From an optimization exercise on the open Yosys and OpenROAD flow, aimed at small area, a short achievable clock period and few clock cycles per item; shortcuts taken in it are not production practice.
Where RTL was checked, it was by simulation tests only, not by an equivalence proof against the original.
Some runs may be left out. An edit can pass the tests and still lose a function that they never use.
Function not checked in runs 2 to 9: the RTL went through the layout flow alone.
No activity file was given, so power comes from the tool's default toggle rates.

run_1/layer_met3.png
Scale bar: 100 um.
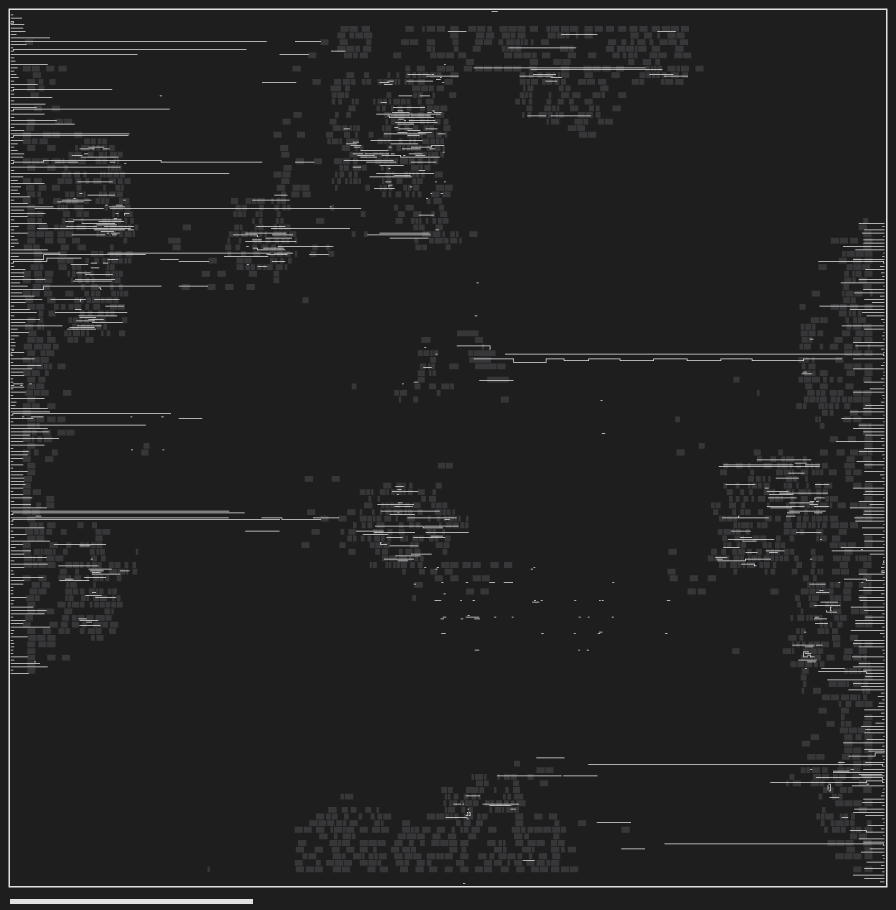
run_1/cell_density.png
Scale bar: 100 um. The die is cut into 36 by 36 equal tiles; white is low, dark blue is high, 0 to 100% covered.
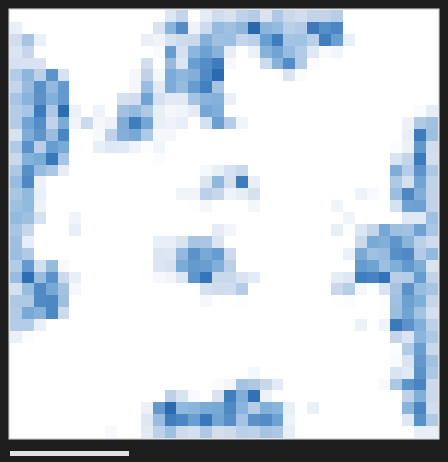
run_1/detail.png
Region (155, 227) to (205, 277) um. Cells in grey, sequential cells in the stronger grey; small squares are vias.
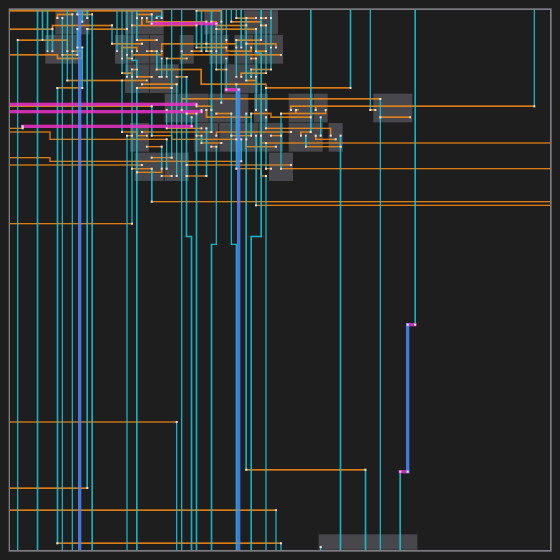
`config.mk`:
```
export PLATFORM = sky130hd
export DESIGN_NAME = decision_tree_classifier
export DESIGN_NICKNAME = decision_tree_classifier
export VERILOG_FILES = /design/flow/design.v
export SDC_FILE = /design/flow/constraint.sdc
export NUM_CORES = 4
export LEC_CHECK = 0
export CAP_MARGIN = 20
export CORE_AREA = 5 5 355 355
export DIE_AREA = 0 0 360 360
export PLACE_DENSITY = 0.6
export SLEW_MARGIN = 20
export SYNTH_MEMORY_MAX_BITS = 65536
```
`constraint.sdc`:
```
create_clock -name core_clock -period 14.0 [get_ports {clk}]
set_input_delay 2.8000 -clock core_clock [delete_from_list [all_inputs] [get_ports {clk}]]
set_output_delay 2.8000 -clock core_clock [all_outputs]
set_load 0.01 [all_outputs]
```
`design.v`:
```
`timescale 1ns / 1ps
module decision_tree_classifier (
    input   wire    clk,
    input   wire    rst,
    input   wire    start,
    input   signed  [31:0]  psd_gamma,
    input   signed  [31:0]  psd_beta,
    input   signed  [31:0]  psd_alpha,
    input   signed  [31:0]  psd_theta,
    input   signed  [31:0]  psd_delta,
    input   signed  [31:0]  peak_amplitude,
    input           [ 7:0]  zero_counter,
    input   signed  [31:0]  dwt_gamma_max,
    input   signed  [31:0]  dwt_gamma_min,
    input   signed  [31:0]  dwt_gamma_mean,
    input   signed  [31:0]  dwt_gamma_sum,
    input   signed  [31:0]  dwt_beta_max,
    input   signed  [31:0]  dwt_beta_min,
    input   signed  [31:0]  dwt_beta_mean,
    input   signed  [31:0]  dwt_beta_sum,
    input   signed  [31:0]  dwt_alpha_max,
    input   signed  [31:0]  dwt_alpha_min,
    input   signed  [31:0]  dwt_alpha_mean,
    input   signed  [31:0]  dwt_alpha_sum,
    input   signed  [31:0]  dwt_theta_max,
    input   signed  [31:0]  dwt_theta_min,
    input   signed  [31:0]  dwt_theta_mean,
    input   signed  [31:0]  dwt_theta_sum,
    input   signed  [31:0]  dwt_delta_max,
    input   signed  [31:0]  dwt_delta_min,
    input   signed  [31:0]  dwt_delta_mean,
    input   signed  [31:0]  dwt_delta_sum,
    output  reg             done,
    output  reg     [3:0]   class_label
);
wire c0 = ($signed(psd_gamma) <= 32'sd815035);
wire c1 = ($signed(psd_gamma) <= 32'sd875487);
wire c2 = ($signed(psd_gamma) <= 32'sd1182274);
wire c3 = ($signed(psd_gamma) <= 32'sd1217277);
wire c4 = ($signed(psd_gamma) <= 32'sd1366078);
wire c5 = ($signed(psd_gamma) <= 32'sd1370908);
wire c6 = ($signed(psd_gamma) <= 32'sd1501151);
wire c7 = ($signed(psd_gamma) <= 32'sd1604313);
wire c8 = ($signed(psd_gamma) <= 32'sd1800747);
wire c9 = ($signed(psd_gamma) <= 32'sd1919423);
wire c10 = ($signed(psd_gamma) <= 32'sd2688027);
wire c11 = ($signed(psd_gamma) <= 32'sd2994797);
wire c12 = ($signed(psd_gamma) <= 32'sd3041874);
wire c13 = ($signed(psd_gamma) <= 32'sd3140963);
wire c14 = ($signed(psd_beta) <= 32'sd3025512);
wire c15 = ($signed(psd_beta) <= 32'sd3143694);
wire c16 = ($signed(psd_beta) <= 32'sd3504967);
wire c17 = ($signed(psd_beta) <= 32'sd4378543);
wire c18 = ($signed(psd_beta) <= 32'sd4991638);
wire c19 = ($signed(psd_beta) <= 32'sd6257570);
wire c20 = ($signed(psd_beta) <= 32'sd6920256);
wire c21 = ($signed(psd_alpha) <= 32'sd126855);
wire c22 = ($signed(psd_alpha) <= 32'sd128415);
wire c23 = ($signed(psd_alpha) <= 32'sd215002);
wire c24 = ($signed(psd_alpha) <= 32'sd239630);
wire c25 = ($signed(psd_alpha) <= 32'sd244508);
wire c26 = ($signed(psd_alpha) <= 32'sd463859);
wire c27 = ($signed(psd_alpha) <= 32'sd541499);
wire c28 = ($signed(psd_alpha) <= 32'sd615941);
wire c29 = ($signed(psd_alpha) <= 32'sd652852);
wire c30 = ($signed(psd_alpha) <= 32'sd669194);
wire c31 = ($signed(psd_alpha) <= 32'sd703357);
wire c32 = ($signed(psd_theta) <= 32'sd32866);
wire c33 = ($signed(psd_theta) <= 32'sd80213);
wire c34 = ($signed(psd_theta) <= 32'sd95329);
wire c35 = ($signed(psd_theta) <= 32'sd402215);
wire c36 = ($signed(psd_theta) <= 32'sd559135);
wire c37 = ($signed(psd_theta) <= 32'sd754201);
wire c38 = ($signed(psd_delta) <= 32'sd252198);
wire c39 = ($signed(psd_delta) <= 32'sd633939);
wire c40 = ($signed(psd_delta) <= 32'sd1322965);
wire c41 = ($signed(psd_delta) <= 32'sd1343231);
wire c42 = ($signed(psd_delta) <= 32'sd1686486);
wire c43 = ($signed(psd_delta) <= 32'sd2312553);
wire c44 = ($signed(peak_amplitude) <= 32'sd75604453);
wire c45 = ($signed(peak_amplitude) <= 32'sd84867325);
wire c46 = ($signed(peak_amplitude) <= 32'sd94098117);
wire c47 = ($signed(peak_amplitude) <= 32'sd105453043);
wire c48 = ($signed(peak_amplitude) <= 32'sd110049603);
wire c49 = ($signed(peak_amplitude) <= 32'sd112447901);
wire c50 = ($signed(peak_amplitude) <= 32'sd129352280);
wire c51 = ($signed(peak_amplitude) <= 32'sd145984465);
wire c52 = ($signed(peak_amplitude) <= 32'sd149485014);
wire c53 = ($signed(peak_amplitude) <= 32'sd192959015);
wire c54 = (zero_counter <= 8'd17);
wire c55 = (zero_counter <= 8'd28);
wire c56 = (zero_counter <= 8'd33);
wire c57 = (zero_counter <= 8'd34);
wire c58 = (zero_counter <= 8'd38);
wire c59 = (zero_counter <= 8'd40);
wire c60 = (zero_counter <= 8'd47);
wire c61 = (zero_counter <= 8'd49);
wire c62 = (zero_counter <= 8'd50);
wire c63 = ($signed(dwt_gamma_max) <= 32'sd61825683);
wire c64 = ($signed(dwt_gamma_max) <= 32'sd65438014);
wire c65 = ($signed(dwt_gamma_max) <= 32'sd114394300);
wire c66 = ($signed(dwt_gamma_max) <= 32'sd131577013);
wire c67 = ($signed(dwt_gamma_max) <= 32'sd134226977);
wire c68 = ($signed(dwt_gamma_min) <= -32'sd102109119);
wire c69 = ($signed(dwt_gamma_mean) <= 32'sd1560615);
wire c70 = ($signed(dwt_gamma_sum) <= 32'sd26152231);
wire c71 = ($signed(dwt_gamma_sum) <= 32'sd27449297);
wire c72 = ($signed(dwt_gamma_sum) <= 32'sd28159081);
wire c73 = ($signed(dwt_beta_max) <= 32'sd82033567);
wire c74 = ($signed(dwt_beta_max) <= 32'sd127562425);
wire c75 = ($signed(dwt_beta_max) <= 32'sd167871929);
wire c76 = ($signed(dwt_beta_min) <= -32'sd147598970);
wire c77 = ($signed(dwt_beta_min) <= -32'sd96510523);
wire c78 = ($signed(dwt_beta_min) <= -32'sd59379567);
wire c79 = ($signed(dwt_beta_sum) <= 32'sd21858356);
wire c80 = ($signed(dwt_beta_sum) <= 32'sd25273349);
wire c81 = ($signed(dwt_alpha_max) <= 32'sd165487211);
wire c82 = ($signed(dwt_alpha_min) <= -32'sd263668372);
wire c83 = ($signed(dwt_alpha_min) <= -32'sd92713851);
wire c84 = ($signed(dwt_alpha_min) <= -32'sd76544730);
wire c85 = ($signed(dwt_alpha_min) <= -32'sd59088209);
wire c86 = ($signed(dwt_alpha_mean) <= -32'sd1310241);
wire c87 = ($signed(dwt_alpha_sum) <= 32'sd44097402);
wire c88 = ($signed(dwt_theta_max) <= 32'sd89924686);
wire c89 = ($signed(dwt_theta_mean) <= -32'sd21042471);
wire c90 = ($signed(dwt_delta_max) <= 32'sd144744219);
wire c91 = ($signed(dwt_delta_sum) <= 32'sd76125584);
wire label_w = (c51 ? (c59 ? (c31 ? (c73 ? (c64 ? (c14 ? (c10 ? (c42 ? (c79 ? 1'b0 : 1'b1) : 1'b0) : 1'b0) : (c87 ? (c27 ? (c1 ? 1'b0 : (c35 ? 1'b1 : 1'b0)) : (c34 ? 1'b1 : 1'b0)) : (c47 ? (c80 ? 1'b1 : (c45 ? 1'b1 : 1'b0)) : (c25 ? (c50 ? 1'b0 : 1'b1) : 1'b1)))) : (c22 ? (c91 ? (c84 ? 1'b0 : 1'b1) : 1'b1) : (c41 ? (c69 ? 1'b1 : 1'b0) : 1'b0))) : (c11 ? (c82 ? 1'b0 : (c44 ? 1'b0 : (c43 ? (c76 ? (c57 ? 1'b1 : 1'b0) : 1'b1) : 1'b0))) : (c83 ? (c26 ? (c21 ? 1'b0 : (c16 ? 1'b0 : 1'b1)) : (c72 ? (c12 ? 1'b1 : 1'b0) : 1'b1)) : (c46 ? 1'b1 : (c71 ? (c78 ? 1'b0 : 1'b1) : 1'b1))))) : (c55 ? (c54 ? 1'b0 : 1'b1) : 1'b0)) : (c5 ? (c49 ? (c61 ? (c39 ? (c60 ? 1'b1 : (c0 ? 1'b0 : 1'b1)) : (c15 ? 1'b1 : 1'b0)) : (c23 ? 1'b0 : (c4 ? 1'b1 : 1'b0))) : (c85 ? 1'b0 : 1'b1)) : (c70 ? (c47 ? (c65 ? (c90 ? (c6 ? (c86 ? 1'b1 : 1'b0) : (c40 ? 1'b0 : 1'b1)) : (c28 ? 1'b1 : 1'b0)) : 1'b1) : (c77 ? (c19 ? 1'b0 : 1'b1) : (c7 ? 1'b0 : 1'b1))) : (c48 ? (c62 ? (c63 ? 1'b0 : (c29 ? 1'b1 : 1'b0)) : 1'b0) : 1'b0)))) : (c37 ? (c81 ? (c68 ? (c53 ? (c56 ? 1'b1 : 1'b0) : (c74 ? 1'b0 : (c8 ? 1'b1 : 1'b0))) : (c18 ? (c17 ? (c30 ? 1'b0 : 1'b1) : (c33 ? 1'b0 : (c38 ? 1'b0 : 1'b1))) : (c58 ? (c36 ? (c89 ? 1'b1 : 1'b0) : 1'b1) : (c13 ? 1'b1 : 1'b0)))) : (c75 ? (c52 ? (c3 ? 1'b0 : 1'b1) : (c32 ? (c24 ? (c2 ? 1'b0 : 1'b1) : 1'b0) : (c66 ? 1'b0 : (c67 ? 1'b1 : 1'b0)))) : (c88 ? 1'b0 : 1'b1))) : (c9 ? (c20 ? 1'b1 : 1'b0) : 1'b1)));
always_ff @(posedge clk or posedge rst) begin
    if (rst) begin
        done        <= 1'b0;
        class_label <= 4'd0;
    end else begin
        done <= start;
        if (start) class_label <= {3'd0, label_w};
    end
end
endmodule
```
`run.sh`:
```
#!/bin/bash
# synth_recipe.tcl (not shown) runs the flow's synth.tcl, then flattens the netlist and writes it again
# the make line also repeats each setting of config.mk as NAME=value (left out here)
make -C /OpenROAD-flow-scripts/flow DESIGN_CONFIG=/design/flow/config.mk WORK_HOME=/design/flow/orfs CLKGATE_MAP_FILE= SYNTH_SCRIPT=/design/flow/synth_recipe.tcl finish
```
==> impl_metrics.toml, run 1 <==
[layout]
largestClassByArea = "multi-input combinational cells"
drive_gt1_share_pct = 2.81
multi_input_area_share_pct = 49.2
n_all_inverters = 27
clkbuf_count = 3
seq_area_share_pct = 0.278
antenna_cells = 16
reg.largest.list = "class_label: 1 flops, done: 1 flops"
clkCellAreaFrac_pct = 0.417
seq_cells = 2
multi_input_area_sq_mm = 0.00887
signal_buffers = 687
register_area_sq_um = 50.0

[global_route]
overflow = 0
first_global_vias = 15979
antenna_found_initial = 60
track_usage_pct = 11.8
met2_usage_pct = 20.8
met1_usage_pct = 14.5
grt-busiest-layer = "met2"

[clocking]
cts_buffer_depth = 2
cts-root-buf = "clkbuf_16"
tritoncts = "done"
cts-hold-fix-buffers = 0
postCtsSetupBuffers = 0
cts_resized = 0
h-tree-depth = 1

[hold_path]
min_to = "class_label[0]"
whs_path_depth = 3
hold_start = "class_label[0]"

[synthesis]
yosysSeqAreaShare_pct = 0.536
async_flop_share_pct = 100
synth_xor_area_share_pct = 0
synth-edff-count = 0
synth_area_leaders = "nor4_1, nand4_1, nand2_1, a21oi_1, o21ai_0"
synth_top_area_share_pct = 7.51
synth_flop_cell = "dfrtp_1"
syn-instance-count = 1522
synth_fa_ha_area_share_pct = 0
avgSynthCellArea_sq_um = 6.13
synth.area.mux_share_pct = 0.818
synth_top_family_by_area = "simple AND/OR/NAND/NOR gates"
yosys.cell_count.top_type = "nand2_1"
synthTopCellsByCount = "nand2_1, nor4_1, nor2_1, a21oi_1, o21ai_0"
yosysTopAreaCell = "nor4_1"
synth-compound-area-share_pct = 37.9

[floorplan]
core_region_area_sq_mm = 0.122
ios = 848
die_w_um = 360
start_util_pct = 7.67
die_h_um = 360
die_area_sq_mm = 0.130

[timing]
rsz0062_at_grt = "false"
timing.hold.ws_ns = 0.692
timing.final.crit_share_pct = 48.7
fmax_mhz = 147
fin_crit_ns = 6.82
skew_ns = 0
tns_ns = 0
slew_headroom_pct = 22.6
worstMarginPinSlew_ns = 1.15

[route]
drc = 0
met2WireLength_um = 39300
viasPerCell = 4.37
met3WireLength_um = 7380
wl_per_cell_um = 21.7
topRoutingLayerUsed = "met5"
drtIter0Drc = 1576
dr.pass1.iters = 5

[setup_path]
path_cells = "clkdlybuf4s50_1 > or4_1 > nor4_2 > nand2_1 > nor4_1 > o31a_1 > a31oi_1 > a21oi_1 > o2111ai_1 > o211ai_1"
slowest_delay_ns = 0.87
cp_num_buf_inv = 1
crit_fanout = 13
ff2ff_setup_slack_ns = 13.09
r2r-start = "class_label[0]"
rr_worst_depth = 3
criticalPathCategory = "in -> reg"
startpoint_type = "primary input"

[job]
drv_cap = 0

[power_and_ir_drop]
leakagePower_nw = 5.16
power_density_mw_per_mm2 = 26.7

[status]
status = "timing/DRC/antenna clean"
Testbench counts for the RTL of run 1, summed over its fixed seeds: cycles 3,200, items 3,200.
Back to the opening pictures, layer_met3.png:
nets with wire on the layer: 671
wire length on this layer: 7380 um
share of all routed wire: 9.0%
main direction: horizontal
longest straight run: 156 um
routed via count: 16.5k
final wirelength: 81900 um
M3 GR Usage: 3.26%

Back to the opening pictures, cell_density.png:
fullest tile: 77%
nearly empty tiles: 63%
densest ninth of the die: north

Back to the opening pictures, detail.png:
legend:
  metal 2:
    colour: cyan
  metal 4:
    colour: blue
  metal 1:
    colour: orange
  metal 3:
    colour: magenta
cells with their middle in the window: 31
sequential cells in the window: 0
most frequent: nand2_1 (5), o21ai_0 (3), nand4_1 (3)

==> run 1: how the worst max path moves through the flow <==
stage	from	end	slack, ns	depth (start not counted)
6_report	psd_gamma[31]	class_label[0]	7.18	10
5_1_grt	psd_gamma[31]	class_label[0]	6.98	9
4_1_cts	psd_gamma[13]	class_label[0]	7.06	10
3_5_place_dp	psd_gamma[13]	class_label[0]	6.87	10
3_3_place_gp	psd_gamma[31]	class_label[0]	6.93	9
2_1_floorplan	psd_beta[31]	class_label[0]	8.59	10
==> run 1: power by group <==
group	switching, mW	leakage (nW)	internal [mW]	total [mW]
Clock	0.00645	0.0371	0.0363	0.0428
Sequential	0.000335	0.0238	0.00646	0.00680
Combinational	0.203	5.10	0.229	0.432
==> run 1: cells in the final DEF (no fill, tap or decap), drive strengths merged, types with 30 or more instances in the layout <==
cell type	count
o21ai	91
a21oi	93
clkdlybuf4s50	675
nor4b	30
a31oi	45
nand3	77
nor2	111
nand2	125
nor4	113
nand4	86
or3	30
nor3	84
or4	34
==> run 1: through the flow <==
stage,cell area [sq um],instances,setup WS [ns]
floorplan,9340,1524,8.59
global placement,17900,3754,6.93
detailed placement,17900,3754,6.87
CTS,18000,3757,7.06
global route,18000,3763,6.98
finish,18000,3773,7.18
--- run 2: outline of the changes from run 1 ---
design.v: 138 -> 138 lines; modules unchanged: 0
  decision_tree_classifier: edited, 137 -> 137 lines
==> impl_metrics.toml, run 2 <==
[route]
dr.pass1.iters = 5
viasPerCell = 3.52
met2WireLength_um = 36100
routed_wl_um = 65500

[setup_path]
crit_start = "psd_alpha[23]"
rr_worst_depth = 3
path_cells = "clkdlybuf4s50_1 > nor4_1 > nand3_1 > a2111oi_2 > o211ai_1 > a2111oi_0 > buf_4 > a211oi_1 > nand2_1 > nand4b_1 > o211ai_1 > a32oi_1"
cp.depth = 12
criticalPathCategory = "in -> reg"
ff2ff_setup_slack_ns = 13.04

[floorplan]
start_util_pct = 4.90
die_h_um = 360
ios = 848
die_area_sq_mm = 0.130

[timing]
fin_crit_ns = 6.61
timing.hold.ws_ns = 0.796
worstMarginPinSlew_ns = 1.09
skew_ns = 0
timing.final.crit_share_pct = 47.2
fmax_mhz = 151

[synthesis]
synth_top_area_share_pct = 7.64
yosysSeqAreaShare_pct = 0.839
avgSynthCellArea_sq_um = 5.93
yosys.cell_count.top_type = "nor2_1"
synth-edff-count = 0
syn-instance-count = 1006
synth_area_leaders = "o21ai_0, a21oi_1, nor2_1, nand4_1, nor3_1"

[layout]
layout_common_cells = "clkdlybuf4s50_1, nor2_1, o21ai_0"
final_area_sq_mm = 0.0148

[status]
status = "timing/DRC/antenna clean"

[clocking]
cts-hold-fix-buffers = 0
postCtsSetupBuffers = 0
tritoncts = "done"

[global_route]
overflow = 0
antenna_found_initial = 20
first_global_vias = 11845

[placement]
post-place-ws_ns = 6.87
dp_cells = 3278
placed_cell_area_sq_mm = 0.0147

[power_and_ir_drop]
leakagePower_nw = 4.34
power_density_mw_per_mm2 = 28.1
==> run 2: where the power goes <==
group	internal [mW]	switching, mW	total [mW]	leakage (nW)
registers	0.00648	0.000286	0.00676	0.0234
clock network	0.0364	0.00718	0.0436	0.0370
logic	0.210	0.156	0.365	4.28
==> run 2: worst min-delay path by stage <==
stage                   startpoint              to  slack (ns)
detailed placement  class_label[0]  class_label[0]        0.79
CTS                 class_label[0]  class_label[0]        0.80
finish              class_label[0]  class_label[0]        0.80
global placement    class_label[0]  class_label[0]        0.81
global route        class_label[0]  class_label[0]        0.80
floorplan           class_label[0]  class_label[0]        0.72
==> run 2: cell type report <==
class	count	area, sq um	share of cell area (%)
Tap cell	1625	2030	13.7
Clock buffer	3	75.1	0.507
Antenna cell	8	20.0	0.135
Sequential cell	2	50.0	0.338
Timing Repair Buffer	686	6820	46.0
Inverter	19	71.3	0.481
Multi-Input combinational cell	946	5750	38.8
==> run 2: kinds of logic (layout without fill, tap and decap cells) <==
logic type,after synthesis,count (layout),synth area share [%]
compound gates,440,440,50.4
buf+inv,60,708,3.99
flops,2,2,0.839
mux,5,5,0.902
other cells,1,11,0.0629
simple gates,498,498,43.9
run_2/layer_met3.png
Scale bar: 100 um.
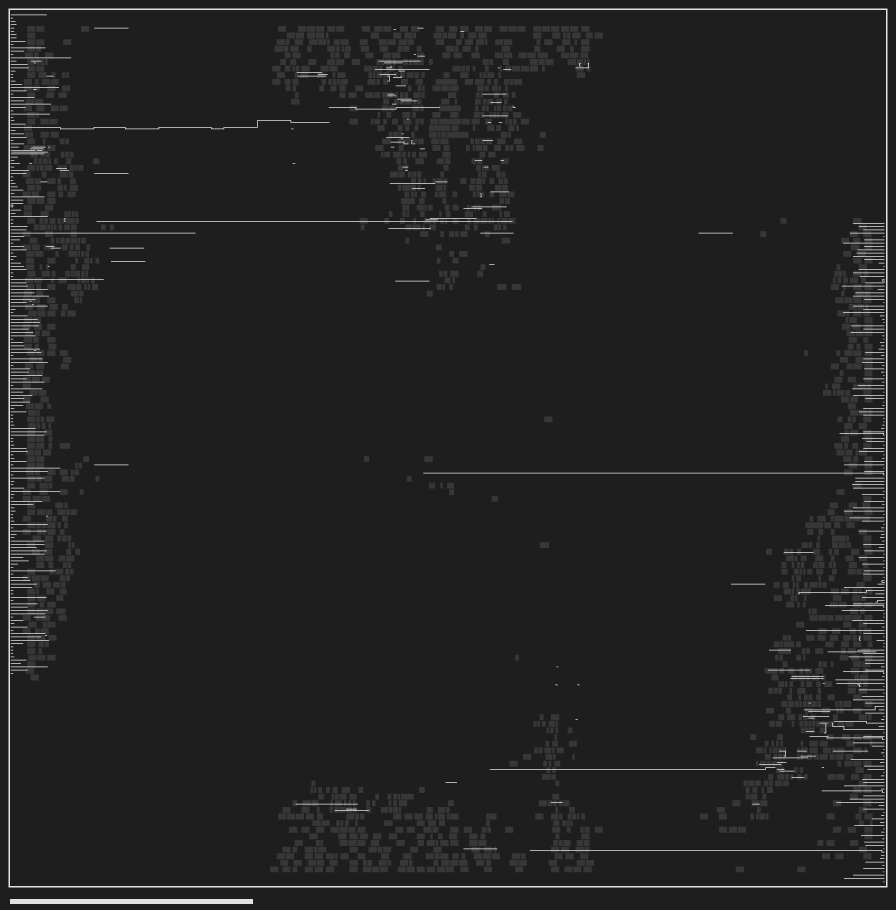
wire length on this layer: 4300 um
share of all routed wire: 6.6%
main direction: horizontal
longest straight run: 189 um
nets with wire on the layer: 502

run_2/congestion.png
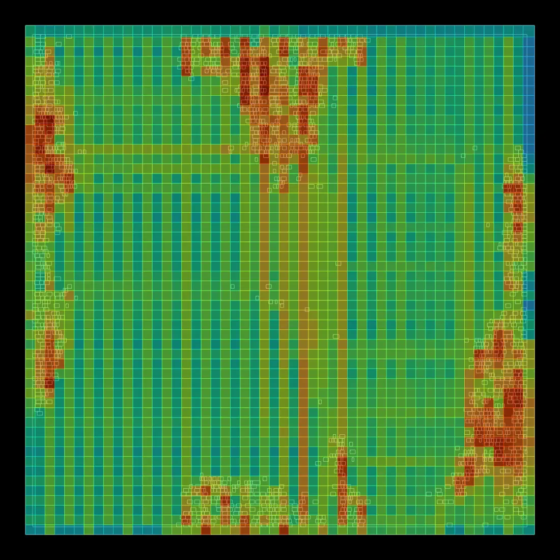
M3 GR Usage: 2.15%
grt peak-use layer: met2
Post-Route Utilization: 12.2%
met2 usage: 19.2%
wire per inst: 19.9 um

==> inputs of run 3 (changes only) <==
==> flow/run.sh (new file) <==
#!/bin/bash
# Own layout flow: the standard ORFS flow (standard synthesis unchanged), with
# the port buffers made as the smallest buffer (buf_1) instead of buffer_ports'
# default pick, and timing repair aimed at a setup margin.
set -euo pipefail
cd "$(dirname "$0")/.."
source flow/opts.sh
bash standard.sh > standard.log 2>&1
==> flow/opts.sh (new file) <==
export BUFFER_PORTS_ARGS="-buffer_cell sky130_fd_sc_hd__buf_1"
==> standard.sh (new file) <==
#!/bin/bash
# synth_recipe.tcl (not shown) runs the flow's synth.tcl, then flattens the netlist and writes it again
# the make line also repeats each setting of config.mk as NAME=value (left out here)
make -C /OpenROAD-flow-scripts/flow DESIGN_CONFIG=/design/flow/config.mk WORK_HOME=/design/flow/orfs CLKGATE_MAP_FILE= SYNTH_SCRIPT=/design/flow/synth_recipe.tcl "${@:-finish}"
removed: run.sh
==> impl_metrics.toml, run 3 <==
[status]
status = "timing/DRC/antenna clean"

[power_and_ir_drop]
powerSeq_mw = 0.00700
maxPowerGroup = "combinational cells"
leakagePower_nw = 2.49
switchingPower_mw = 0.159
swShare_pct = 55.1
pwr-share-comb_pct = 82.8
p_int_mw = 0.129

[layout]
buf_share_pct = 24.4
n_multi_input_combinational_cell = 946
final_area_sq_mm = 0.0106
seq_area_share_pct = 0.471
layout_common_cells = "buf_1, nor2_1, o21ai_0"
multi_input_area_sq_mm = 0.00575
largestClassByArea = "multi-input combinational cells"
signal_buffers = 680
register_area_sq_um = 50.0
n_all_inverters = 19
clkCellAreaFrac_pct = 0.706

[setup_path]
rr_worst_depth = 3
ff2ff_setup_slack_ns = 12.98
path_cells = "buf_1 > nor4_1 > nand3_1 > a2111oi_2 > o211ai_1 > a2111oi_1 > a211oi_1 > nand2_1 > nand4b_1 > o211ai_1 > a32oi_1"

[placement]
dp_cells = 3272

[floorplan]
start_util_pct = 4.90
die_h_um = 360
die_area_sq_mm = 0.130
n_tap_cell = 1625

[timing]
worstMarginPinSlew_ns = 1.17
timing.hold.ws_ns = 0.864
fin_crit_ns = 6.24
skew_ns = 0
timing.final.crit_share_pct = 44.6

[synthesis]
synth-edff-count = 0
syn-instance-count = 1006
avgSynthCellArea_sq_um = 5.93
synth_area_leaders = "o21ai_0, a21oi_1, nor2_1, nand4_1, nor3_1"

[clocking]
cts-hold-fix-buffers = 0
tritoncts = "done"

[global_route]
antenna_found_initial = 42
grt-busiest-layer = "met2"
grt_use_met3_pct = 1.94

[route]
viasPerCell = 3.54
dr.pass1.iters = 6
met2WireLength_um = 34400
routed_wl_um = 63800
==> run 3: cell count changes in the layout (fill, tap and decap cells not counted) <==
cell	before	now
a2111oi_1	1	2
a2111oi_0	13	12
clkdlybuf4s50_1	668	0
diode_2	8	21
a21boi_1	1	2
buf_1	0	668
a21boi_0	8	7
a21oi_2	0	1
a21oi_1	82	81
buf_4	18	12
==> run 3: worst min-delay path by stage <==
stage	from	to	slack (ns)	cells after the start
finish	class_label[0]	class_label[0]	0.86	3
detailed placement	class_label[0]	class_label[0]	0.88	3
floorplan	class_label[0]	class_label[0]	0.72	3
global route	class_label[0]	class_label[0]	0.91	3
global placement	class_label[0]	class_label[0]	0.84	3
CTS	class_label[0]	class_label[0]	0.89	3
==> run 3: worst min-delay path, cell delays in order, from the launching register on <==
cell and delay [ns]:
dfrtp_1 0.36, and2b_2 0.16, a31oi_1 0.04, a32oi_1 0.22
==> run 3: kinds of logic (layout without fill, tap and decap cells) <==
family                 Yosys count  in the layout  synth area share, %
other                            1             24               0.0629
muxes                            5              5                0.902
DFF                              2              2                0.839
buffers and inverters           60            702                 3.99
and+or+nand+nor                498            498                 43.9
AOI/OAI and AO/OA              440            440                 50.4
run_3/layer_met3.png
Scale bar: 100 um.
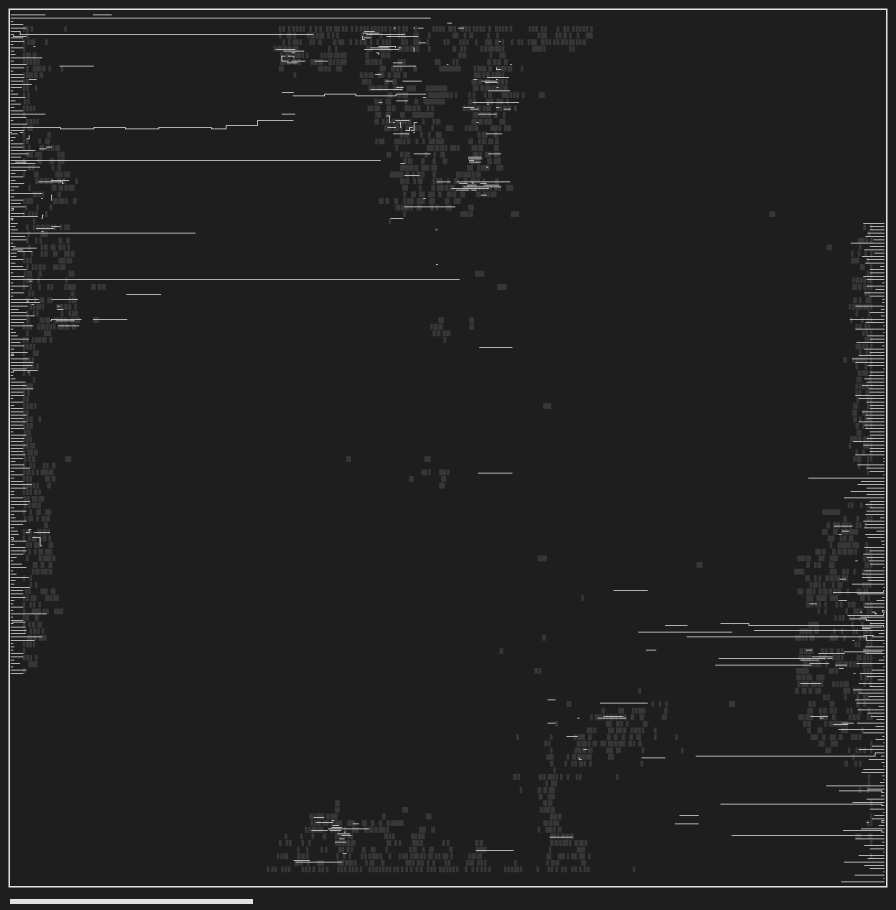
wire length on this layer: 4650 um
main direction: horizontal
share of all routed wire: 7.3%
nets with wire on the layer: 527
longest straight run: 184 um

run_3/congestion.png
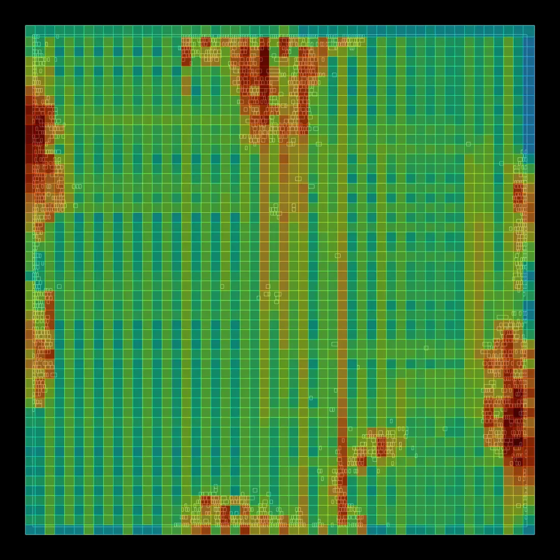
GR Util All Layers: 9.01%
wire per inst: 19.4 um
Post-Route Utilization: 8.73%
met1 GRT Util: 9.39%
met2 usage: 18.0%

==> inputs of run 4 (changes only) <==
==> flow/opts.sh (replaced) <==
export BUFFER_PORTS_ARGS="-buffer_cell sky130_fd_sc_hd__buf_1"
export SETUP_SLACK_MARGIN=9
==> impl_metrics.toml, run 4 <==
[status]
status = "timing/DRC/antenna clean"

[layout]
n_multi_input_combinational_cell = 946
multi_input_area_sq_mm = 0.00604
fin_util_pct = 9.04
n_all_inverters = 19
register_area_sq_um = 50.0
largestClassByArea = "multi-input combinational cells"
fin_cells = 3304
clkCellAreaFrac_pct = 0.682
layout_common_cells = "buf_1, nor2_1, o21ai_0"
seq_area_share_pct = 0.455
signal_buffers = 685
final_area_sq_mm = 0.0110

[power_and_ir_drop]
maxPowerGroup = "combinational cells"
p_int_mw = 0.133
leakagePower_nw = 2.58
pwr-share-comb_pct = 83.3
swShare_pct = 55.4
powerSeq_mw = 0.00701
switchingPower_mw = 0.166

[route]
wl_per_cell_um = 19.4
viasPerCell = 3.57
dr.pass1.iters = 8

[hold_path]
hold_start = "class_label[0]"
min_to = "class_label[0]"
whs_path_depth = 3

[synthesis]
avgSynthCellArea_sq_um = 5.93
synth-edff-count = 0
synth_area_leaders = "o21ai_0, a21oi_1, nor2_1, nand4_1, nor3_1"
syn-instance-count = 1006

[timing]
worstMarginPinSlew_ns = 1.05
timing.final.crit_share_pct = 39.2
fin_crit_ns = 5.48
timing.hold.ws_ns = 0.867
skew_ns = 0

[clocking]
cts-hold-fix-buffers = 0

[global_route]
antenna_found_initial = 41

[floorplan]
die_area_sq_mm = 0.130
start_util_pct = 4.90
die_h_um = 360

[setup_path]
path_cells = "clkbuf_2 > or4_1 > nor2_4 > buf_12 > nand3_1 > o31a_4 > nand3_1 > a31oi_1 > o21ai_0 > nand4b_1 > a31oi_1 > a32oi_1"
rr_worst_depth = 3

[placement]
dp_cells = 3272
-- run 4: cell types whose count changed in the layout (fill, tap and decap cells not counted), moves of 4 or more --
cell     previous run  this run
buf_1             668       659
a21oi_1            81        75
buf_4              12        16
o21ai_0            90        86
a21oi_2             1         5
nor4_1             49        45
buf_2               0         4
-- run 4: critical path: cells and delay by family --
| family | cells | cell delay (ns) |
|---|---|---|
| AOI/OAI and AO/OA | 5 | 1.24 |
| buffers and inverters | 2 | 0.34 |
| and+or+nand+nor | 5 | 1.12 |
-- run 4: repair_timing --
item                       4_1_cts  5_1_grt
setup endpoints to repair        1        1
pin swaps                       14       18
resized for setup               36       33
buffers inserted                 3        2
-- run 4: kinds of logic after synthesis --
family / synth area share, %
other: 0.0629
muxes: 0.902
DFF: 0.839
AOI/OAI and AO/OA: 50.4
and+or+nand+nor: 43.9
buffers and inverters: 3.99
-- run 4: per-layer routing --
metal | up-vias | global-route usage [%] | wire (um) | part of all wire [%]
li1 | 5522 | - | - | -
met2 | 734 | 18.1 | 34400 | 54
met3 | 104 | 1.93 | 4810 | 7.5
met1 | 5427 | 9.42 | 22700 | 35
met5 | - | 0 | 94 | 0.15
met4 | 16 | 2.49 | 2100 | 3.3
run_4/detail.png
Region (155, 227) to (205, 277) um. Cells in grey, sequential cells in the stronger grey; small squares are vias.
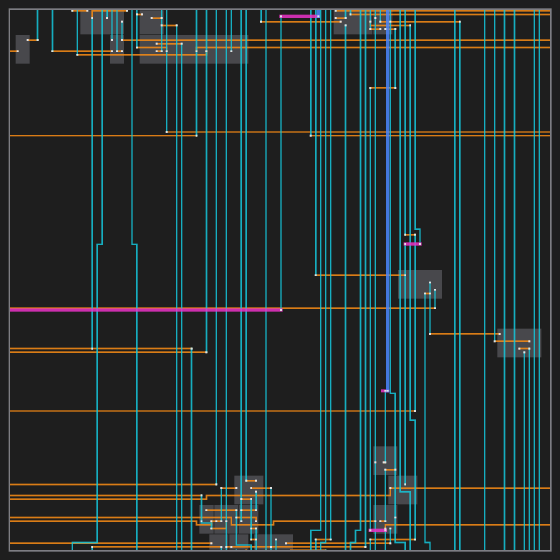
legend:
  metal 3:
    colour: magenta
  metal 1:
    colour: orange
  metal 2:
    colour: cyan
  metal 4:
    colour: blue
sequential cells in the window: 0
cells with their middle in the window: 19

run_4/congestion.png
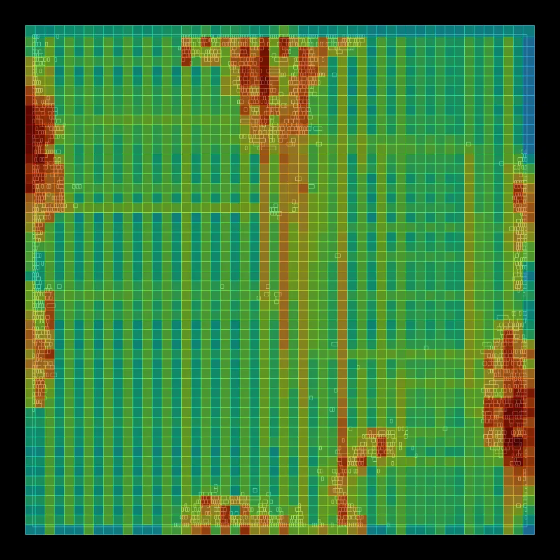
met1 GRT Util: 9.42%
GR Util All Layers: 9.04%
met2 usage: 18.1%
M3 GR Usage: 1.93%

==> inputs of run 5 (changes only) <==
--- a/config.mk
+++ b/config.mk
@@ -8,4 +8,4 @@
 export CAP_MARGIN = 20
-export CORE_AREA = 5 5 355 355
-export DIE_AREA = 0 0 360 360
+export CORE_AREA = 5 5 215 215
+export DIE_AREA = 0 0 220 220
 export PLACE_DENSITY = 0.6
==> impl_metrics.toml, run 5 <==
[synthesis]
yosysSeqAreaShare_pct = 0.839
synth_area_leaders = "o21ai_0, a21oi_1, nor2_1, nand4_1, nor3_1"
ys_seq_elements = 2
yosys.cell_count.top_type = "nor2_1"
ys_types = 69
syn-instance-count = 1006
synth-edff-count = 0
synth_flop_cell = "dfrtp_1"
synthTopCellsByCount = "nor2_1, o21ai_0, a21oi_1, nand2_1, nor3_1"
avgSynthCellArea_sq_um = 5.93
yosysTopAreaCell = "o21ai_0"
synth_area_sq_mm = 0.00596
yosys_warnings = 1
async_flop_share_pct = 100
synth_top_area_share_pct = 7.64

[status]
lastStage = "I/O pin placement (3_2_place_iop)"
status = "aborted with a tool error"
error = "[ERROR PPL-0024] Number of IO pins (848) exceeds maximum number of available positions (790). Increase the die perimeter from 880.00um to 1153.28um."

[floorplan]
die_h_um = 220
die_w_um = 220
rows = 77
start_util_pct = 13.6
==> run 5: cell families after synthesis <==
kind of cell	synth area share, %
and+or+nand+nor	43.9
AOI/OAI and AO/OA	50.4
buffers and inverters	3.99
muxes	0.902
DFF	0.839
other	0.0629
==> inputs of run 6 (changes only) <==
--- a/config.mk
+++ b/config.mk
@@ -8,4 +8,4 @@
 export CAP_MARGIN = 20
-export CORE_AREA = 5 5 215 215
-export DIE_AREA = 0 0 220 220
+export CORE_AREA = 5 5 265 265
+export DIE_AREA = 0 0 270 270
 export PLACE_DENSITY = 0.6
==> impl_metrics.toml, run 6 <==
[power_and_ir_drop]
pwr-share-comb_pct = 82.2
swShare_pct = 54.0
leakagePower_nw = 2.48
pwr-share-seq_pct = 2.7
pwr-share-clk_pct = 15.1
clock_power_mw = 0.0424
powerSeq_mw = 0.00747
power_density_mw_per_mm2 = 29.0
p_int_mw = 0.129
p_total_mw = 0.281
p_comb_mw = 0.231
switchingPower_mw = 0.151

[global_route]
first_global_vias = 11362
grt_max_degree = 16
grt_pass1_wl_um = 77700
overflow = 0
met1_usage_pct = 15.8

[synthesis]
yosysSeqAreaShare_pct = 0.839
syn-instance-count = 1006
yosys.cell_count.top_type = "nor2_1"
avgSynthCellArea_sq_um = 5.93
async_flop_share_pct = 100
yosysTopAreaCell = "o21ai_0"
synth_area_leaders = "o21ai_0, a21oi_1, nor2_1, nand4_1, nor3_1"
ys_types = 69
yosys_warnings = 1
ys_seq_elements = 2
synth_flop_cell = "dfrtp_1"
synthTopCellsByCount = "nor2_1, o21ai_0, a21oi_1, nand2_1, nor3_1"
synth-edff-count = 0
synth_top_area_share_pct = 7.64
synth_area_sq_mm = 0.00596

[floorplan]
ios = 848
die_w_um = 270
die_h_um = 270
core_region_area_sq_mm = 0.0672
start_util_pct = 8.88
die_area_sq_mm = 0.0729
rows = 95

[placement]
dp_hpwl_um = 52900
dp_cells = 2513
placed_cell_area_sq_mm = 0.00945
gp_congestion = 1.01
post-place-ws_ns = 7.48
numPortBuffers = 668

[route]
drc = 0
wl_met1_um = 21100
met3WireLength_um = 6920
viasPerCell = 4.64
drtIter0Drc = 689
dr.pass1.iters = 5
met2WireLength_um = 27300

[timing]
timing.hold.ws_ns = 0.954
tns_ns = 0
hold_violations = 0
timing.final.crit_share_pct = 39.2
setup_viol_count_final = 0
worstMarginPinSlew_ns = 1.01
slew_headroom_pct = 31.9
fin_crit_ns = 5.49
slew_viol_final = 0
rsz0062_at_grt = "true"
skew_ns = 0
fin_ws_ns = 8.51

[setup_path]
crit_start = "dwt_beta_sum[9]"
crit_fanout = 2
r2r-start = "class_label[0]"
criticalPathCategory = "in -> reg"
startpoint_type = "primary input"
r2r-end = "class_label[0]"
crit_required_ns = 14.07
rr_worst_depth = 3
cpMostUsedCell = "o211ai_1"
path_cells = "buf_1 > or4_1 > a311o_2 > a2111o_1 > a31oi_1 > o211ai_1 > nand4_1 > nand4b_1 > o211ai_1 > a32oi_2"
slowest_delay_ns = 0.53

[layout]
nNetsFinal = 2488
drive_gt1_share_pct = 2.92
fin_cells = 2531
layout_commonest_cell = "buf_1"
layout_common_cells = "buf_1, nor2_1, o21ai_0"
multi_input_area_sq_mm = 0.00579
fillers = 7916
area_growth_pct = 62.1
final_area_sq_mm = 0.00967

[clocking]
clk_pin_slew_ns = 0.03
clk_latency_ns = 0.22
cts-root-buf = "clkbuf_16"
tritoncts = "done"
cts_buffers = 3
h-tree-depth = 1
cts_buffer_depth = 2
cts-hold-fix-buffers = 0
cts_sinks = 2
postCtsSetupBuffers = 0

[hold_path]
min_path_type = "reg -> reg"
whs_path_depth = 3
min_to = "class_label[0]"

[status]
status = "timing/DRC/antenna clean"

[job]
drv_cap = 0
run 6: cell counts after synthesis:
No cell type changed its count.
run 6: area by class of cell:
class	instances	area share, %
Timing Repair Buffer	673	26.4
Clock buffer	3	0.776
Tap cell	873	11.3
Antenna cell	15	0.388
Inverter	19	0.738
Multi-Input combinational cell	946	59.9
Sequential cell	2	0.518
run 6: worst max-delay path by stage:
stage                     end  cells past startpoint
2_1_floorplan  class_label[0]                     10
3_3_place_gp   class_label[0]                     11
3_5_place_dp   class_label[0]                     11
4_1_cts        class_label[0]                     10
5_1_grt        class_label[0]                     10
6_report       class_label[0]                     10
run 6: kinds of logic (layout without fill, tap and decap cells):
| group | Yosys count | in the layout | synth area share, % |
|---|---|---|---|
| simple gates | 498 | 498 | 43.9 |
| compound gates | 440 | 440 | 50.4 |
| buf+inv | 60 | 695 | 3.99 |
| mux | 5 | 5 | 0.902 |
| flops | 2 | 2 | 0.839 |
| other cells | 1 | 18 | 0.0629 |
run 6: repair_timing:
item,in CTS,in global routing
setup endpoints to repair,1,1
pin swaps,8,4
gates resized for setup,24,4
run 6: worst max-delay path: cells and delay by family:
kind	cells	cell delay [ns]
buf+inv	1	0.07
compound gates	6	1.63
simple gates	3	1.05
run_6/layer_met3.png
Scale bar: 100 um.
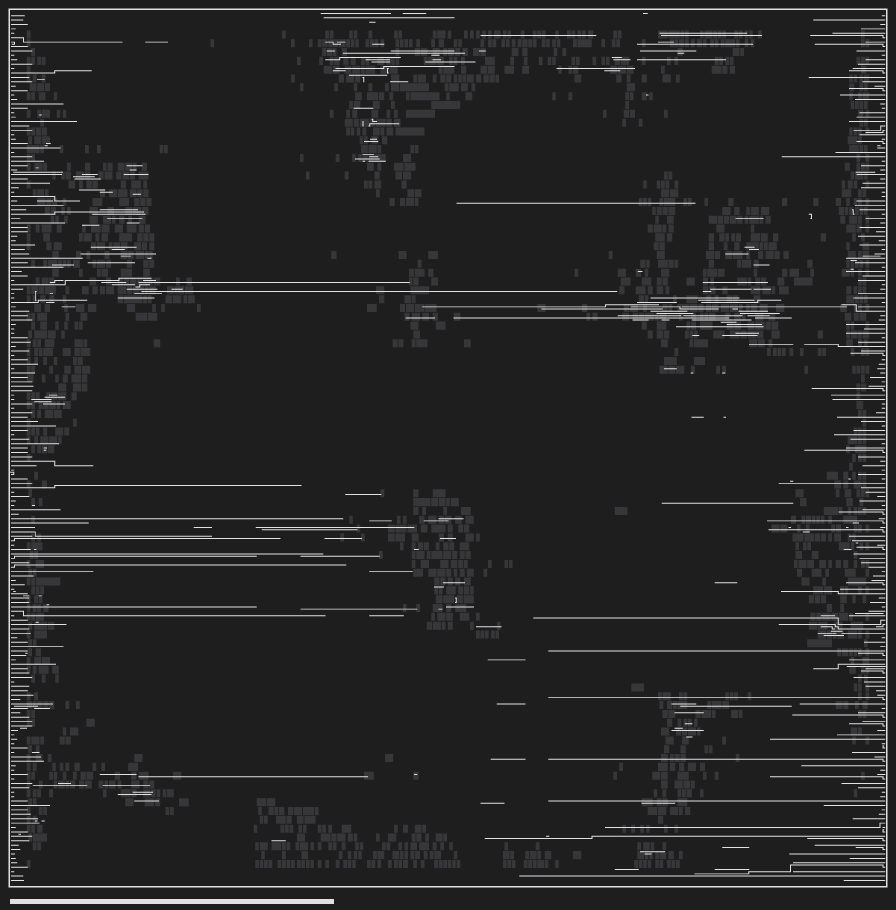
main direction: horizontal
nets with wire on the layer: 549
final wirelength: 57700 um
M3 GR Usage: 6.15%
routed via count: 11.7k

run_6/congestion.png
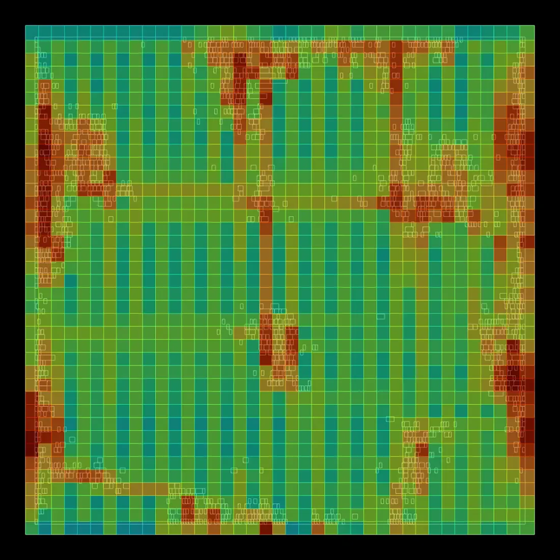
GR Util All Layers: 14.4%
met2 usage: 25.2%
wire per inst: 22.8 um
Post-Route Utilization: 14.4%

==> inputs of run 7 (changes only) <==
--- a/design.v
+++ b/design.v
@@ -129,9 +129,7 @@
 always_ff @(posedge clk or posedge rst) begin
-    if (rst) begin
-        done        <= 1'b0;
-        class_label <= 4'd0;
-    end else begin
-        done <= start;
-        if (start) class_label <= {3'd0, label_w};
-    end
+    if (rst) done <= 1'b0;
+    else     done <= start;
+end
+always_ff @(posedge clk) begin
+    class_label <= {3'd0, label_w};
 end
==> flow/run.sh (replaced) <==
#!/bin/bash
# Own layout flow: the standard ORFS flow and synthesis script, with three changes:
#  - ABC maps the logic with flow/abc.script (delay-targeted map) instead of ORFS's script;
#  - the port buffers are buf_1 instead of buffer_ports' default pick;
#  - the flow's timing repair aims at the setup margin set in flow/opts.sh.
# Each tool's output goes to the ORFS logs (orfs/logs/...) and to standard.log here.
set -euo pipefail
cd "$(dirname "$0")/.."
W=$(pwd)
source flow/opts.sh
cat > my_synth.tcl <<EOT
# synth_recipe.tcl with ABC's script replaced by flow/abc.script
proc abc {args} {
  set i [lsearch -exact \$args -script]
  if {\$i >= 0} { lset args [expr {\$i + 1}] $W/flow/abc.script }
  yosys abc {*}\$args
}
source $W/synth_recipe.tcl
EOT
sed "s#SYNTH_SCRIPT=[^ ]*synth_recipe.tcl#SYNTH_SCRIPT=$W/my_synth.tcl#" standard.sh > my_standard.sh
grep -q "SYNTH_SCRIPT=$W/my_synth.tcl" my_standard.sh
bash my_standard.sh > standard.log 2>&1
==> flow/abc.script (new file) <==
strash
balance
rewrite
refactor
balance
rewrite
rewrite -z
balance
refactor -z
rewrite -z
balance
dch
map -D 1200
topo
stime -c
buffer -c
upsize -c
dnsize -c
==> impl_metrics.toml, run 7 <==
[status]
status = "timing/DRC/antenna clean"

[layout]
layout_common_cells = "buf_1, inv_1, nand2_1"
seq_area_share_pct = 0.456
n_multi_input_combinational_cell = 954
final_area_sq_mm = 0.00987
clkCellAreaFrac_pct = 0.799
clkbuf_count = 4
fin_cells = 2726
multi_input_area_share_pct = 53.7
layout_commonest_cell = "buf_1"
multi_input_area_sq_mm = 0.00530
fillers = 7947
buf_share_pct = 25.9
nNetsFinal = 2680
signal_buffers = 675
area_growth_pct = 64.4
seq_cells = 2
fin_util_pct = 14.7
largestClassByArea = "multi-input combinational cells"
antenna_cells = 17
drive_gt1_share_pct = 4.03

[synthesis]
yosys_warnings = 1
ys_seq_elements = 2
avgSynthCellArea_sq_um = 5.17
synth-edff-count = 0
synth_flop_cell = "dfxtp_1"
synth_area_leaders = "inv_1, nand2_1, nor2_1, a21oi_1, nand3_1"
yosysTopAreaCell = "inv_1"
synth_top_area_share_pct = 11.5
ys_types = 71
synthTopCellsByCount = "inv_1, nand2_1, nor2_1, a21oi_1"
yosys.cell_count.top_type = "inv_1"
syn-instance-count = 1161
yosysSeqAreaShare_pct = 0.750
synth_area_sq_mm = 0.00600
async_flop_share_pct = 50.0

[clocking]
cts-root-buf = "clkbuf_16"
cts-hold-fix-buffers = 0
h-tree-depth = 1
cts_buffers = 3
postCtsSetupBuffers = 0
cts_sinks = 2
clk_pin_slew_ns = 0.03
cts_resized = 14
cts_buffer_depth = 2
tritoncts = "done"

[setup_path]
cp_num_buf_inv = 2
cp_top_family = "compound AO/OA/AOI/OAI gates"
path_cells = "buf_1 > nor4_1 > nand3_1 > nor2_1 > nor2_1 > clkinv_1 > a31oi_1 > a41oi_1 > a21oi_1 > o2111ai_1 > a21boi_1 > o2bb2ai_1 > a21oi_2 > o22ai_2"
startpoint_type = "primary input"
cpMostUsedCell = "nor2_1"
slowest_stage = "a31oi_1"
criticalPathCategory = "in -> reg"
crit_fanout = 4
critical_path.endpoint = "class_label[0]"
slowest_delay_ns = 0.65
crit_start = "psd_alpha[22]"
crit_required_ns = 14.13
cp.depth = 14

[placement]
placed_cell_area_sq_mm = 0.00961
dp_cells = 2703
gp_congestion = 0.996
numPortBuffers = 668
dp_hpwl_um = 46700
post-place-ws_ns = 8.12

[power_and_ir_drop]
p_total_mw = 0.278
pwr-share-clk_pct = 16.1
leakagePower_nw = 3.35
power_density_mw_per_mm2 = 28.2
swShare_pct = 53.0
pwr-share-comb_pct = 81.4
switchingPower_mw = 0.147
pwr-share-seq_pct = 2.4
p_int_mw = 0.131

[floorplan]
n_tap_cell = 873
die_h_um = 270
die_w_um = 270
core_region_area_sq_mm = 0.0672
die_area_sq_mm = 0.0729
ios = 848
rows = 95
start_util_pct = 8.94

[timing]
fin_ws_ns = 8.81
slew_headroom_pct = 38.6
rsz0062_at_grt = "true"
timing.hold.ws_ns = 2.38
hold_violations = 0
worstMarginPinSlew_ns = 0.910
slew_viol_final = 0
fin_crit_ns = 5.19
tns_ns = 0
setup_viol_count_final = 0

[route]
routed_wl_um = 50000
postRouteAntennaNets = 0
vias = 11366
dr.pass1.iters = 5
drtIter0Drc = 656
drc = 0
wl_per_cell_um = 18.3
viasPerCell = 4.17

[global_route]
grt_max_degree = 10
track_usage_pct = 12.5
first_global_vias = 11195
overflow = 0
grt_pass1_wl_um = 68200

[job]
drv_cap = 0

[hold_path]
min_path_type = "in -> async"
-- run 7: cell types whose count changed after synthesis, sizes merged, moves of 13 or more --
cell    delta
nand4     -22
o21a      -13
a211oi    -13
nand3     +22
inv      +181
nor2      +62
clkbuf    -35
or4       -16
a21oi     +16
nand2     +80
nor4      -23
-- run 7: logic make-up (layout without fill, tap and decap cells) --
kind of cell,count (synthesis),count (layout),share of synthesized area [%]
simple gates,562,562,43.4
compound gates,389,389,42.7
buf+inv,207,880,13.2
other cells,1,20,0.0625
flops,2,2,0.750
-- run 7: power groups by stage --
| stage | Combinational, mW | Sequential, mW | Clock, mW |
|---|---|---|---|
| 3_5_place_dp | 0.223 | 0.00695 | 0 |
| 2_1_floorplan | 0.0920 | 0.00689 | 0 |
| 6_report | 0.227 | 0.00676 | 0.0449 |
| 5_1_grt | 0.254 | 0.00685 | 0.0475 |
| 4_1_cts | 0.226 | 0.00688 | 0.0463 |
| 3_3_place_gp | 0.222 | 0.00692 | 0 |
-- run 7: routing by layer --
layer  vias to the layer above  global-route usage (%)  part of all wire, %
li1                       5615                       -                    -
met1                      4990                    13.9                   38
met2                       625                    22.6                   48
met3                       108                    3.62                  8.6
met4                        28                    4.71                  4.4
met5                         -                       0                 0.35
run_7/cell_density.png
Scale bar: 100 um. The die is cut into 27 by 27 equal tiles; white is low, dark blue is high, 0 to 100% covered.
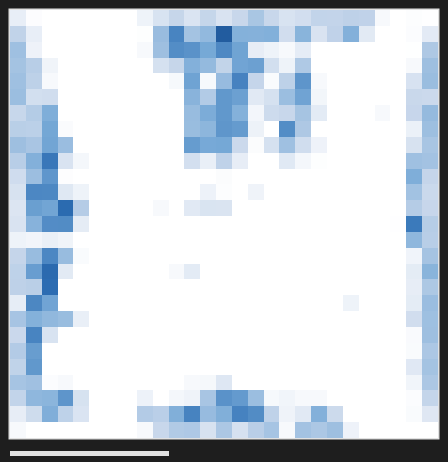
mean over tiles: 12%
emptiest ninth of the die: centre
fullest tile: 82%
nearly empty tiles: 60%

run_7/layer_met3.png
Scale bar: 100 um.
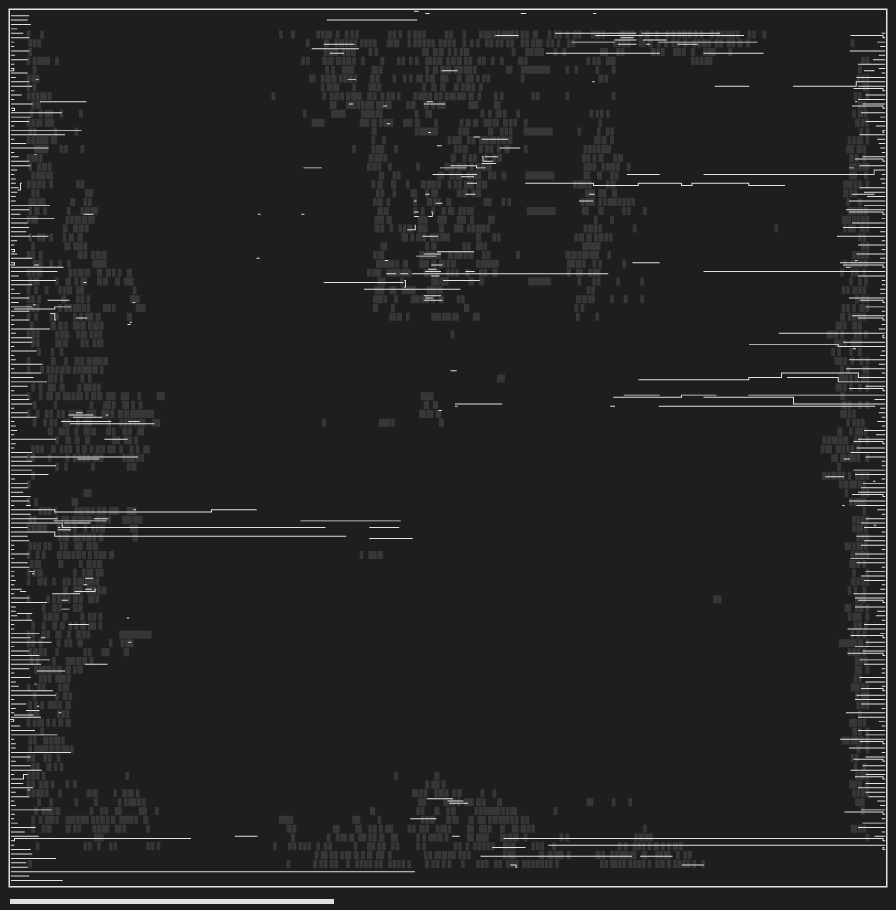
nets with wire on the layer: 491
main direction: horizontal
share of all routed wire: 8.6%
longest straight run: 124 um

==> inputs of run 8 (changes only) <==
--- a/config.mk
+++ b/config.mk
@@ -10,3 +10,3 @@
 export DIE_AREA = 0 0 270 270
-export PLACE_DENSITY = 0.6
+export PLACE_DENSITY = 0.85
 export SLEW_MARGIN = 20
==> impl_metrics.toml, run 8 <==
[timing]
slew_headroom_pct = 44.3
timing.hold.ws_ns = 2.38
hold_violations = 0
rsz0062_at_grt = "true"
fin_crit_ns = 5.10
worstMarginPinSlew_ns = 0.826
setup_viol_count_final = 0
slew_viol_final = 0

[power_and_ir_drop]
swShare_pct = 53.7
pwr-share-clk_pct = 15.6
p_total_mw = 0.285
leakagePower_nw = 3.37
pwr-share-comb_pct = 82.0
pwr-share-seq_pct = 2.4
switchingPower_mw = 0.153
vdd_drop_max_mv = 0.0260
power_density_mw_per_mm2 = 28.4

[global_route]
overflow = 0
first_global_vias = 11602
met2_usage_pct = 24.4
grt_use_met3_pct = 2.98
grt-busiest-layer = "met2"
grt_max_degree = 10
grt_pass1_wl_um = 71500
met1_usage_pct = 14.0

[clocking]
cts_buffers = 3
cts-root-buf = "clkbuf_16"
postCtsSetupBuffers = 0
h-tree-depth = 1
cts-hold-fix-buffers = 0
cts_buffer_depth = 2
tritoncts = "done"
cts_resized = 29

[layout]
fin_cells = 2725
seq_area_share_pct = 0.450
fillers = 7936
clkbuf_count = 4
antenna_cells = 18
layout_commonest_cell = "buf_1"
signal_buffers = 673
multi_input_area_sq_mm = 0.00545
n_multi_input_combinational_cell = 954
multi_input_area_share_pct = 54.4
area_growth_pct = 66.8
seq_cells = 2
clkCellAreaFrac_pct = 0.787
largestClassByArea = "multi-input combinational cells"

[setup_path]
criticalPathCategory = "in -> reg"
startpoint_type = "primary input"
crit_required_ns = 14.08
crit_fanout = 2
critical_path.endpoint = "class_label[0]"
crit_start = "dwt_theta_max[4]"

[synthesis]
synth.area.mux_share_pct = 0
synth_flop_cell = "dfxtp_1"
yosysSeqAreaShare_pct = 0.750
synth_fa_ha_area_share_pct = 0
ys_types = 71
synth_area_sq_mm = 0.00600
ys_seq_elements = 2
synthTopCellsByCount = "inv_1, nand2_1, nor2_1, a21oi_1"
synth_area_leaders = "inv_1, nand2_1, nor2_1, a21oi_1, nand3_1"
yosysTopAreaCell = "inv_1"
async_flop_share_pct = 50.0
synth_xor_area_share_pct = 0
syn-instance-count = 1161
synth_top_family_by_area = "simple AND/OR/NAND/NOR gates"
synth-compound-area-share_pct = 42.7
synth-simple-area-share_pct = 43.4
synth-edff-count = 0

[placement]
dp_cells = 2699
gp_congestion = 0.990
numPortBuffers = 668
dp_hpwl_um = 48300

[floorplan]
die_w_um = 270
die_h_um = 270
ios = 848
rows = 95
n_tap_cell = 873
core_region_area_sq_mm = 0.0672
die_area_sq_mm = 0.0729

[route]
topRoutingLayerUsed = "met5"
viasPerCell = 4.28
drc = 0
wl_met1_um = 19200
postRouteAntennaNets = 0
drtIter0Drc = 710
met2WireLength_um = 25800
dr.pass1.iters = 5

[status]
status = "timing/DRC/antenna clean"

[job]
drv_cap = 0
run 8: cell count changes in the layout (fill, tap and decap cells not counted), sizes merged:
cell	delta
diode	+1
clkbuf	+2
buf	-4
run 8: critical path: stages:
cell	delay, ns
buf_1	0.07
nor2_1	0.13
a21oi_1	0.10
o41ai_2	0.26
a21oi_1	0.11
o2111ai_1	0.19
a21boi_1	0.12
o21ai_2	0.17
a21boi_0	0.10
o211ai_1	0.47
o21ai_1	0.21
nand2_1	0.11
nand2_1	0.06
a21oi_2	0.14
o22ai_2	0.12
run 8: power groups by stage:
stage / sequential [mW] / combinational (mW) / clock, mW
floorplan: 0.00689 / 0.0920 / 0
global placement: 0.00694 / 0.223 / 0
detailed placement: 0.00691 / 0.225 / 0
CTS: 0.00684 / 0.230 / 0.0452
global route: 0.00681 / 0.261 / 0.0457
finish: 0.00670 / 0.234 / 0.0445
run 8: through the flow:
step | worst slack (ns) | util, % | instance area [sq um]
after floorplan | 9.37 | - | 6010
after global placement | 8.05 | 14.3 | 9600
after detailed placement | 8.07 | 14.3 | 9600
after CTS | 8.76 | 14.6 | 9840
after global routing | 8.72 | 14.9 | 10000
final | 8.90 | 14.9 | 10000
run_8/wires.png
Two of the layers only.
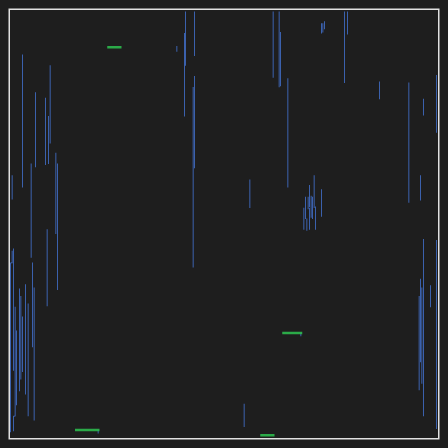
legend:
  metal 4:
    colour: blue
    wire_length: 2560 um
  metal 5:
    colour: green
    wire_length: 39.6 um
GR Util All Layers: 13.0%
wire per inst: 19.1 um
final wirelength: 52000 um
routed via count: 11.7k

run_8/cell_density.png
Scale bar: 100 um. The die is cut into 27 by 27 equal tiles; white is low, dark blue is high, 0 to 100% covered.
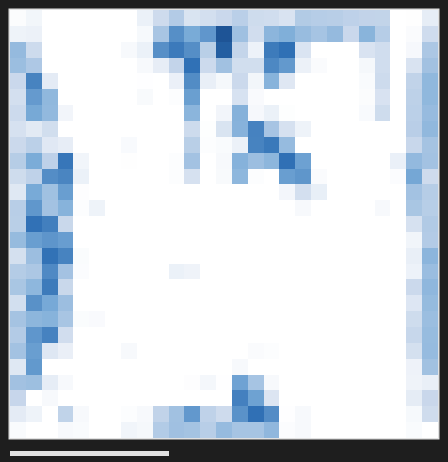
mean over tiles: 12%
densest ninth of the die: north
fullest tile: 85%
nearly empty tiles: 59%
Initial Util: 8.94%
Post-Route Utilization: 14.9%

==> inputs of run 9 (changes only) <==
--- a/flow/opts.sh
+++ b/flow/opts.sh
@@ -2 +2,2 @@
 export SETUP_SLACK_MARGIN=9
+export SETUP_SLACK_MARGIN=11
--- a/config.mk
+++ b/config.mk
@@ -10,3 +10,3 @@
 export DIE_AREA = 0 0 270 270
-export PLACE_DENSITY = 0.85
+export PLACE_DENSITY = 0.6
 export SLEW_MARGIN = 20
==> impl_metrics.toml, run 9 <==
[power_and_ir_drop]
power_density_mw_per_mm2 = 28.4
pwr-share-clk_pct = 15.9
powerSeq_mw = 0.00660
swShare_pct = 53.2
pwr-share-comb_pct = 81.8
p_comb_mw = 0.233
pwr-share-seq_pct = 2.3
maxPowerGroup = "combinational cells"
clock_power_mw = 0.0452
switchingPower_mw = 0.151
leakagePower_nw = 3.39
vdd_drop_max_mv = 0.0274
p_int_mw = 0.133

[timing]
worstMarginPinSlew_ns = 0.943
fin_crit_ns = 5.03
tns_ns = 0
timing.hold.ws_ns = 2.37
slew_headroom_pct = 36.8
rsz0062_at_grt = "true"
timing.final.crit_share_pct = 36.0
setup_viol_count_final = 0
fmax_mhz = 199
fin_ws_ns = 8.97
slew_viol_final = 0
hold_violations = 0

[setup_path]
cp_top_family = "compound AO/OA/AOI/OAI gates"
crit_start = "dwt_beta_min[1]"
cpMostUsedCell = "a31oi_1"
crit_required_ns = 14.09
cp.depth = 13
crit_fanout = 3
slowest_stage = "a21oi_1"
criticalPathCategory = "in -> reg"
startpoint_type = "primary input"
cp_num_buf_inv = 1
slowest_delay_ns = 0.31
worst_setup_path_end_kind = "flip-flop"
arrival_ns = 5.12
path_cells = "buf_1 > o31ai_1 > a31oi_1 > o311ai_1 > a31oi_1 > nor4_2 > o2111ai_1 > a21oi_1 > o2bb2ai_4 > a21oi_4 > o2bb2ai_2 > a21oi_2 > o22ai_2"

[placement]
numPortBuffers = 668
placed_cell_area_sq_mm = 0.00964
post-place-ws_ns = 8.00
dp_hpwl_um = 46000
dp_cells = 2705
gp_congestion = 1.01

[floorplan]
ios = 848
die_h_um = 270
rows = 95
die_area_sq_mm = 0.0729
die_w_um = 270
start_util_pct = 8.94

[synthesis]
yosys_warnings = 1
synth_area_sq_mm = 0.00600
synth_area_leaders = "inv_1, nand2_1, nor2_1, a21oi_1, nand3_1"
synthTopCellsByCount = "inv_1, nand2_1, nor2_1, a21oi_1"
yosysSeqAreaShare_pct = 0.750
avgSynthCellArea_sq_um = 5.17
async_flop_share_pct = 50.0
syn-instance-count = 1161
yosys.cell_count.top_type = "inv_1"
yosysTopAreaCell = "inv_1"
synth_flop_cell = "dfxtp_1"
synth_top_area_share_pct = 11.5
ys_seq_elements = 2
ys_types = 71
synth-edff-count = 0

[clocking]
clk_pin_slew_ns = 0.03
cts_sinks = 2
cts-root-buf = "clkbuf_16"
cts_resized = 35
cts_buffer_depth = 2
tritoncts = "done"
cts_buffers = 3
h-tree-depth = 1
cts-hold-fix-buffers = 0
postCtsSetupBuffers = 0

[route]
viasPerCell = 4.15
wl_per_cell_um = 18.0
vias = 11347
drtIter0Drc = 750
routed_wl_um = 49100
postRouteAntennaNets = 0
drc = 0
dr.pass1.iters = 6

[layout]
final_area_sq_mm = 0.0100
register_area_sq_um = 45.0
reg.largest.list = "class_label: 1 flops, done: 1 flops"
area_growth_pct = 66.8
layout_commonest_cell = "buf_1"
fin_cells = 2735
nNetsFinal = 2684
layout_common_cells = "buf_1, inv_1, nand2_1"
drive_gt1_share_pct = 4.84
multi_input_area_sq_mm = 0.00539
fillers = 7977

[global_route]
track_usage_pct = 12.3
overflow = 0
first_global_vias = 11085
grt_max_degree = 10
grt_pass1_wl_um = 67600
antenna_found_initial = 28

[status]
status = "timing/DRC/antenna clean"

[job]
drv_cap = 0

[hold_path]
min_path_type = "in -> async"
[run 9: cell counts after synthesis]
Identical to the previous run, type by type.
[run 9: per-stage QoR]
stage	total power [mW]	utilization (%)
after global routing	0.313	14.9
after global placement	0.232	14.3
after detailed placement	0.233	14.3
final	0.284	14.9
after floorplan	0.0990	-
after CTS	0.285	14.7
[run 9: path summary, 6_finish.rpt]
path / end / slack (ns)
min in group core_clock: done / 2.67
max in group asynchronous: done / 11.54
hold / removal: done / 2.37
setup / recovery: class_label[0] / 8.97
[run 9: logic make-up after synthesis]
| family | after synthesis | synth area share, % |
|---|---|---|
| AOI/OAI and AO/OA | 389 | 42.7 |
| other | 1 | 0.0625 |
| buffers and inverters | 207 | 13.2 |
| and+or+nand+nor | 562 | 43.4 |
| DFF | 2 | 0.750 |
[run 9: per-layer routing]
metal  part of all wire (%)  track usage, %
met2                     48            21.9
met3                    9.3            4.20
met1                     37            13.3
met4                    4.7            5.20
met5                   0.19               0
[run 9: final cells by class]
type,instances,share of cell area (%)
clock buffer,4,0.787
tap,873,10.9
sequential,2,0.450
antenna,22,0.550
multi-input combinational,954,53.8
inverter,201,7.53
timing repair buffer,679,26.0
run_9/detail.png
Region (110, 164) to (160, 214) um. Cells in grey, sequential cells in the stronger grey; small squares are vias.
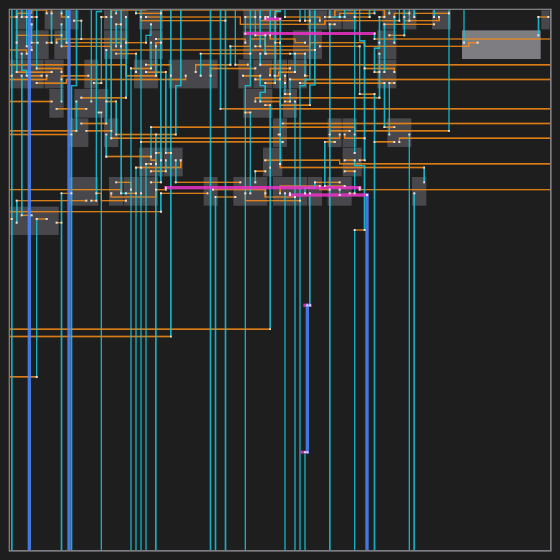
legend:
  metal 1:
    colour: orange
  metal 4:
    colour: blue
  metal 2:
    colour: cyan
  metal 3:
    colour: magenta
cells with their middle in the window: 54
sequential cells in the window: 1
netlist names of flops here include: `class_label` (1)
most frequent: nor2_1 (7), a21oi_1 (6), nand2_1 (6)

run_9/cell_density.png
Scale bar: 100 um. The die is cut into 27 by 27 equal tiles; white is low, dark blue is high, 0 to 100% covered.
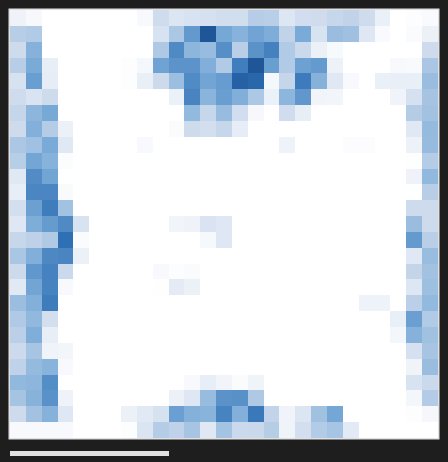
tiles over 75% full: 0.50%
densest ninth of the die: north
fullest tile: 85%
mean over tiles: 12%
Post-Route Utilization: 14.9%
Core Region: 0.0672 sq mm

==> inputs of run 10 (changes only) <==
--- a/design.v
+++ b/design.v
@@ -33,3 +33,3 @@
     output  reg             done,
-    output  reg     [3:0]   class_label
+    output  wire    [3:0]   class_label
 );
@@ -127,3 +127,9 @@
 wire c91 = ~(~dwt_delta_sum[31] & (dwt_delta_sum[30] | (dwt_delta_sum[29] | (dwt_delta_sum[28] | (dwt_delta_sum[27] | (dwt_delta_sum[26] & (dwt_delta_sum[25] | (dwt_delta_sum[24] | (dwt_delta_sum[23] & (dwt_delta_sum[22] | (dwt_delta_sum[21] | (dwt_delta_sum[20] | (dwt_delta_sum[19] & (dwt_delta_sum[18] | (dwt_delta_sum[17] | (dwt_delta_sum[16] & (dwt_delta_sum[15] & (dwt_delta_sum[14] | (dwt_delta_sum[13] | (dwt_delta_sum[12] & (dwt_delta_sum[11] | (dwt_delta_sum[10] & (dwt_delta_sum[9] | (dwt_delta_sum[8] & (dwt_delta_sum[7] & (dwt_delta_sum[6] | (dwt_delta_sum[5] | (dwt_delta_sum[4] & (dwt_delta_sum[3] | (dwt_delta_sum[2] | (dwt_delta_sum[1] | dwt_delta_sum[0])))))))))))))))))))))))))))))));
-wire label_w = (c51 ? (c59 ? (c31 ? (c73 ? (c64 ? (c14 ? (c10 ? (c42 ? (c79 ? 1'b0 : 1'b1) : 1'b0) : 1'b0) : (c87 ? (c27 ? (c1 ? 1'b0 : (c35 ? 1'b1 : 1'b0)) : (c34 ? 1'b1 : 1'b0)) : (c47 ? (c80 ? 1'b1 : (c45 ? 1'b1 : 1'b0)) : (c25 ? (c50 ? 1'b0 : 1'b1) : 1'b1)))) : (c22 ? (c91 ? (c84 ? 1'b0 : 1'b1) : 1'b1) : (c41 ? (c69 ? 1'b1 : 1'b0) : 1'b0))) : (c11 ? (c82 ? 1'b0 : (c44 ? 1'b0 : (c43 ? (c76 ? (c57 ? 1'b1 : 1'b0) : 1'b1) : 1'b0))) : (c83 ? (c26 ? (c21 ? 1'b0 : (c16 ? 1'b0 : 1'b1)) : (c72 ? (c12 ? 1'b1 : 1'b0) : 1'b1)) : (c46 ? 1'b1 : (c71 ? (c78 ? 1'b0 : 1'b1) : 1'b1))))) : (c55 ? (c54 ? 1'b0 : 1'b1) : 1'b0)) : (c5 ? (c49 ? (c61 ? (c39 ? (c60 ? 1'b1 : (c0 ? 1'b0 : 1'b1)) : (c15 ? 1'b1 : 1'b0)) : (c23 ? 1'b0 : (c4 ? 1'b1 : 1'b0))) : (c85 ? 1'b0 : 1'b1)) : (c70 ? (c47 ? (c65 ? (c90 ? (c6 ? (c86 ? 1'b1 : 1'b0) : (c40 ? 1'b0 : 1'b1)) : (c28 ? 1'b1 : 1'b0)) : 1'b1) : (c77 ? (c19 ? 1'b0 : 1'b1) : (c7 ? 1'b0 : 1'b1))) : (c48 ? (c62 ? (c63 ? 1'b0 : (c29 ? 1'b1 : 1'b0)) : 1'b0) : 1'b0)))) : (c37 ? (c81 ? (c68 ? (c53 ? (c56 ? 1'b1 : 1'b0) : (c74 ? 1'b0 : (c8 ? 1'b1 : 1'b0))) : (c18 ? (c17 ? (c30 ? 1'b0 : 1'b1) : (c33 ? 1'b0 : (c38 ? 1'b0 : 1'b1))) : (c58 ? (c36 ? (c89 ? 1'b1 : 1'b0) : 1'b1) : (c13 ? 1'b1 : 1'b0)))) : (c75 ? (c52 ? (c3 ? 1'b0 : 1'b1) : (c32 ? (c24 ? (c2 ? 1'b0 : 1'b1) : 1'b0) : (c66 ? 1'b0 : (c67 ? 1'b1 : 1'b0)))) : (c88 ? 1'b0 : 1'b1))) : (c9 ? (c20 ? 1'b1 : 1'b0) : 1'b1)));
+reg cmp_q0;
+reg cmp_q1;
+reg sub_q2;
+reg sub_q3;
+reg cmp_q4;
+reg sub_q5;
+reg sub_q6;
 always_ff @(posedge clk or posedge rst) begin
@@ -133,4 +139,11 @@
 always_ff @(posedge clk) begin
-    class_label <= {3'd0, label_w};
+    cmp_q0 <= c51;
+    cmp_q1 <= c59;
+    sub_q2 <= (c31 ? (c73 ? (c64 ? (c14 ? (c10 ? (c42 ? (c79 ? 1'b0 : 1'b1) : 1'b0) : 1'b0) : (c87 ? (c27 ? (c1 ? 1'b0 : (c35 ? 1'b1 : 1'b0)) : (c34 ? 1'b1 : 1'b0)) : (c47 ? (c80 ? 1'b1 : (c45 ? 1'b1 : 1'b0)) : (c25 ? (c50 ? 1'b0 : 1'b1) : 1'b1)))) : (c22 ? (c91 ? (c84 ? 1'b0 : 1'b1) : 1'b1) : (c41 ? (c69 ? 1'b1 : 1'b0) : 1'b0))) : (c11 ? (c82 ? 1'b0 : (c44 ? 1'b0 : (c43 ? (c76 ? (c57 ? 1'b1 : 1'b0) : 1'b1) : 1'b0))) : (c83 ? (c26 ? (c21 ? 1'b0 : (c16 ? 1'b0 : 1'b1)) : (c72 ? (c12 ? 1'b1 : 1'b0) : 1'b1)) : (c46 ? 1'b1 : (c71 ? (c78 ? 1'b0 : 1'b1) : 1'b1))))) : (c55 ? (c54 ? 1'b0 : 1'b1) : 1'b0));
+    sub_q3 <= (c5 ? (c49 ? (c61 ? (c39 ? (c60 ? 1'b1 : (c0 ? 1'b0 : 1'b1)) : (c15 ? 1'b1 : 1'b0)) : (c23 ? 1'b0 : (c4 ? 1'b1 : 1'b0))) : (c85 ? 1'b0 : 1'b1)) : (c70 ? (c47 ? (c65 ? (c90 ? (c6 ? (c86 ? 1'b1 : 1'b0) : (c40 ? 1'b0 : 1'b1)) : (c28 ? 1'b1 : 1'b0)) : 1'b1) : (c77 ? (c19 ? 1'b0 : 1'b1) : (c7 ? 1'b0 : 1'b1))) : (c48 ? (c62 ? (c63 ? 1'b0 : (c29 ? 1'b1 : 1'b0)) : 1'b0) : 1'b0)));
+    cmp_q4 <= c37;
+    sub_q5 <= (c81 ? (c68 ? (c53 ? (c56 ? 1'b1 : 1'b0) : (c74 ? 1'b0 : (c8 ? 1'b1 : 1'b0))) : (c18 ? (c17 ? (c30 ? 1'b0 : 1'b1) : (c33 ? 1'b0 : (c38 ? 1'b0 : 1'b1))) : (c58 ? (c36 ? (c89 ? 1'b1 : 1'b0) : 1'b1) : (c13 ? 1'b1 : 1'b0)))) : (c75 ? (c52 ? (c3 ? 1'b0 : 1'b1) : (c32 ? (c24 ? (c2 ? 1'b0 : 1'b1) : 1'b0) : (c66 ? 1'b0 : (c67 ? 1'b1 : 1'b0)))) : (c88 ? 1'b0 : 1'b1)));
+    sub_q6 <= (c9 ? (c20 ? 1'b1 : 1'b0) : 1'b1);
 end
+assign class_label = {3'd0, (cmp_q0 ? (cmp_q1 ? sub_q2 : sub_q3) : (cmp_q4 ? sub_q5 : sub_q6))};
 endmodule
==> impl_metrics.toml, run 10 <==
[synthesis]
ys_types = 57
ys_seq_elements = 8
yosysTopAreaCell = "inv_1"
yosysSeqAreaShare_pct = 2.73
async_flop_share_pct = 12.5
yosys_warnings = 1
syn-instance-count = 1171
synthTopCellsByCount = "inv_1, nor2_1, nand2_1, a21oi_1, nand3_1"
synth_top_area_share_pct = 11.3
synth_area_sq_mm = 0.00605
yosys.cell_count.top_type = "inv_1"
synth_fa_ha_area_share_pct = 0
avgSynthCellArea_sq_um = 5.17
synth_xor_area_share_pct = 0
synth_flop_cell = "dfxtp_1"
synth-simple-area-share_pct = 44.7
synth-edff-count = 0
synth_top_family_by_area = "simple AND/OR/NAND/NOR gates"
synth_area_leaders = "inv_1, nor2_1, nand2_1, a21oi_1, nand3_1"

[power_and_ir_drop]
p_int_mw = 0.156
leakagePower_nw = 3.50
p_total_mw = 0.322
pwr-share-seq_pct = 8.0
pwr-share-clk_pct = 16.8
pwr-share-comb_pct = 75.2

[clocking]
cts-root-buf = "clkbuf_16"
cts-hold-fix-buffers = 0
cts_buffer_depth = 2
tritoncts = "done"
cts_buffers = 3

[layout]
nNetsFinal = 2700
layout_common_cells = "buf_1, inv_1, nor2_1"
layout_commonest_cell = "buf_1"
fillers = 7930
fin_util_pct = 15.5
final_area_sq_mm = 0.0104
fin_cells = 2749
area_growth_pct = 71.6

[global_route]
grt-busiest-layer = "met2"
grt_pass1_wl_um = 68700
grt_use_met3_pct = 3.11
met2_usage_pct = 21.9
antenna_found_initial = 27
overflow = 0
grt_max_degree = 9
first_global_vias = 11202
met1_usage_pct = 14.5

[hold_path]
min_path_type = "in -> async"

[route]
met2WireLength_um = 23900
topRoutingLayerUsed = "met5"
drtIter0Drc = 840
postRouteAntennaNets = 0
drc = 0
met3WireLength_um = 4520
dr.pass1.iters = 6
viasPerCell = 4.23
wl_met1_um = 19900

[floorplan]
die_h_um = 270
core_region_area_sq_mm = 0.0672
rows = 95
start_util_pct = 9.01
ios = 848

[setup_path]
cp_top_family = "compound AO/OA/AOI/OAI gates"
crit_required_ns = 14.18
slowest_delay_ns = 0.43
arrival_ns = 5.03
startpoint_type = "primary input"
critical_path.endpoint = "sub_q2"
criticalPathCategory = "in -> reg"
crit_fanout = 3
slowest_stage = "o21ai_1"
worst_setup_path_end_kind = "flip-flop"
path_cells = "buf_1 > nor2_1 > nor2_1 > o311ai_0 > a21oi_1 > o31ai_1 > a21oi_1 > o21ai_1 > o21ai_0 > nor2_1 > nand2_1 > a21oi_1 > a21oi_2 > a21oi_2"
crit_start = "psd_delta[2]"

[placement]
gp_congestion = 1.00
dp_cells = 2715
numPortBuffers = 668
dp_hpwl_um = 46900
placed_cell_area_sq_mm = 0.00971
post-place-ws_ns = 8.34

[timing]
tns_ns = 0
worstMarginPinSlew_ns = 0.945
rsz0062_at_grt = "true"
fmax_mhz = 206
setup_viol_count_final = 0
fin_crit_ns = 4.85
fin_ws_ns = 9.15
slew_headroom_pct = 36.4

[status]
status = "timing/DRC/antenna clean"
Testbench counts for the RTL of run 10, summed over its fixed seeds: cycles 3,200, items 3,200.
[run 10: changes by cell type in the layout (fill, tap and decap cells not counted), sizes merged, moves of 5 or more]
| cell | change |
|---|---|
| o2111ai | -13 |
| nor4 | +11 |
| inv | -11 |
| nand3 | +17 |
| a21boi | +5 |
| o21bai | +5 |
| nor2 | +21 |
| o31ai | +5 |
| nand2 | -13 |
| dfxtp | +6 |
| a31oi | -6 |
[run 10: final cells by class]
class / count / area, sq um / share of cell area [%]
clock buffer: 4 / 78.8 / 0.759
timing repair buffer: 684 / 2680 / 25.8
inverter: 189 / 709 / 6.83
multi-input combinational: 971 / 5620 / 54.1
tap: 873 / 1090 / 10.5
sequential: 8 / 166 / 1.60
antenna: 20 / 50.0 / 0.482
[run 10: timing repair]
action,in CTS,in global routing
resized for setup,75,42
buffers inserted,8,2
endpoints found under the setup margin,9,9
pin swaps,25,16
gates cloned,0,0
[run 10: power by group through the flow]
stage	combinational, mW	sequential, mW	clock, mW
3_5_place_dp	0.226	0.0264	0
6_report	0.242	0.0259	0.0541
2_1_floorplan	0.0891	0.0257	0
5_1_grt	0.269	0.0263	0.0567
4_1_cts	0.237	0.0261	0.0554
3_3_place_gp	0.225	0.0264	0
run_10/metal_density.png
The die is cut into 27 by 27 equal tiles; white is low, dark blue is high, scaled to the fullest tile. Values are wire area over tile area, all layers added.
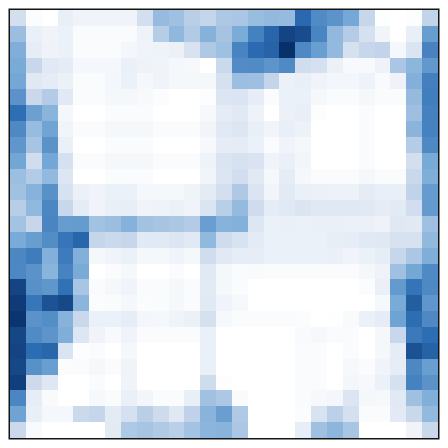
emptiest ninth of the die: south
tiles over half the peak: 13%
nearly empty tiles: 18%
GR Util All Layers: 12.5%
wire per inst: 18.5 um
routed via count: 11.6k
final wirelength: 50900 um

run_10/wires.png
Two of the layers only.
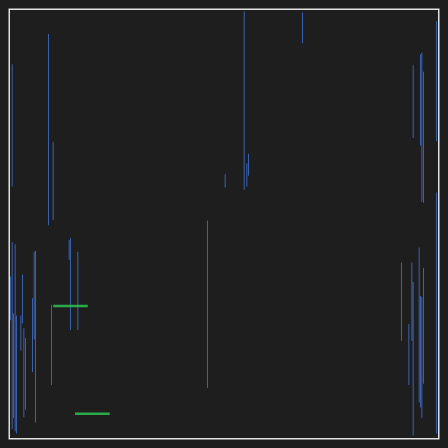
legend:
  metal 5:
    colour: green
    wire_length: 40.5 um
  metal 4:
    colour: blue
    wire_length: 2510 um

==> inputs of run 11 (changes only) <==
==> flow/opts.sh (replaced) <==
export BUFFER_PORTS_ARGS="-buffer_cell sky130_fd_sc_hd__buf_1"
export SETUP_SLACK_MARGIN=9
--- a/config.mk
+++ b/config.mk
@@ -9,2 +9,3 @@
 export CORE_AREA = 5 5 265 265
+export CTS_BUF_LIST = sky130_fd_sc_hd__clkbuf_4
 export DIE_AREA = 0 0 270 270
==> impl_metrics.toml, run 11 <==
[synthesis]
synth-edff-count = 0
synth_flop_cell = "dfxtp_1"
yosys_warnings = 1
synthTopCellsByCount = "inv_1, nor2_1, nand2_1, a21oi_1, nand3_1"
yosys.cell_count.top_type = "inv_1"
ys_seq_elements = 8
yosysTopAreaCell = "inv_1"
ys_types = 57
async_flop_share_pct = 12.5
synth_top_area_share_pct = 11.3
synth_area_leaders = "inv_1, nor2_1, nand2_1, a21oi_1, nand3_1"
synth_area_sq_mm = 0.00605
syn-instance-count = 1171
avgSynthCellArea_sq_um = 5.17
yosysSeqAreaShare_pct = 2.73

[floorplan]
die_w_um = 270
rows = 95
die_area_sq_mm = 0.0729
ios = 848
start_util_pct = 9.01
die_h_um = 270
core_region_area_sq_mm = 0.0672

[global_route]
first_global_vias = 11015
grt_pass1_wl_um = 72200
met1_usage_pct = 16.3
grt_use_met3_pct = 3.66
antenna_found_initial = 32
overflow = 0
grt_max_degree = 9
track_usage_pct = 13.3
grt-busiest-layer = "met2"
met2_usage_pct = 23.1

[timing]
rsz0062_at_grt = "false"
timing.hold.ws_ns = 2.30
fmax_mhz = 205
worstMarginPinSlew_ns = 1.05
hold_violations = 0
tns_ns = 0
fin_ws_ns = 9.12
timing.final.crit_share_pct = 34.8
slew_viol_final = 0
setup_viol_count_final = 0
fin_crit_ns = 4.88
slew_headroom_pct = 29.1

[status]
status = "timing/DRC/antenna clean"

[route]
postRouteAntennaNets = 0
dr.pass1.iters = 5
met3WireLength_um = 4420
viasPerCell = 4.21
topRoutingLayerUsed = "met5"
routed_wl_um = 53100
wl_per_cell_um = 19.4
drtIter0Drc = 827
wl_met1_um = 22100
drc = 0
met2WireLength_um = 25200
vias = 11533

[setup_path]
startpoint_type = "primary input"
criticalPathCategory = "in -> reg"
arrival_ns = 5.07
worst_setup_path_end_kind = "flip-flop"
crit_start = "psd_alpha[20]"
crit_fanout = 3
crit_required_ns = 14.19
critical_path.endpoint = "sub_q3"

[layout]
final_area_sq_mm = 0.0100
layout_common_cells = "buf_1, inv_1, nor2_1"
fin_cells = 2740
area_growth_pct = 65.6
nNetsFinal = 2687
drive_gt1_share_pct = 4.61
fin_util_pct = 14.9
layout_commonest_cell = "buf_1"

[placement]
gp_congestion = 0.937
numPortBuffers = 668
dp_cells = 2710
post-place-ws_ns = 8.25
dp_hpwl_um = 49100
placed_cell_area_sq_mm = 0.00964

[clocking]
cts_buffers = 3
cts-hold-fix-buffers = 0
clk_pin_slew_ns = 0.08
tritoncts = "done"
h-tree-depth = 1
cts-root-buf = "clkbuf_4"
cts_sinks = 8
cts_buffer_depth = 2

[power_and_ir_drop]
power_density_mw_per_mm2 = 28.1
vdd_drop_max_mv = 0.0113
leakagePower_nw = 3.35
p_total_mw = 0.282

[hold_path]
min_path_type = "in -> async"

[job]
drv_cap = 0
run 11: cell counts after synthesis:
No cell type changed its count.
run 11: logic make-up after synthesis:
group | share of synthesized area (%)
AO/OA/AOI/OAI | 40.2
buffers and inverters | 12.2
flip-flops | 2.73
other | 0.0619
AND/OR/NAND/NOR | 44.7
run 11: cell type report:
cell class | count | area, sq um
flip-flops and latches | 8 | 165
multi-input cells | 971 | 5430
well taps | 873 | 1090
repair buffers | 671 | 2530
diodes | 24 | 60.1
fillers | 7899 | 57100
clock buffers | 4 | 30.0
inverters | 189 | 712
run 11: timing repair:
action                                  CTS  global route
gates resized for setup                  31            37
buffers inserted                          1             1
pin swaps                                 7            20
endpoints found under the setup margin    3             3
run 11: critical path, cell delays in order:
cell and delay (ns):
buf_1 0.07, or4_4 0.53, nor2_4 0.11, inv_1 0.07
nor2_1 0.12, inv_1 0.07, o21ai_0 0.73, nand4_1 0.17
a21oi_1 0.20, a21oi_2 0.07, o22ai_1 0.11
run 11: report_power, final:
part / internal (mW) / leakage [nW] / switching [mW] / total (mW)
Sequential: 0.0247 / 0.0704 / 0.000724 / 0.0254
Clock: 0.0130 / 0.0186 / 0.0114 / 0.0244
Combinational: 0.0872 / 3.26 / 0.145 / 0.232
run_11/detail.png
Region (110, 164) to (160, 214) um. Cells in grey, sequential cells in the stronger grey; small squares are vias.
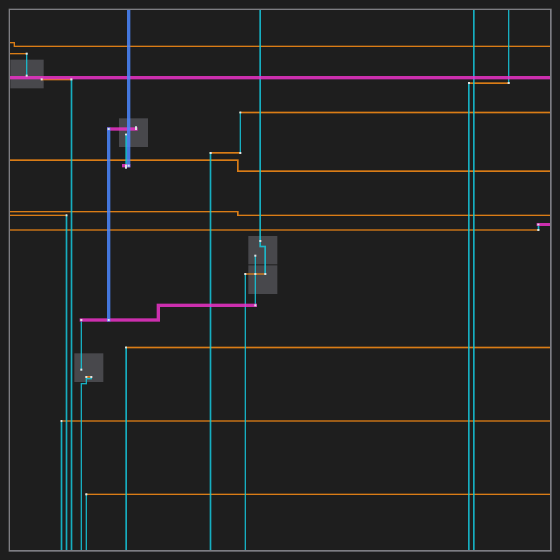
legend:
  metal 3:
    colour: magenta
  metal 2:
    colour: cyan
  metal 1:
    colour: orange
  metal 4:
    colour: blue
most frequent: clkbuf_4 (4), o21ai_4 (1)
sequential cells in the window: 0
cells with their middle in the window: 5

run_11/layer_met3.png
Scale bar: 100 um.
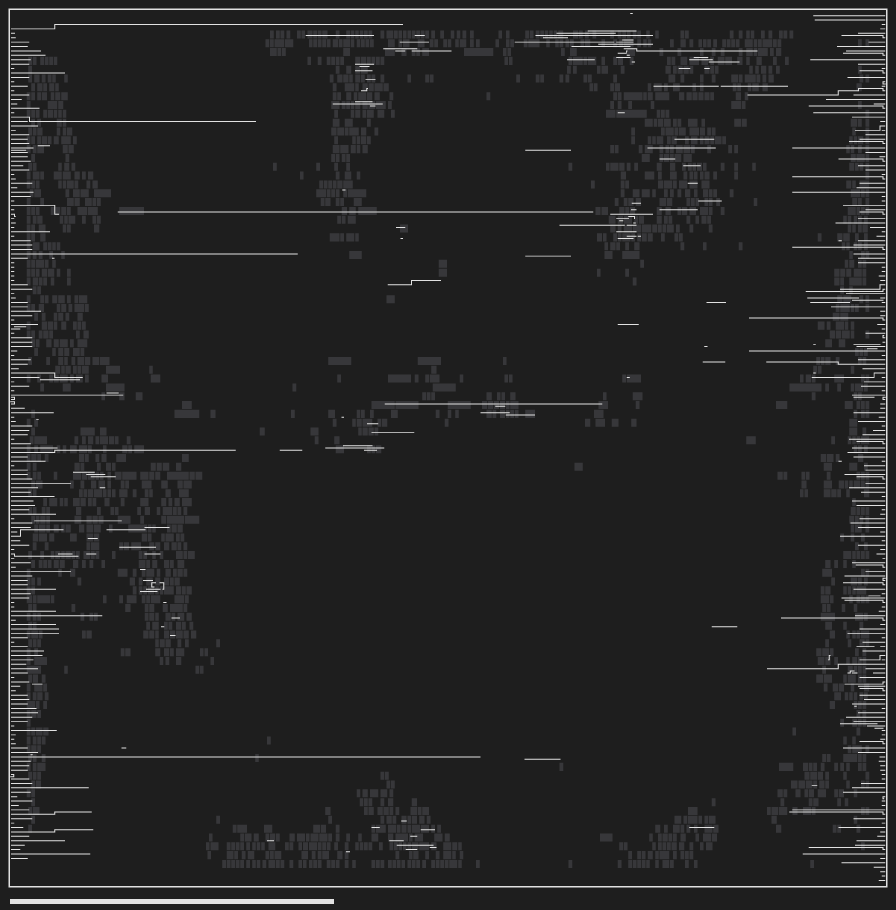
share of all routed wire: 8.3%
wire length on this layer: 4420 um

==> inputs of run 12 (changes only) <==
--- a/flow/abc.script
+++ b/flow/abc.script
@@ -11,3 +11,13 @@
 balance
-dch
+balance
+rewrite
+refactor
+balance
+rewrite
+rewrite -z
+balance
+refactor -z
+rewrite -z
+balance
+dch -f
 map -D 1200
==> impl_metrics.toml, run 12 <==
[status]
status = "timing/DRC/antenna clean"

[global_route]
track_usage_pct = 13.8
met1_usage_pct = 17.2
grt-busiest-layer = "met2"

[hold_path]
min_path_type = "in -> async"

[placement]
dp_hpwl_um = 50600
post-place-ws_ns = 8.25

[setup_path]
arrival_ns = 5.12
crit_required_ns = 14.22
path_cells = "buf_1 > or4_1 > nand3b_4 > or2_4 > clkinv_4 > nand2_4 > o21ai_4 > nand3_2 > o21ai_4 > a21oi_2 > o311a_1 > a21oi_2"
cp_top_family = "simple AND/OR/NAND/NOR gates"
worst_setup_path_end_kind = "flip-flop"
slowest_stage = "or4_1"

[route]
wl_per_cell_um = 20.0
viasPerCell = 4.24
dr.pass1.iters = 5

[floorplan]
rows = 95
die_w_um = 270
die_area_sq_mm = 0.0729
ios = 848
start_util_pct = 9.01
core_region_area_sq_mm = 0.0672

[layout]
layout_commonest_cell = "buf_1"
fin_util_pct = 15.0
area_growth_pct = 66.1
layout_common_cells = "buf_1, inv_1, nor2_1"
final_area_sq_mm = 0.0100

[synthesis]
synth_top_area_share_pct = 11.5
avgSynthCellArea_sq_um = 5.20
synth_xor_area_share_pct = 0
synth_fa_ha_area_share_pct = 0
yosys_warnings = 1
synthTopCellsByCount = "inv_1, nor2_1, nand2_1, a21oi_1, nor3_1"
synth-compound-area-share_pct = 41.8
synth-edff-count = 0
synth_flop_cell = "dfxtp_1"
synth_area_sq_mm = 0.00605

[power_and_ir_drop]
pwr-share-seq_pct = 8.9
pwr-share-comb_pct = 82.0
swShare_pct = 56.5
maxPowerGroup = "combinational cells"
p_comb_mw = 0.238
p_total_mw = 0.291
clock_power_mw = 0.0265

[timing]
worstMarginPinSlew_ns = 1.00
timing.hold.ws_ns = 2.32
fin_crit_ns = 4.90

[clocking]
tritoncts = "done"
run 12: path summary, 6_finish.rpt:
kind	from	end	slack, ns	cells past startpoint
max in group asynchronous	rst	done	11.56	2
worst min-delay path	rst	done	2.32	2
worst max-delay path	psd_alpha[23]	sub_q5	9.10	12
min in group core_clock	start	done	2.66	1
run 12: logic make-up (layout without fill, tap and decap cells):
logic type / Yosys count / count (layout)
AO/OA/AOI/OAI: 395 / 395
buffers and inverters: 205 / 880
flip-flops: 8 / 8
multiplexers: 1 / 1
other: 1 / 14
AND/OR/NAND/NOR: 553 / 553
run 12: layout make-up:
class                           instances  area [sq um]  share of cell area (%)
Inverter                              201           759                    7.56
Antenna cell                           11          27.5                   0.274
Tap cell                              873          1090                    10.9
Sequential cell                         8           165                    1.64
Timing Repair Buffer                  675          2560                    25.5
Clock buffer                            4          30.0                   0.299
Multi-Input combinational cell        952          5410                    53.8
run 12: what timing repair did:
| action | CTS | global route |
|---|---|---|
| setup buffers | 1 | 3 |
| cloned | 0 | 0 |
| pin swaps | 2 | 13 |
| setup endpoints to repair | 3 | 3 |
| resized for setup | 29 | 37 |
| hold endpoints to repair | 0 | 0 |
run_12/layer_met3.png
Scale bar: 100 um.
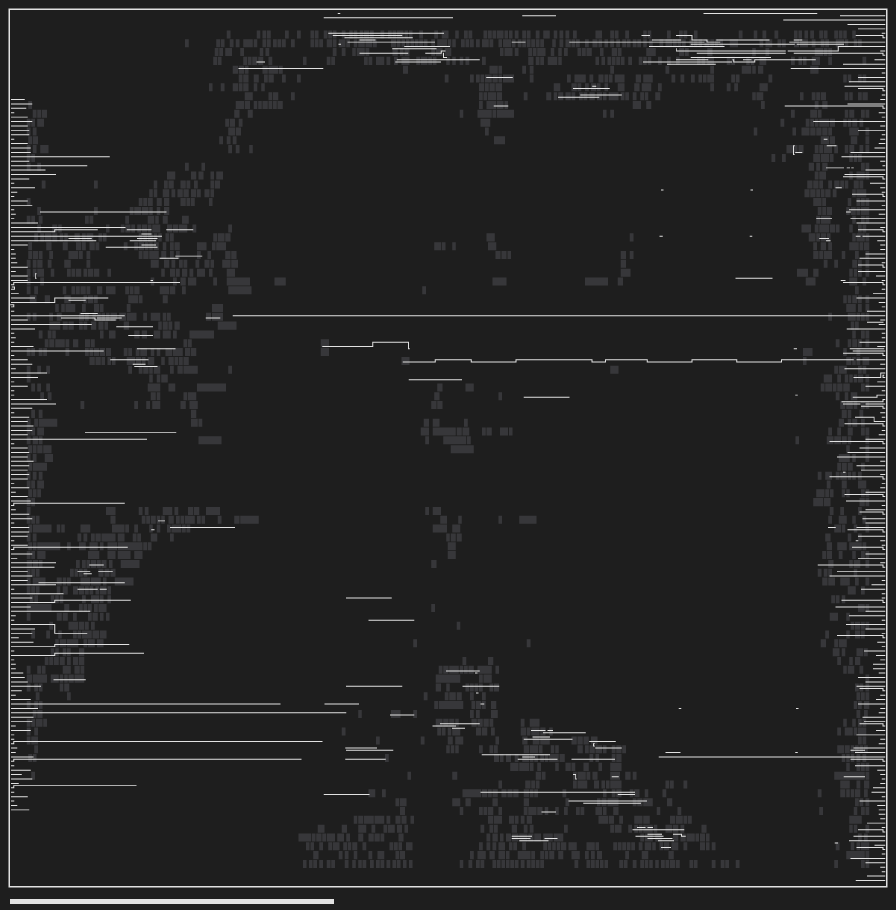
nets with wire on the layer: 482
main direction: horizontal
routed via count: 11.6k
M3 GR Usage: 4.26%
final wirelength: 54500 um

run_12/detail.png
Region (110, 164) to (160, 214) um. Cells in grey, sequential cells in the stronger grey; small squares are vias.
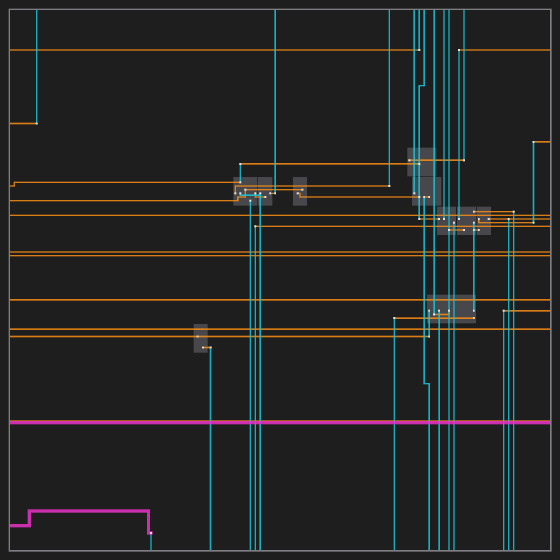
legend:
  metal 1:
    colour: orange
  metal 2:
    colour: cyan
  metal 3:
    colour: magenta
cells with their middle in the window: 10
sequential cells in the window: 0
most frequent: nor2_1 (2), inv_1 (2), buf_4 (2)

==> inputs of run 13 (changes only) <==
==> flow/abc.script (replaced) <==
strash
balance
rewrite
refactor
balance
rewrite
rewrite -z
balance
refactor -z
rewrite -z
balance
dch
map -D 1200
topo
stime -c
buffer -c
upsize -c
dnsize -c
--- a/config.mk
+++ b/config.mk
@@ -12,3 +12,3 @@
 export PLACE_DENSITY = 0.6
-export SLEW_MARGIN = 20
+export SLEW_MARGIN = 70
 export SYNTH_MEMORY_MAX_BITS = 65536
==> impl_metrics.toml, run 13 <==
[synthesis]
yosys.cell_count.top_type = "inv_1"
synth_fa_ha_area_share_pct = 0
synth_top_family_by_area = "simple AND/OR/NAND/NOR gates"
synth-compound-area-share_pct = 40.2
ys_seq_elements = 8
synth_flop_cell = "dfxtp_1"
syn-instance-count = 1171
yosysSeqAreaShare_pct = 2.73
synth_area_sq_mm = 0.00605
synth_top_area_share_pct = 11.3
ys_types = 57
synthTopCellsByCount = "inv_1, nor2_1, nand2_1, a21oi_1, nand3_1"
synth.area.mux_share_pct = 0
yosys_warnings = 1
synth_xor_area_share_pct = 0
yosysTopAreaCell = "inv_1"
synth-simple-area-share_pct = 44.7
synth-edff-count = 0
async_flop_share_pct = 12.5
synth_area_leaders = "inv_1, nor2_1, nand2_1, a21oi_1, nand3_1"
avgSynthCellArea_sq_um = 5.17

[clocking]
cts_buffer_depth = 2
h-tree-depth = 1
tritoncts = "done"
postCtsSetupBuffers = 2
cts_buffers = 3
cts_resized = 9
clk_pin_slew_ns = 0.09
cts_sinks = 8
cts-hold-fix-buffers = 0
cts-root-buf = "clkbuf_4"

[setup_path]
criticalPathCategory = "in -> reg"
worst_setup_path_end_kind = "flip-flop"
crit_fanout = 4
arrival_ns = 5.09
slowest_stage = "or4_4"
cp_top_family = "compound AO/OA/AOI/OAI gates"
cp_num_buf_inv = 1
startpoint_type = "primary input"
path_cells = "buf_1 > or4_4 > nor2_4 > nand2_2 > or2_4 > a31oi_2 > o211ai_1 > o21bai_4 > a21oi_1 > o311a_1 > a21oi_2"
slowest_delay_ns = 0.54
crit_required_ns = 14.21

[timing]
hold_violations = 0
timing.hold.ws_ns = 2.31
rsz0062_at_grt = "false"
tns_ns = 0
fin_crit_ns = 4.88
slew_viol_final = 0
fmax_mhz = 205
setup_viol_count_final = 0
timing.final.crit_share_pct = 34.9

[power_and_ir_drop]
p_total_mw = 0.290
power_density_mw_per_mm2 = 28.1
vdd_drop_max_mv = 0.0114
leakagePower_nw = 3.45

[placement]
post-place-ws_ns = 8.51
dp_hpwl_um = 49300
placed_cell_area_sq_mm = 0.0100
numPortBuffers = 668
gp_congestion = 0.937
dp_cells = 2713

[status]
status = "timing/DRC/antenna clean"

[global_route]
grt_use_met3_pct = 3.40
met1_usage_pct = 16.4
grt-busiest-layer = "met2"
met2_usage_pct = 23.5
overflow = 0
antenna_found_initial = 28
grt_max_degree = 9
first_global_vias = 10957
track_usage_pct = 13.3

[route]
wl_per_cell_um = 19.4
vias = 11544
topRoutingLayerUsed = "met5"
drtIter0Drc = 711
drc = 0
met3WireLength_um = 4350
viasPerCell = 4.21
postRouteAntennaNets = 0
dr.pass1.iters = 5
met2WireLength_um = 25500
wl_met1_um = 22200
routed_wl_um = 53300

[layout]
layout_common_cells = "buf_1, inv_1, nor2_1"
nNetsFinal = 2694
fin_cells = 2742
layout_commonest_cell = "buf_1"
area_growth_pct = 70.7
fin_util_pct = 15.4
final_area_sq_mm = 0.0103
drive_gt1_share_pct = 7.19

[floorplan]
core_region_area_sq_mm = 0.0672
die_w_um = 270
rows = 95
ios = 848
start_util_pct = 9.01
die_h_um = 270
die_area_sq_mm = 0.0729

[hold_path]
min_path_type = "in -> async"

[job]
drv_cap = 0
## run 13: report_power, final
group	internal, mW	switching (mW)
Clock	0.0130	0.0114
Combinational	0.0903	0.150
Sequential	0.0247	0.000748
Total	0.128	0.162
## run 13: worst max-delay path by stage
stage / startpoint / to / slack [ns] / depth (start not counted)
after floorplan: psd_alpha[20] / sub_q5 / 9.39 / 10
after global placement: psd_gamma[25] / sub_q5 / 8.29 / 11
after detailed placement: psd_gamma[25] / sub_q3 / 8.51 / 12
after CTS: psd_gamma[24] / sub_q2 / 9.00 / 13
after global routing: peak_amplitude[6] / sub_q2 / 9.01 / 17
final: psd_alpha[20] / sub_q5 / 9.12 / 11
## run 13: cell families (layout without fill, tap and decap cells)
kind of cell | count (synthesis) | count (layout)
simple gates | 589 | 589
other cells | 1 | 22
compound gates | 379 | 379
flops | 8 | 8
buf+inv | 194 | 871
## run 13: layout make-up
cell class / instances / area (sq um)
inverter: 189 / 709
antenna: 19 / 47.5
multi-input combinational: 971 / 5700
sequential: 8 / 165
clock buffer: 4 / 30.0
timing repair buffer: 678 / 2580
tap: 873 / 1090
fill: 7905 / 56800
run_13/wires.png
Two of the layers only.
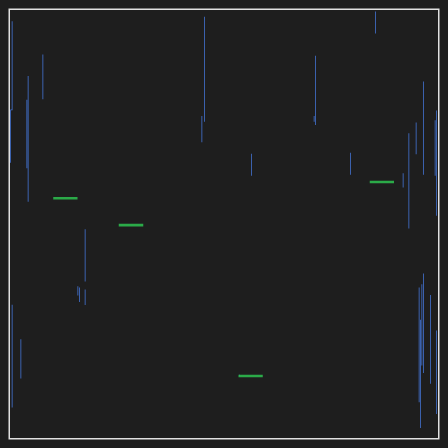
legend:
  metal 4:
    colour: blue
    wire_length: 1170 um
  metal 5:
    colour: green
    wire_length: 55.2 um

run_13/layer_met3.png
Scale bar: 100 um.
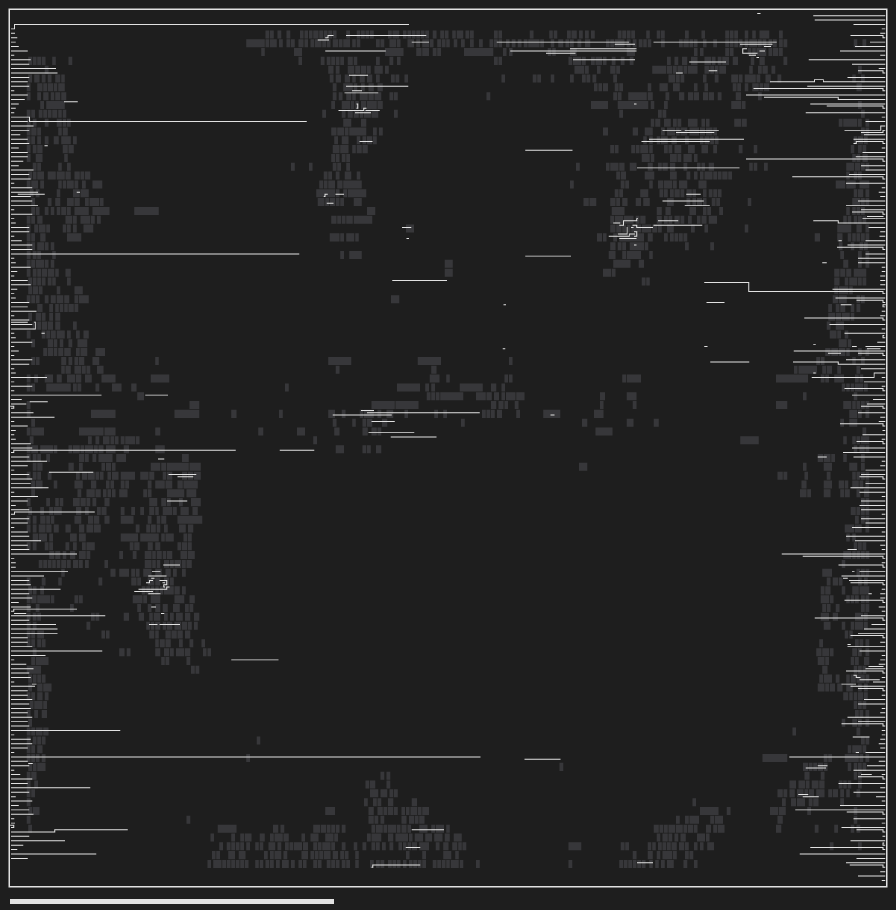
longest straight run: 144 um
wire length on this layer: 4350 um
nets with wire on the layer: 482

==> inputs of run 14 (changes only) <==
--- a/flow/opts.sh
+++ b/flow/opts.sh
@@ -2 +2,2 @@
 export SETUP_SLACK_MARGIN=9
+export SETUP_SLACK_MARGIN=10.2
--- a/config.mk
+++ b/config.mk
@@ -12,3 +12,3 @@
 export PLACE_DENSITY = 0.6
-export SLEW_MARGIN = 70
+export SLEW_MARGIN = 20
 export SYNTH_MEMORY_MAX_BITS = 65536
==> impl_metrics.toml, run 14 <==
[synthesis]
synthTopCellsByCount = "inv_1, nor2_1, nand2_1, a21oi_1, nand3_1"
synth_area_leaders = "inv_1, nor2_1, nand2_1, a21oi_1, nand3_1"
yosys.cell_count.top_type = "inv_1"
async_flop_share_pct = 12.5
yosys_warnings = 1
synth_top_area_share_pct = 11.3
synth_area_sq_mm = 0.00605
yosysTopAreaCell = "inv_1"

[floorplan]
start_util_pct = 9.01
die_h_um = 270
ios = 848
die_area_sq_mm = 0.0729
core_region_area_sq_mm = 0.0672

[clocking]
cts_sinks = 8
cts_buffer_depth = 2
cts_buffers = 3
h-tree-depth = 1
tritoncts = "done"
cts-root-buf = "clkbuf_4"

[global_route]
met2_usage_pct = 21.8
antenna_found_initial = 26
grt-busiest-layer = "met2"
overflow = 0
first_global_vias = 10981

[setup_path]
crit_required_ns = 14.15
startpoint_type = "primary input"
slowest_delay_ns = 0.46
critical_path.endpoint = "sub_q3"
worst_setup_path_end_kind = "flip-flop"
cp_num_buf_inv = 2
cp.depth = 11

[route]
dr.pass1.iters = 6
viasPerCell = 4.24
postRouteAntennaNets = 0
topRoutingLayerUsed = "met5"
met2WireLength_um = 23900

[power_and_ir_drop]
p_comb_mw = 0.239
p_int_mw = 0.130
vdd_drop_max_mv = 0.0174
switchingPower_mw = 0.163
clock_power_mw = 0.0282
pwr-share-comb_pct = 81.7
power_density_mw_per_mm2 = 28.2
pwr-share-clk_pct = 9.6
pwr-share-seq_pct = 8.7

[layout]
fillers = 7839
fin_cells = 2752
layout_commonest_cell = "buf_1"
area_growth_pct = 71.8

[hold_path]
min_path_type = "in -> async"

[timing]
hold_violations = 0
rsz0062_at_grt = "true"
slew_viol_final = 0
fin_crit_ns = 4.91

[placement]
dp_hpwl_um = 46500
placed_cell_area_sq_mm = 0.00966

[job]
drv_cap = 0

[status]
status = "timing/DRC/antenna clean"
[run 14: kinds of logic (layout without fill, tap and decap cells)]
family,after synthesis,in the layout,synth area share (%)
other,1,22,0.0619
buffers and inverters,194,881,12.2
and+or+nand+nor,589,589,44.7
DFF,8,8,2.73
AOI/OAI and AO/OA,379,379,40.2
[run 14: cell type report]
type	instances	area, sq um	share of cell area (%)
timing repair buffer	688	2690	25.8
multi-input combinational	971	5660	54.4
inverter	189	719	6.92
clock buffer	4	30.0	0.289
antenna	19	47.5	0.457
tap	873	1090	10.5
sequential	8	169	1.62
[run 14: through the flow]
stage	power, mW	setup WS (ns)	utilization, %	hold slack, ns
final	0.293	9.09	15.5	2.27
after global routing	0.324	9.04	15.5	2.25
after CTS	0.290	9.06	15.0	2.24
after detailed placement	0.247	8.12	14.4	2.61
after global placement	0.246	8.07	14.4	2.61
after floorplan	0.114	9.43	-	2.53
[run 14: what timing repair did]
| action | CTS | global route |
|---|---|---|
| setup buffers | 6 | 10 |
| pin swaps | 14 | 22 |
| hold buffers | 0 | 0 |
| endpoints found under the setup margin | 7 | 7 |
| resized for setup | 69 | 38 |
run_14/wires.png
Two of the layers only.
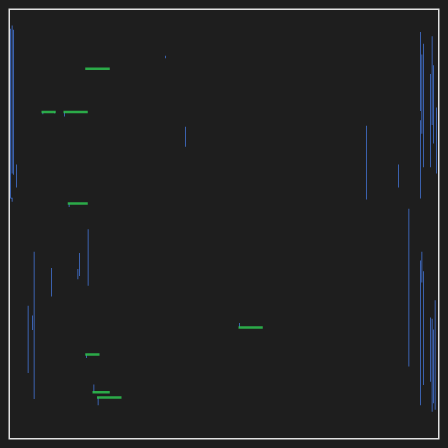
legend:
  metal 4:
    colour: blue
    wire_length: 1550 um
  metal 5:
    colour: green
    wire_length: 90.2 um
GR Util All Layers: 12.6%
wire per inst: 18.3 um
final wirelength: 50400 um
routed via count: 11.7k

run_14/layer_met3.png
Scale bar: 100 um.
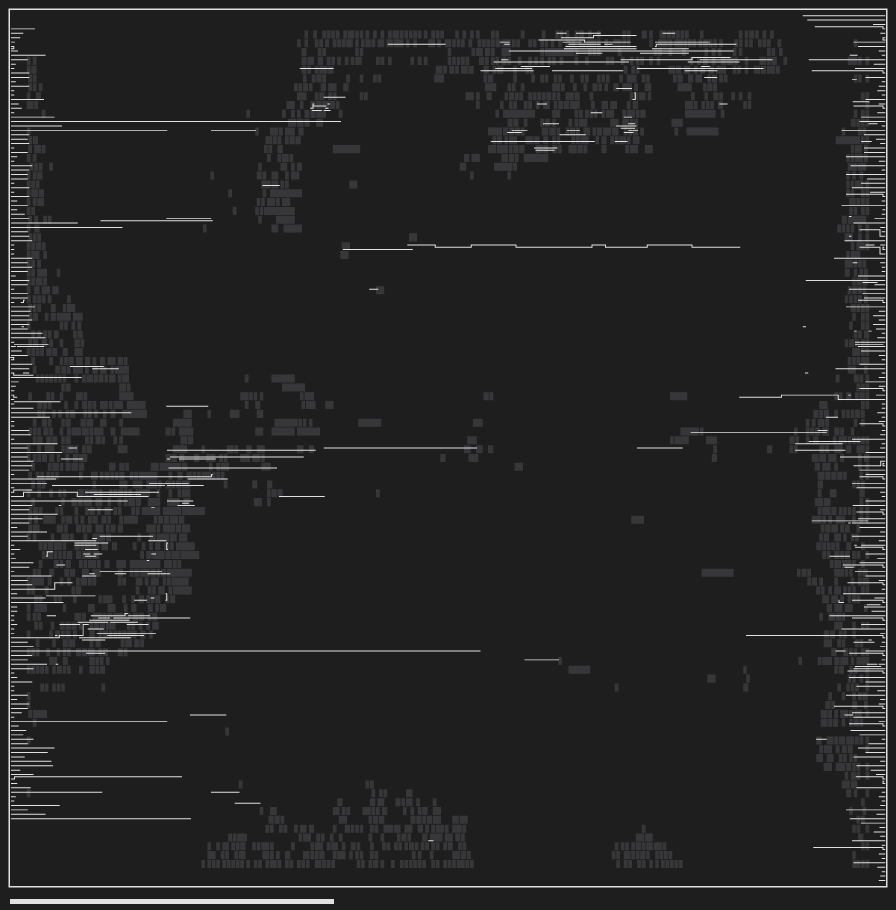
main direction: horizontal
longest straight run: 144 um
wire length on this layer: 4610 um
share of all routed wire: 9.2%
nets with wire on the layer: 498
M3 GR Usage: 3.45%

==> inputs of run 15 (changes only) <==
==> flow/opts.sh (replaced) <==
export BUFFER_PORTS_ARGS="-buffer_cell sky130_fd_sc_hd__buf_1"
export SETUP_SLACK_MARGIN=9
export SETUP_SLACK_MARGIN=9.6
==> impl_metrics.toml, run 15 <==
[status]
status = "timing/DRC/antenna clean"

[placement]
placed_cell_area_sq_mm = 0.00966
dp_hpwl_um = 46500
post-place-ws_ns = 8.12

[setup_path]
startpoint_type = "primary input"
crit_required_ns = 14.15
cp_num_buf_inv = 2
slowest_delay_ns = 0.46
critical_path.endpoint = "sub_q3"
worst_setup_path_end_kind = "flip-flop"
cp.depth = 11

[floorplan]
core_region_area_sq_mm = 0.0672
die_area_sq_mm = 0.0729
ios = 848
die_h_um = 270

[hold_path]
min_path_type = "in -> async"

[power_and_ir_drop]
p_comb_mw = 0.239
p_int_mw = 0.129
pwr-share-comb_pct = 81.6
vdd_drop_max_mv = 0.0176
clock_power_mw = 0.0284
pwr-share-clk_pct = 9.7
p_total_mw = 0.293
pwr-share-seq_pct = 8.7
switchingPower_mw = 0.164
power_density_mw_per_mm2 = 28.2

[route]
viasPerCell = 4.22
topRoutingLayerUsed = "met5"
wl_met1_um = 20500
postRouteAntennaNets = 0
dr.pass1.iters = 6
met2WireLength_um = 23800

[synthesis]
synth_xor_area_share_pct = 0
yosys.cell_count.top_type = "inv_1"
synth.area.mux_share_pct = 0
synth-compound-area-share_pct = 40.2
yosys_warnings = 1
synth_top_area_share_pct = 11.3
synthTopCellsByCount = "inv_1, nor2_1, nand2_1, a21oi_1, nand3_1"
syn-instance-count = 1171
yosysTopAreaCell = "inv_1"
async_flop_share_pct = 12.5
synth_top_family_by_area = "simple AND/OR/NAND/NOR gates"
synth_area_leaders = "inv_1, nor2_1, nand2_1, a21oi_1, nand3_1"
synth-simple-area-share_pct = 44.7
synth_fa_ha_area_share_pct = 0

[global_route]
met2_usage_pct = 21.8
first_global_vias = 10983
grt_use_met3_pct = 3.45
track_usage_pct = 12.6
overflow = 0
grt-busiest-layer = "met2"

[timing]
timing.hold.ws_ns = 2.27
fin_ws_ns = 9.10
hold_violations = 0
slew_viol_final = 0
rsz0062_at_grt = "true"
fin_crit_ns = 4.90

[clocking]
h-tree-depth = 1
cts-root-buf = "clkbuf_4"
cts_buffer_depth = 2
cts_buffers = 3
tritoncts = "done"

[layout]
fin_cells = 2756
layout_commonest_cell = "buf_1"
area_growth_pct = 71.5
nNetsFinal = 2704
drive_gt1_share_pct = 5.91

[job]
drv_cap = 0
run 15: cell counts after synthesis:
Identical to the previous run, type by type.
run 15: area by class of cell:
| class | instances | area [sq um] |
|---|---|---|
| fill | 7844 | 56800 |
| multi-input combinational | 971 | 5640 |
| timing repair buffer | 688 | 2680 |
| tap | 873 | 1090 |
| inverter | 189 | 719 |
| sequential | 8 | 165 |
| antenna | 23 | 57.6 |
| clock buffer | 4 | 30.0 |
run 15: cells by family after synthesis:
| logic type | count (synthesis) |
|---|---|
| buffers and inverters | 194 |
| AND/OR/NAND/NOR | 589 |
| AO/OA/AOI/OAI | 379 |
| flip-flops | 8 |
| other | 1 |
run 15: what timing repair did:
action                     CTS  global route
hold buffers                 0             0
setup endpoints to repair    4             4
buffers inserted             6            10
gates resized for setup     63            36
pin swaps                   14            21
run 15: how the worst min path moves through the flow:
| stage | from | to | slack [ns] | cells past startpoint |
|---|---|---|---|---|
| 4_1_cts | rst | done | 2.24 | 2 |
| 5_1_grt | rst | done | 2.25 | 2 |
| 3_3_place_gp | rst | done | 2.61 | 2 |
| 2_1_floorplan | rst | done | 2.53 | 1 |
| 6_report | rst | done | 2.27 | 2 |
| 3_5_place_dp | rst | done | 2.61 | 2 |
run_15/metal_density.png
The die is cut into 27 by 27 equal tiles; white is low, dark blue is high, scaled to the fullest tile. Values are wire area over tile area, all layers added.
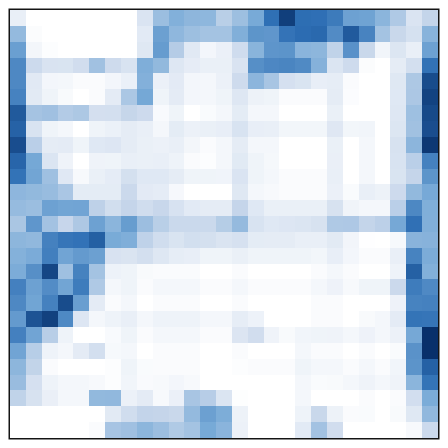
nearly empty tiles: 18%
emptiest ninth of the die: south
fullest tile: 0.59
mean over tiles: 0.12
routed via count: 11.6k
wire per inst: 18.3 um
final wirelength: 50500 um

run_15/cell_density.png
Scale bar: 100 um. The die is cut into 27 by 27 equal tiles; white is low, dark blue is high, 0 to 100% covered.
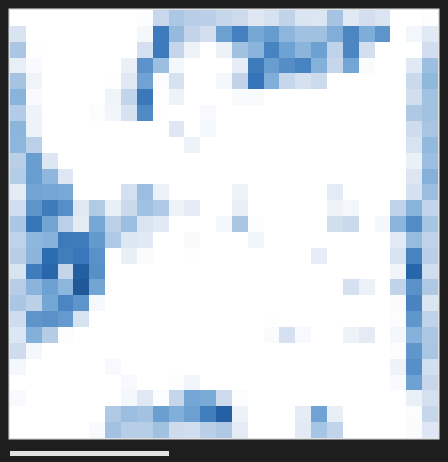
tiles over 75% full: 0.80%
mean over tiles: 13%
fullest tile: 84%
densest ninth of the die: west
Post-Route Utilization: 15.5%
Initial Util: 9.01%

==> inputs of run 16 (changes only) <==
==> flow/opts.sh (replaced) <==
export BUFFER_PORTS_ARGS="-buffer_cell sky130_fd_sc_hd__buf_1"
export SETUP_SLACK_MARGIN=9
export SETUP_SLACK_MARGIN=9.3
==> impl_metrics.toml, run 16 <==
[status]
status = "timing/DRC/antenna clean"

[clocking]
postCtsSetupBuffers = 3
clk_pin_slew_ns = 0.08
cts-root-buf = "clkbuf_4"
cts-hold-fix-buffers = 0
tritoncts = "done"
cts_sinks = 8
cts_buffers = 3
cts_buffer_depth = 2
h-tree-depth = 1
cts_resized = 61

[timing]
worstMarginPinSlew_ns = 1.03
slew_headroom_pct = 30.8
hold_violations = 0
timing.final.crit_share_pct = 34.4
tns_ns = 0
slew_viol_final = 0
fmax_mhz = 208
fin_ws_ns = 9.18
setup_viol_count_final = 0
fin_crit_ns = 4.82
rsz0062_at_grt = "true"

[floorplan]
die_h_um = 270
ios = 848
start_util_pct = 9.01
die_area_sq_mm = 0.0729
rows = 95
core_region_area_sq_mm = 0.0672
die_w_um = 270

[layout]
layout_common_cells = "buf_1, inv_1, nor2_1"
area_growth_pct = 68.2
layout_commonest_cell = "buf_1"
final_area_sq_mm = 0.0102
fin_util_pct = 15.2
nNetsFinal = 2690
drive_gt1_share_pct = 5.69

[global_route]
antenna_found_initial = 33
grt_max_degree = 9
track_usage_pct = 13.3
overflow = 0
grt_pass1_wl_um = 72200
first_global_vias = 11014

[placement]
gp_congestion = 0.937
post-place-ws_ns = 8.25
placed_cell_area_sq_mm = 0.00964
numPortBuffers = 668
dp_hpwl_um = 49100

[setup_path]
slowest_stage = "nor4_1"
arrival_ns = 5.01
cp_top_family = "compound AO/OA/AOI/OAI gates"
crit_required_ns = 14.19
startpoint_type = "primary input"
worst_setup_path_end_kind = "flip-flop"
criticalPathCategory = "in -> reg"
crit_fanout = 3
path_cells = "buf_1 > nor4_1 > nor2_1 > a21oi_1 > a21boi_2 > nand2_1 > a21oi_1"
cp_num_buf_inv = 1
slowest_delay_ns = 0.85
cpMostUsedCell = "a21oi_1"

[synthesis]
yosys_warnings = 1
synth_xor_area_share_pct = 0
avgSynthCellArea_sq_um = 5.17
synth_top_area_share_pct = 11.3
ys_types = 57
synth_fa_ha_area_share_pct = 0
synth-simple-area-share_pct = 44.7
synth-edff-count = 0
yosys.cell_count.top_type = "inv_1"
synth_area_sq_mm = 0.00605
syn-instance-count = 1171
ys_seq_elements = 8
synth.area.mux_share_pct = 0
async_flop_share_pct = 12.5
synth-compound-area-share_pct = 40.2
synth_flop_cell = "dfxtp_1"
synth_top_family_by_area = "simple AND/OR/NAND/NOR gates"
yosysSeqAreaShare_pct = 2.73
synthTopCellsByCount = "inv_1, nor2_1, nand2_1, a21oi_1, nand3_1"
yosysTopAreaCell = "inv_1"
synth_area_leaders = "inv_1, nor2_1, nand2_1, a21oi_1, nand3_1"

[hold_path]
min_path_type = "in -> async"

[power_and_ir_drop]
p_total_mw = 0.286
power_density_mw_per_mm2 = 28.1
vdd_drop_max_mv = 0.0113
leakagePower_nw = 3.41

[route]
drtIter0Drc = 729
viasPerCell = 4.22
dr.pass1.iters = 5
postRouteAntennaNets = 0
drc = 0

[job]
drv_cap = 0
[run 16: cell counts after synthesis]
Identical to the previous run, type by type.
[run 16: area by class of cell]
type / count / area (sq um)
timing repair buffer: 674 / 2570
tap: 873 / 1090
multi-input combinational: 971 / 5560
antenna: 22 / 55.1
sequential: 8 / 165
clock buffer: 4 / 30.0
inverter: 189 / 712
fill: 7893 / 57000
[run 16: layer usage]
layer / part of all wire [%] / global-route usage (%) / vias to the layer above
met4: 2.4 / 3.48 / 14
met1: 42 / 16.4 / 5242
met2: 47 / 23.0 / 614
met5: 0.19 / 0 / -
met3: 8.1 / 3.63 / 64
li1: - / - / 5643
[run 16: worst paths after layout]
kind                                   from      to  depth (start not counted)
max                        dwt_beta_max[28]  sub_q2                          7
min                                     rst    done                          2
max in group asynchronous               rst    done                          2
min in group core_clock               start    done                          1
[run 16: power breakdown]
group	leakage [nW]	switching [mW]	internal [mW]
sequential	0.0704	0.000713	0.0247
clock	0.0185	0.0114	0.0130
combinational	3.32	0.147	0.0891
[run 16: per-stage QoR]
stage	hold WS, ns	cells
3_5_place_dp	2.61	2710
6_report	2.30	2741
2_1_floorplan	2.53	1173
3_3_place_gp	2.61	2710
4_1_cts	2.27	2717
5_1_grt	2.28	2735
run_16/detail.png
Region (110, 164) to (160, 214) um. Cells in grey, sequential cells in the stronger grey; small squares are vias.
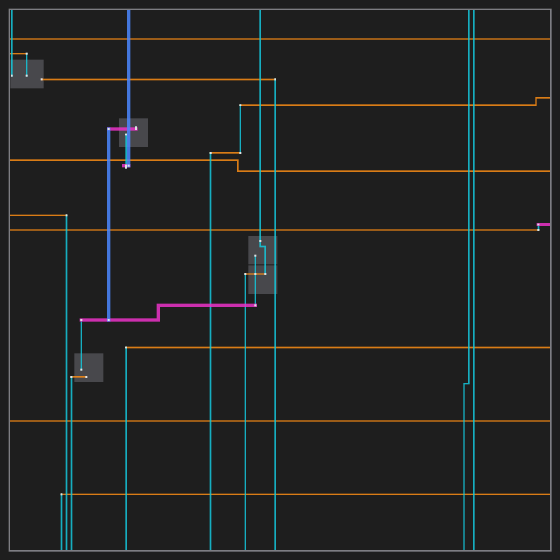
legend:
  metal 1:
    colour: orange
  metal 2:
    colour: cyan
  metal 4:
    colour: blue
  metal 3:
    colour: magenta
sequential cells in the window: 0
most frequent: clkbuf_4 (4), o21ai_4 (1)
cells with their middle in the window: 5

run_16/wires.png
Two of the layers only.
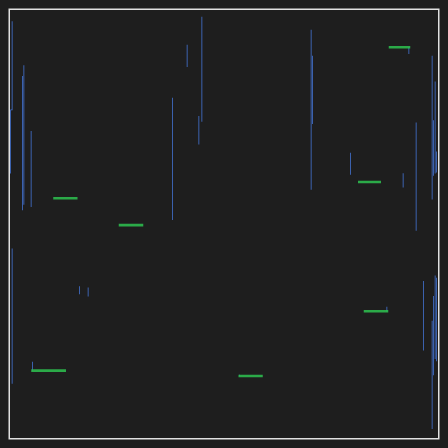
legend:
  metal 5:
    colour: green
    wire_length: 100 um
  metal 4:
    colour: blue
    wire_length: 1290 um
final wirelength: 53200 um
wire per inst: 19.4 um
routed via count: 11.6k

==> inputs of run 17 (changes only) <==
==> flow/opts.sh (replaced) <==
export BUFFER_PORTS_ARGS="-buffer_cell sky130_fd_sc_hd__buf_1"
export SETUP_SLACK_MARGIN=9
--- a/config.mk
+++ b/config.mk
@@ -9,3 +9,2 @@
 export CORE_AREA = 5 5 265 265
-export CTS_BUF_LIST = sky130_fd_sc_hd__clkbuf_4
 export DIE_AREA = 0 0 270 270
==> impl_metrics.toml, run 17 <==
[floorplan]
die_h_um = 270
start_util_pct = 9.01
core_region_area_sq_mm = 0.0672
rows = 95
die_area_sq_mm = 0.0729
ios = 848
die_w_um = 270

[setup_path]
crit_required_ns = 14.16
crit_fanout = 3
criticalPathCategory = "in -> reg"
worst_setup_path_end_kind = "flip-flop"
crit_start = "dwt_beta_max[28]"
critical_path.endpoint = "sub_q2"
arrival_ns = 5.00
startpoint_type = "primary input"

[global_route]
grt_max_degree = 9
grt-busiest-layer = "met2"
track_usage_pct = 13.3
met2_usage_pct = 23.0
antenna_found_initial = 31

[route]
wl_per_cell_um = 19.4
wl_met1_um = 22100
dr.pass1.iters = 5
met2WireLength_um = 25300
topRoutingLayerUsed = "met5"
viasPerCell = 4.23
postRouteAntennaNets = 0
drc = 0
drtIter0Drc = 816

[timing]
tns_ns = 0
hold_violations = 0
slew_headroom_pct = 29.6
timing.hold.ws_ns = 2.35
timing.final.crit_share_pct = 34.6
setup_viol_count_final = 0
rsz0062_at_grt = "true"
worstMarginPinSlew_ns = 1.05
fmax_mhz = 207
slew_viol_final = 0
fin_ws_ns = 9.16

[synthesis]
synth_area_leaders = "inv_1, nor2_1, nand2_1, a21oi_1, nand3_1"
ys_seq_elements = 8
synth-edff-count = 0
synth_xor_area_share_pct = 0
synth_flop_cell = "dfxtp_1"
synthTopCellsByCount = "inv_1, nor2_1, nand2_1, a21oi_1, nand3_1"
ys_types = 57
yosysSeqAreaShare_pct = 2.73
synth.area.mux_share_pct = 0
yosysTopAreaCell = "inv_1"
synth_top_family_by_area = "simple AND/OR/NAND/NOR gates"
synth_top_area_share_pct = 11.3
synth_area_sq_mm = 0.00605
yosys.cell_count.top_type = "inv_1"
synth_fa_ha_area_share_pct = 0
synth-simple-area-share_pct = 44.7
synth-compound-area-share_pct = 40.2

[clocking]
cts-root-buf = "clkbuf_16"
cts_buffers = 3
tritoncts = "done"
h-tree-depth = 1
clk_pin_slew_ns = 0.05
cts_buffer_depth = 2
cts-hold-fix-buffers = 0
cts_sinks = 8

[layout]
fin_cells = 2737
drive_gt1_share_pct = 4.88
nNetsFinal = 2688
area_growth_pct = 67.5
layout_commonest_cell = "buf_1"
final_area_sq_mm = 0.0101
fin_util_pct = 15.1

[placement]
post-place-ws_ns = 8.25
dp_hpwl_um = 49100
gp_congestion = 0.937
placed_cell_area_sq_mm = 0.00964
numPortBuffers = 668

[power_and_ir_drop]
pwr-share-seq_pct = 8.2
clock_power_mw = 0.0527
maxPowerGroup = "combinational cells"
switchingPower_mw = 0.161
swShare_pct = 51.6
power_density_mw_per_mm2 = 30.8
p_comb_mw = 0.234
p_int_mw = 0.151
pwr-share-clk_pct = 16.9
pwr-share-comb_pct = 74.9
powerSeq_mw = 0.0255
p_total_mw = 0.312
vdd_drop_max_mv = 0.0248

[status]
status = "timing/DRC/antenna clean"

[hold_path]
min_path_type = "in -> async"

[job]
drv_cap = 0
run 17: changes by cell type in the layout (fill, tap and decap cells not counted), moves of 2 or more:
| cell | before | now |
|---|---|---|
| a2111oi_0 | 3 | 5 |
| a2111oi_1 | 2 | 0 |
| buf_1 | 660 | 666 |
| buf_4 | 5 | 3 |
| clkbuf_16 | 0 | 3 |
| clkbuf_2 | 5 | 0 |
| clkbuf_4 | 4 | 0 |
| diode_2 | 22 | 20 |
| nand2_2 | 4 | 2 |
| nor2_2 | 8 | 10 |
| o21ai_2 | 6 | 4 |
run 17: area by class of cell:
type	count	area, sq um
fillers	7903	57000
well taps	873	1090
flip-flops and latches	8	165
inverters	189	712
repair buffers	672	2540
clock buffers	4	78.8
diodes	20	50.0
multi-input cells	971	5500
run 17: worst max-delay path: stages:
cell and delay (ns):
buf_1 0.13, nor4_1 0.87, nor2_1 0.07, a21oi_1 0.62, a21boi_2 0.31, nand2_1 0.07
a21oi_1 0.13
run 17: repair_timing:
| item | 4_1_cts | 5_1_grt |
|---|---|---|
| resized for setup | 39 | 41 |
| setup endpoints to repair | 3 | 3 |
| hold endpoints to repair | 0 | 0 |
| pin swaps | 8 | 21 |
| setup buffers | 1 | 2 |
run_17/detail.png
Region (110, 164) to (160, 214) um. Cells in grey, sequential cells in the stronger grey; small squares are vias.
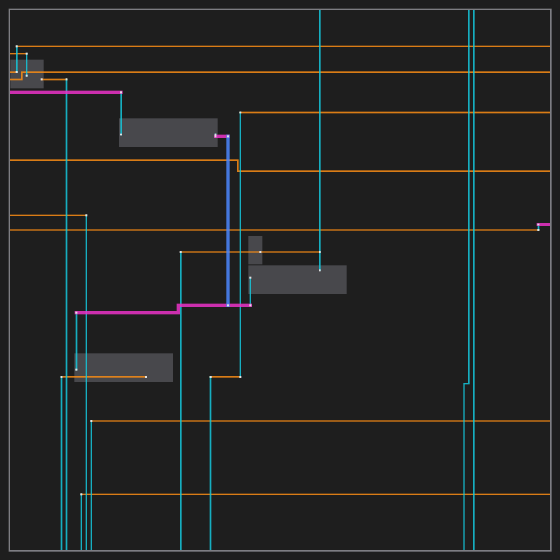
legend:
  metal 1:
    colour: orange
  metal 4:
    colour: blue
  metal 3:
    colour: magenta
  metal 2:
    colour: cyan
sequential cells in the window: 0
cells with their middle in the window: 5
most frequent: clkbuf_16 (3), o21ai_4 (1), clkbuf_1 (1)

run_17/layer_met3.png
Scale bar: 100 um.
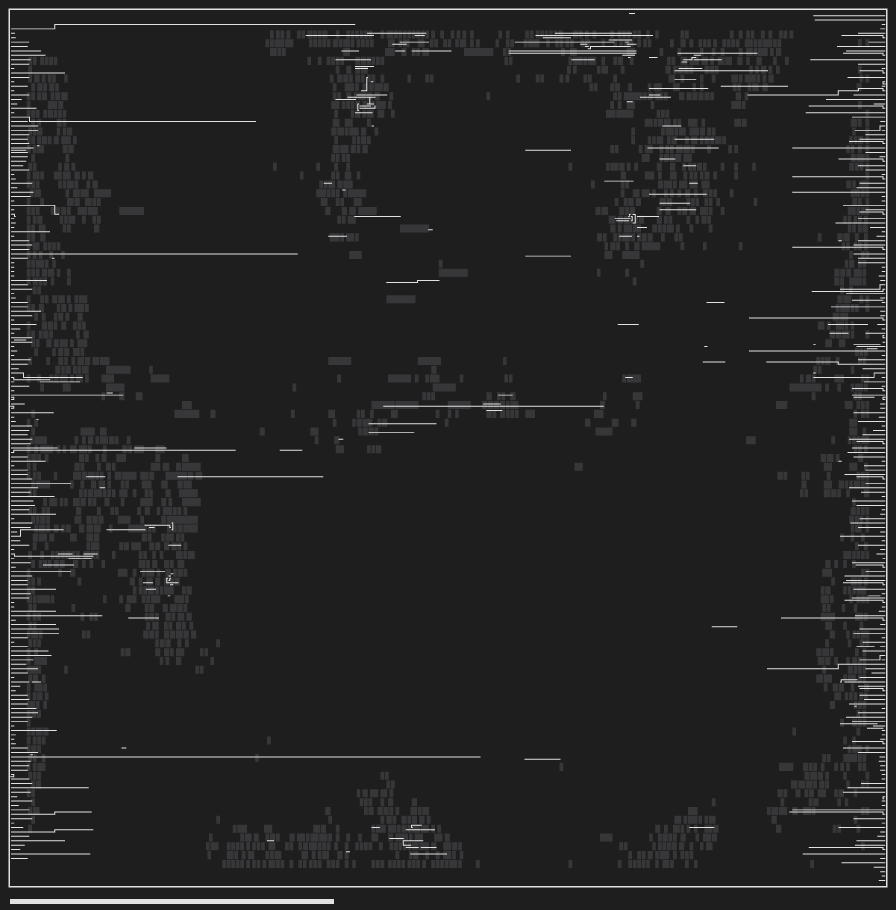
share of all routed wire: 8.4%
longest straight run: 144 um
nets with wire on the layer: 500
main direction: horizontal
M3 GR Usage: 3.66%
routed via count: 11.6k
final wirelength: 53200 um

Check on run 17: ideal ports give 9.158 ns setup slack; a clkbuf_16 on the clock port and buf_2 on the inputs give 9.144 ns; moving port delays by the midpoint clock arrival (0.288 ns) as well gives 8.855 ns.
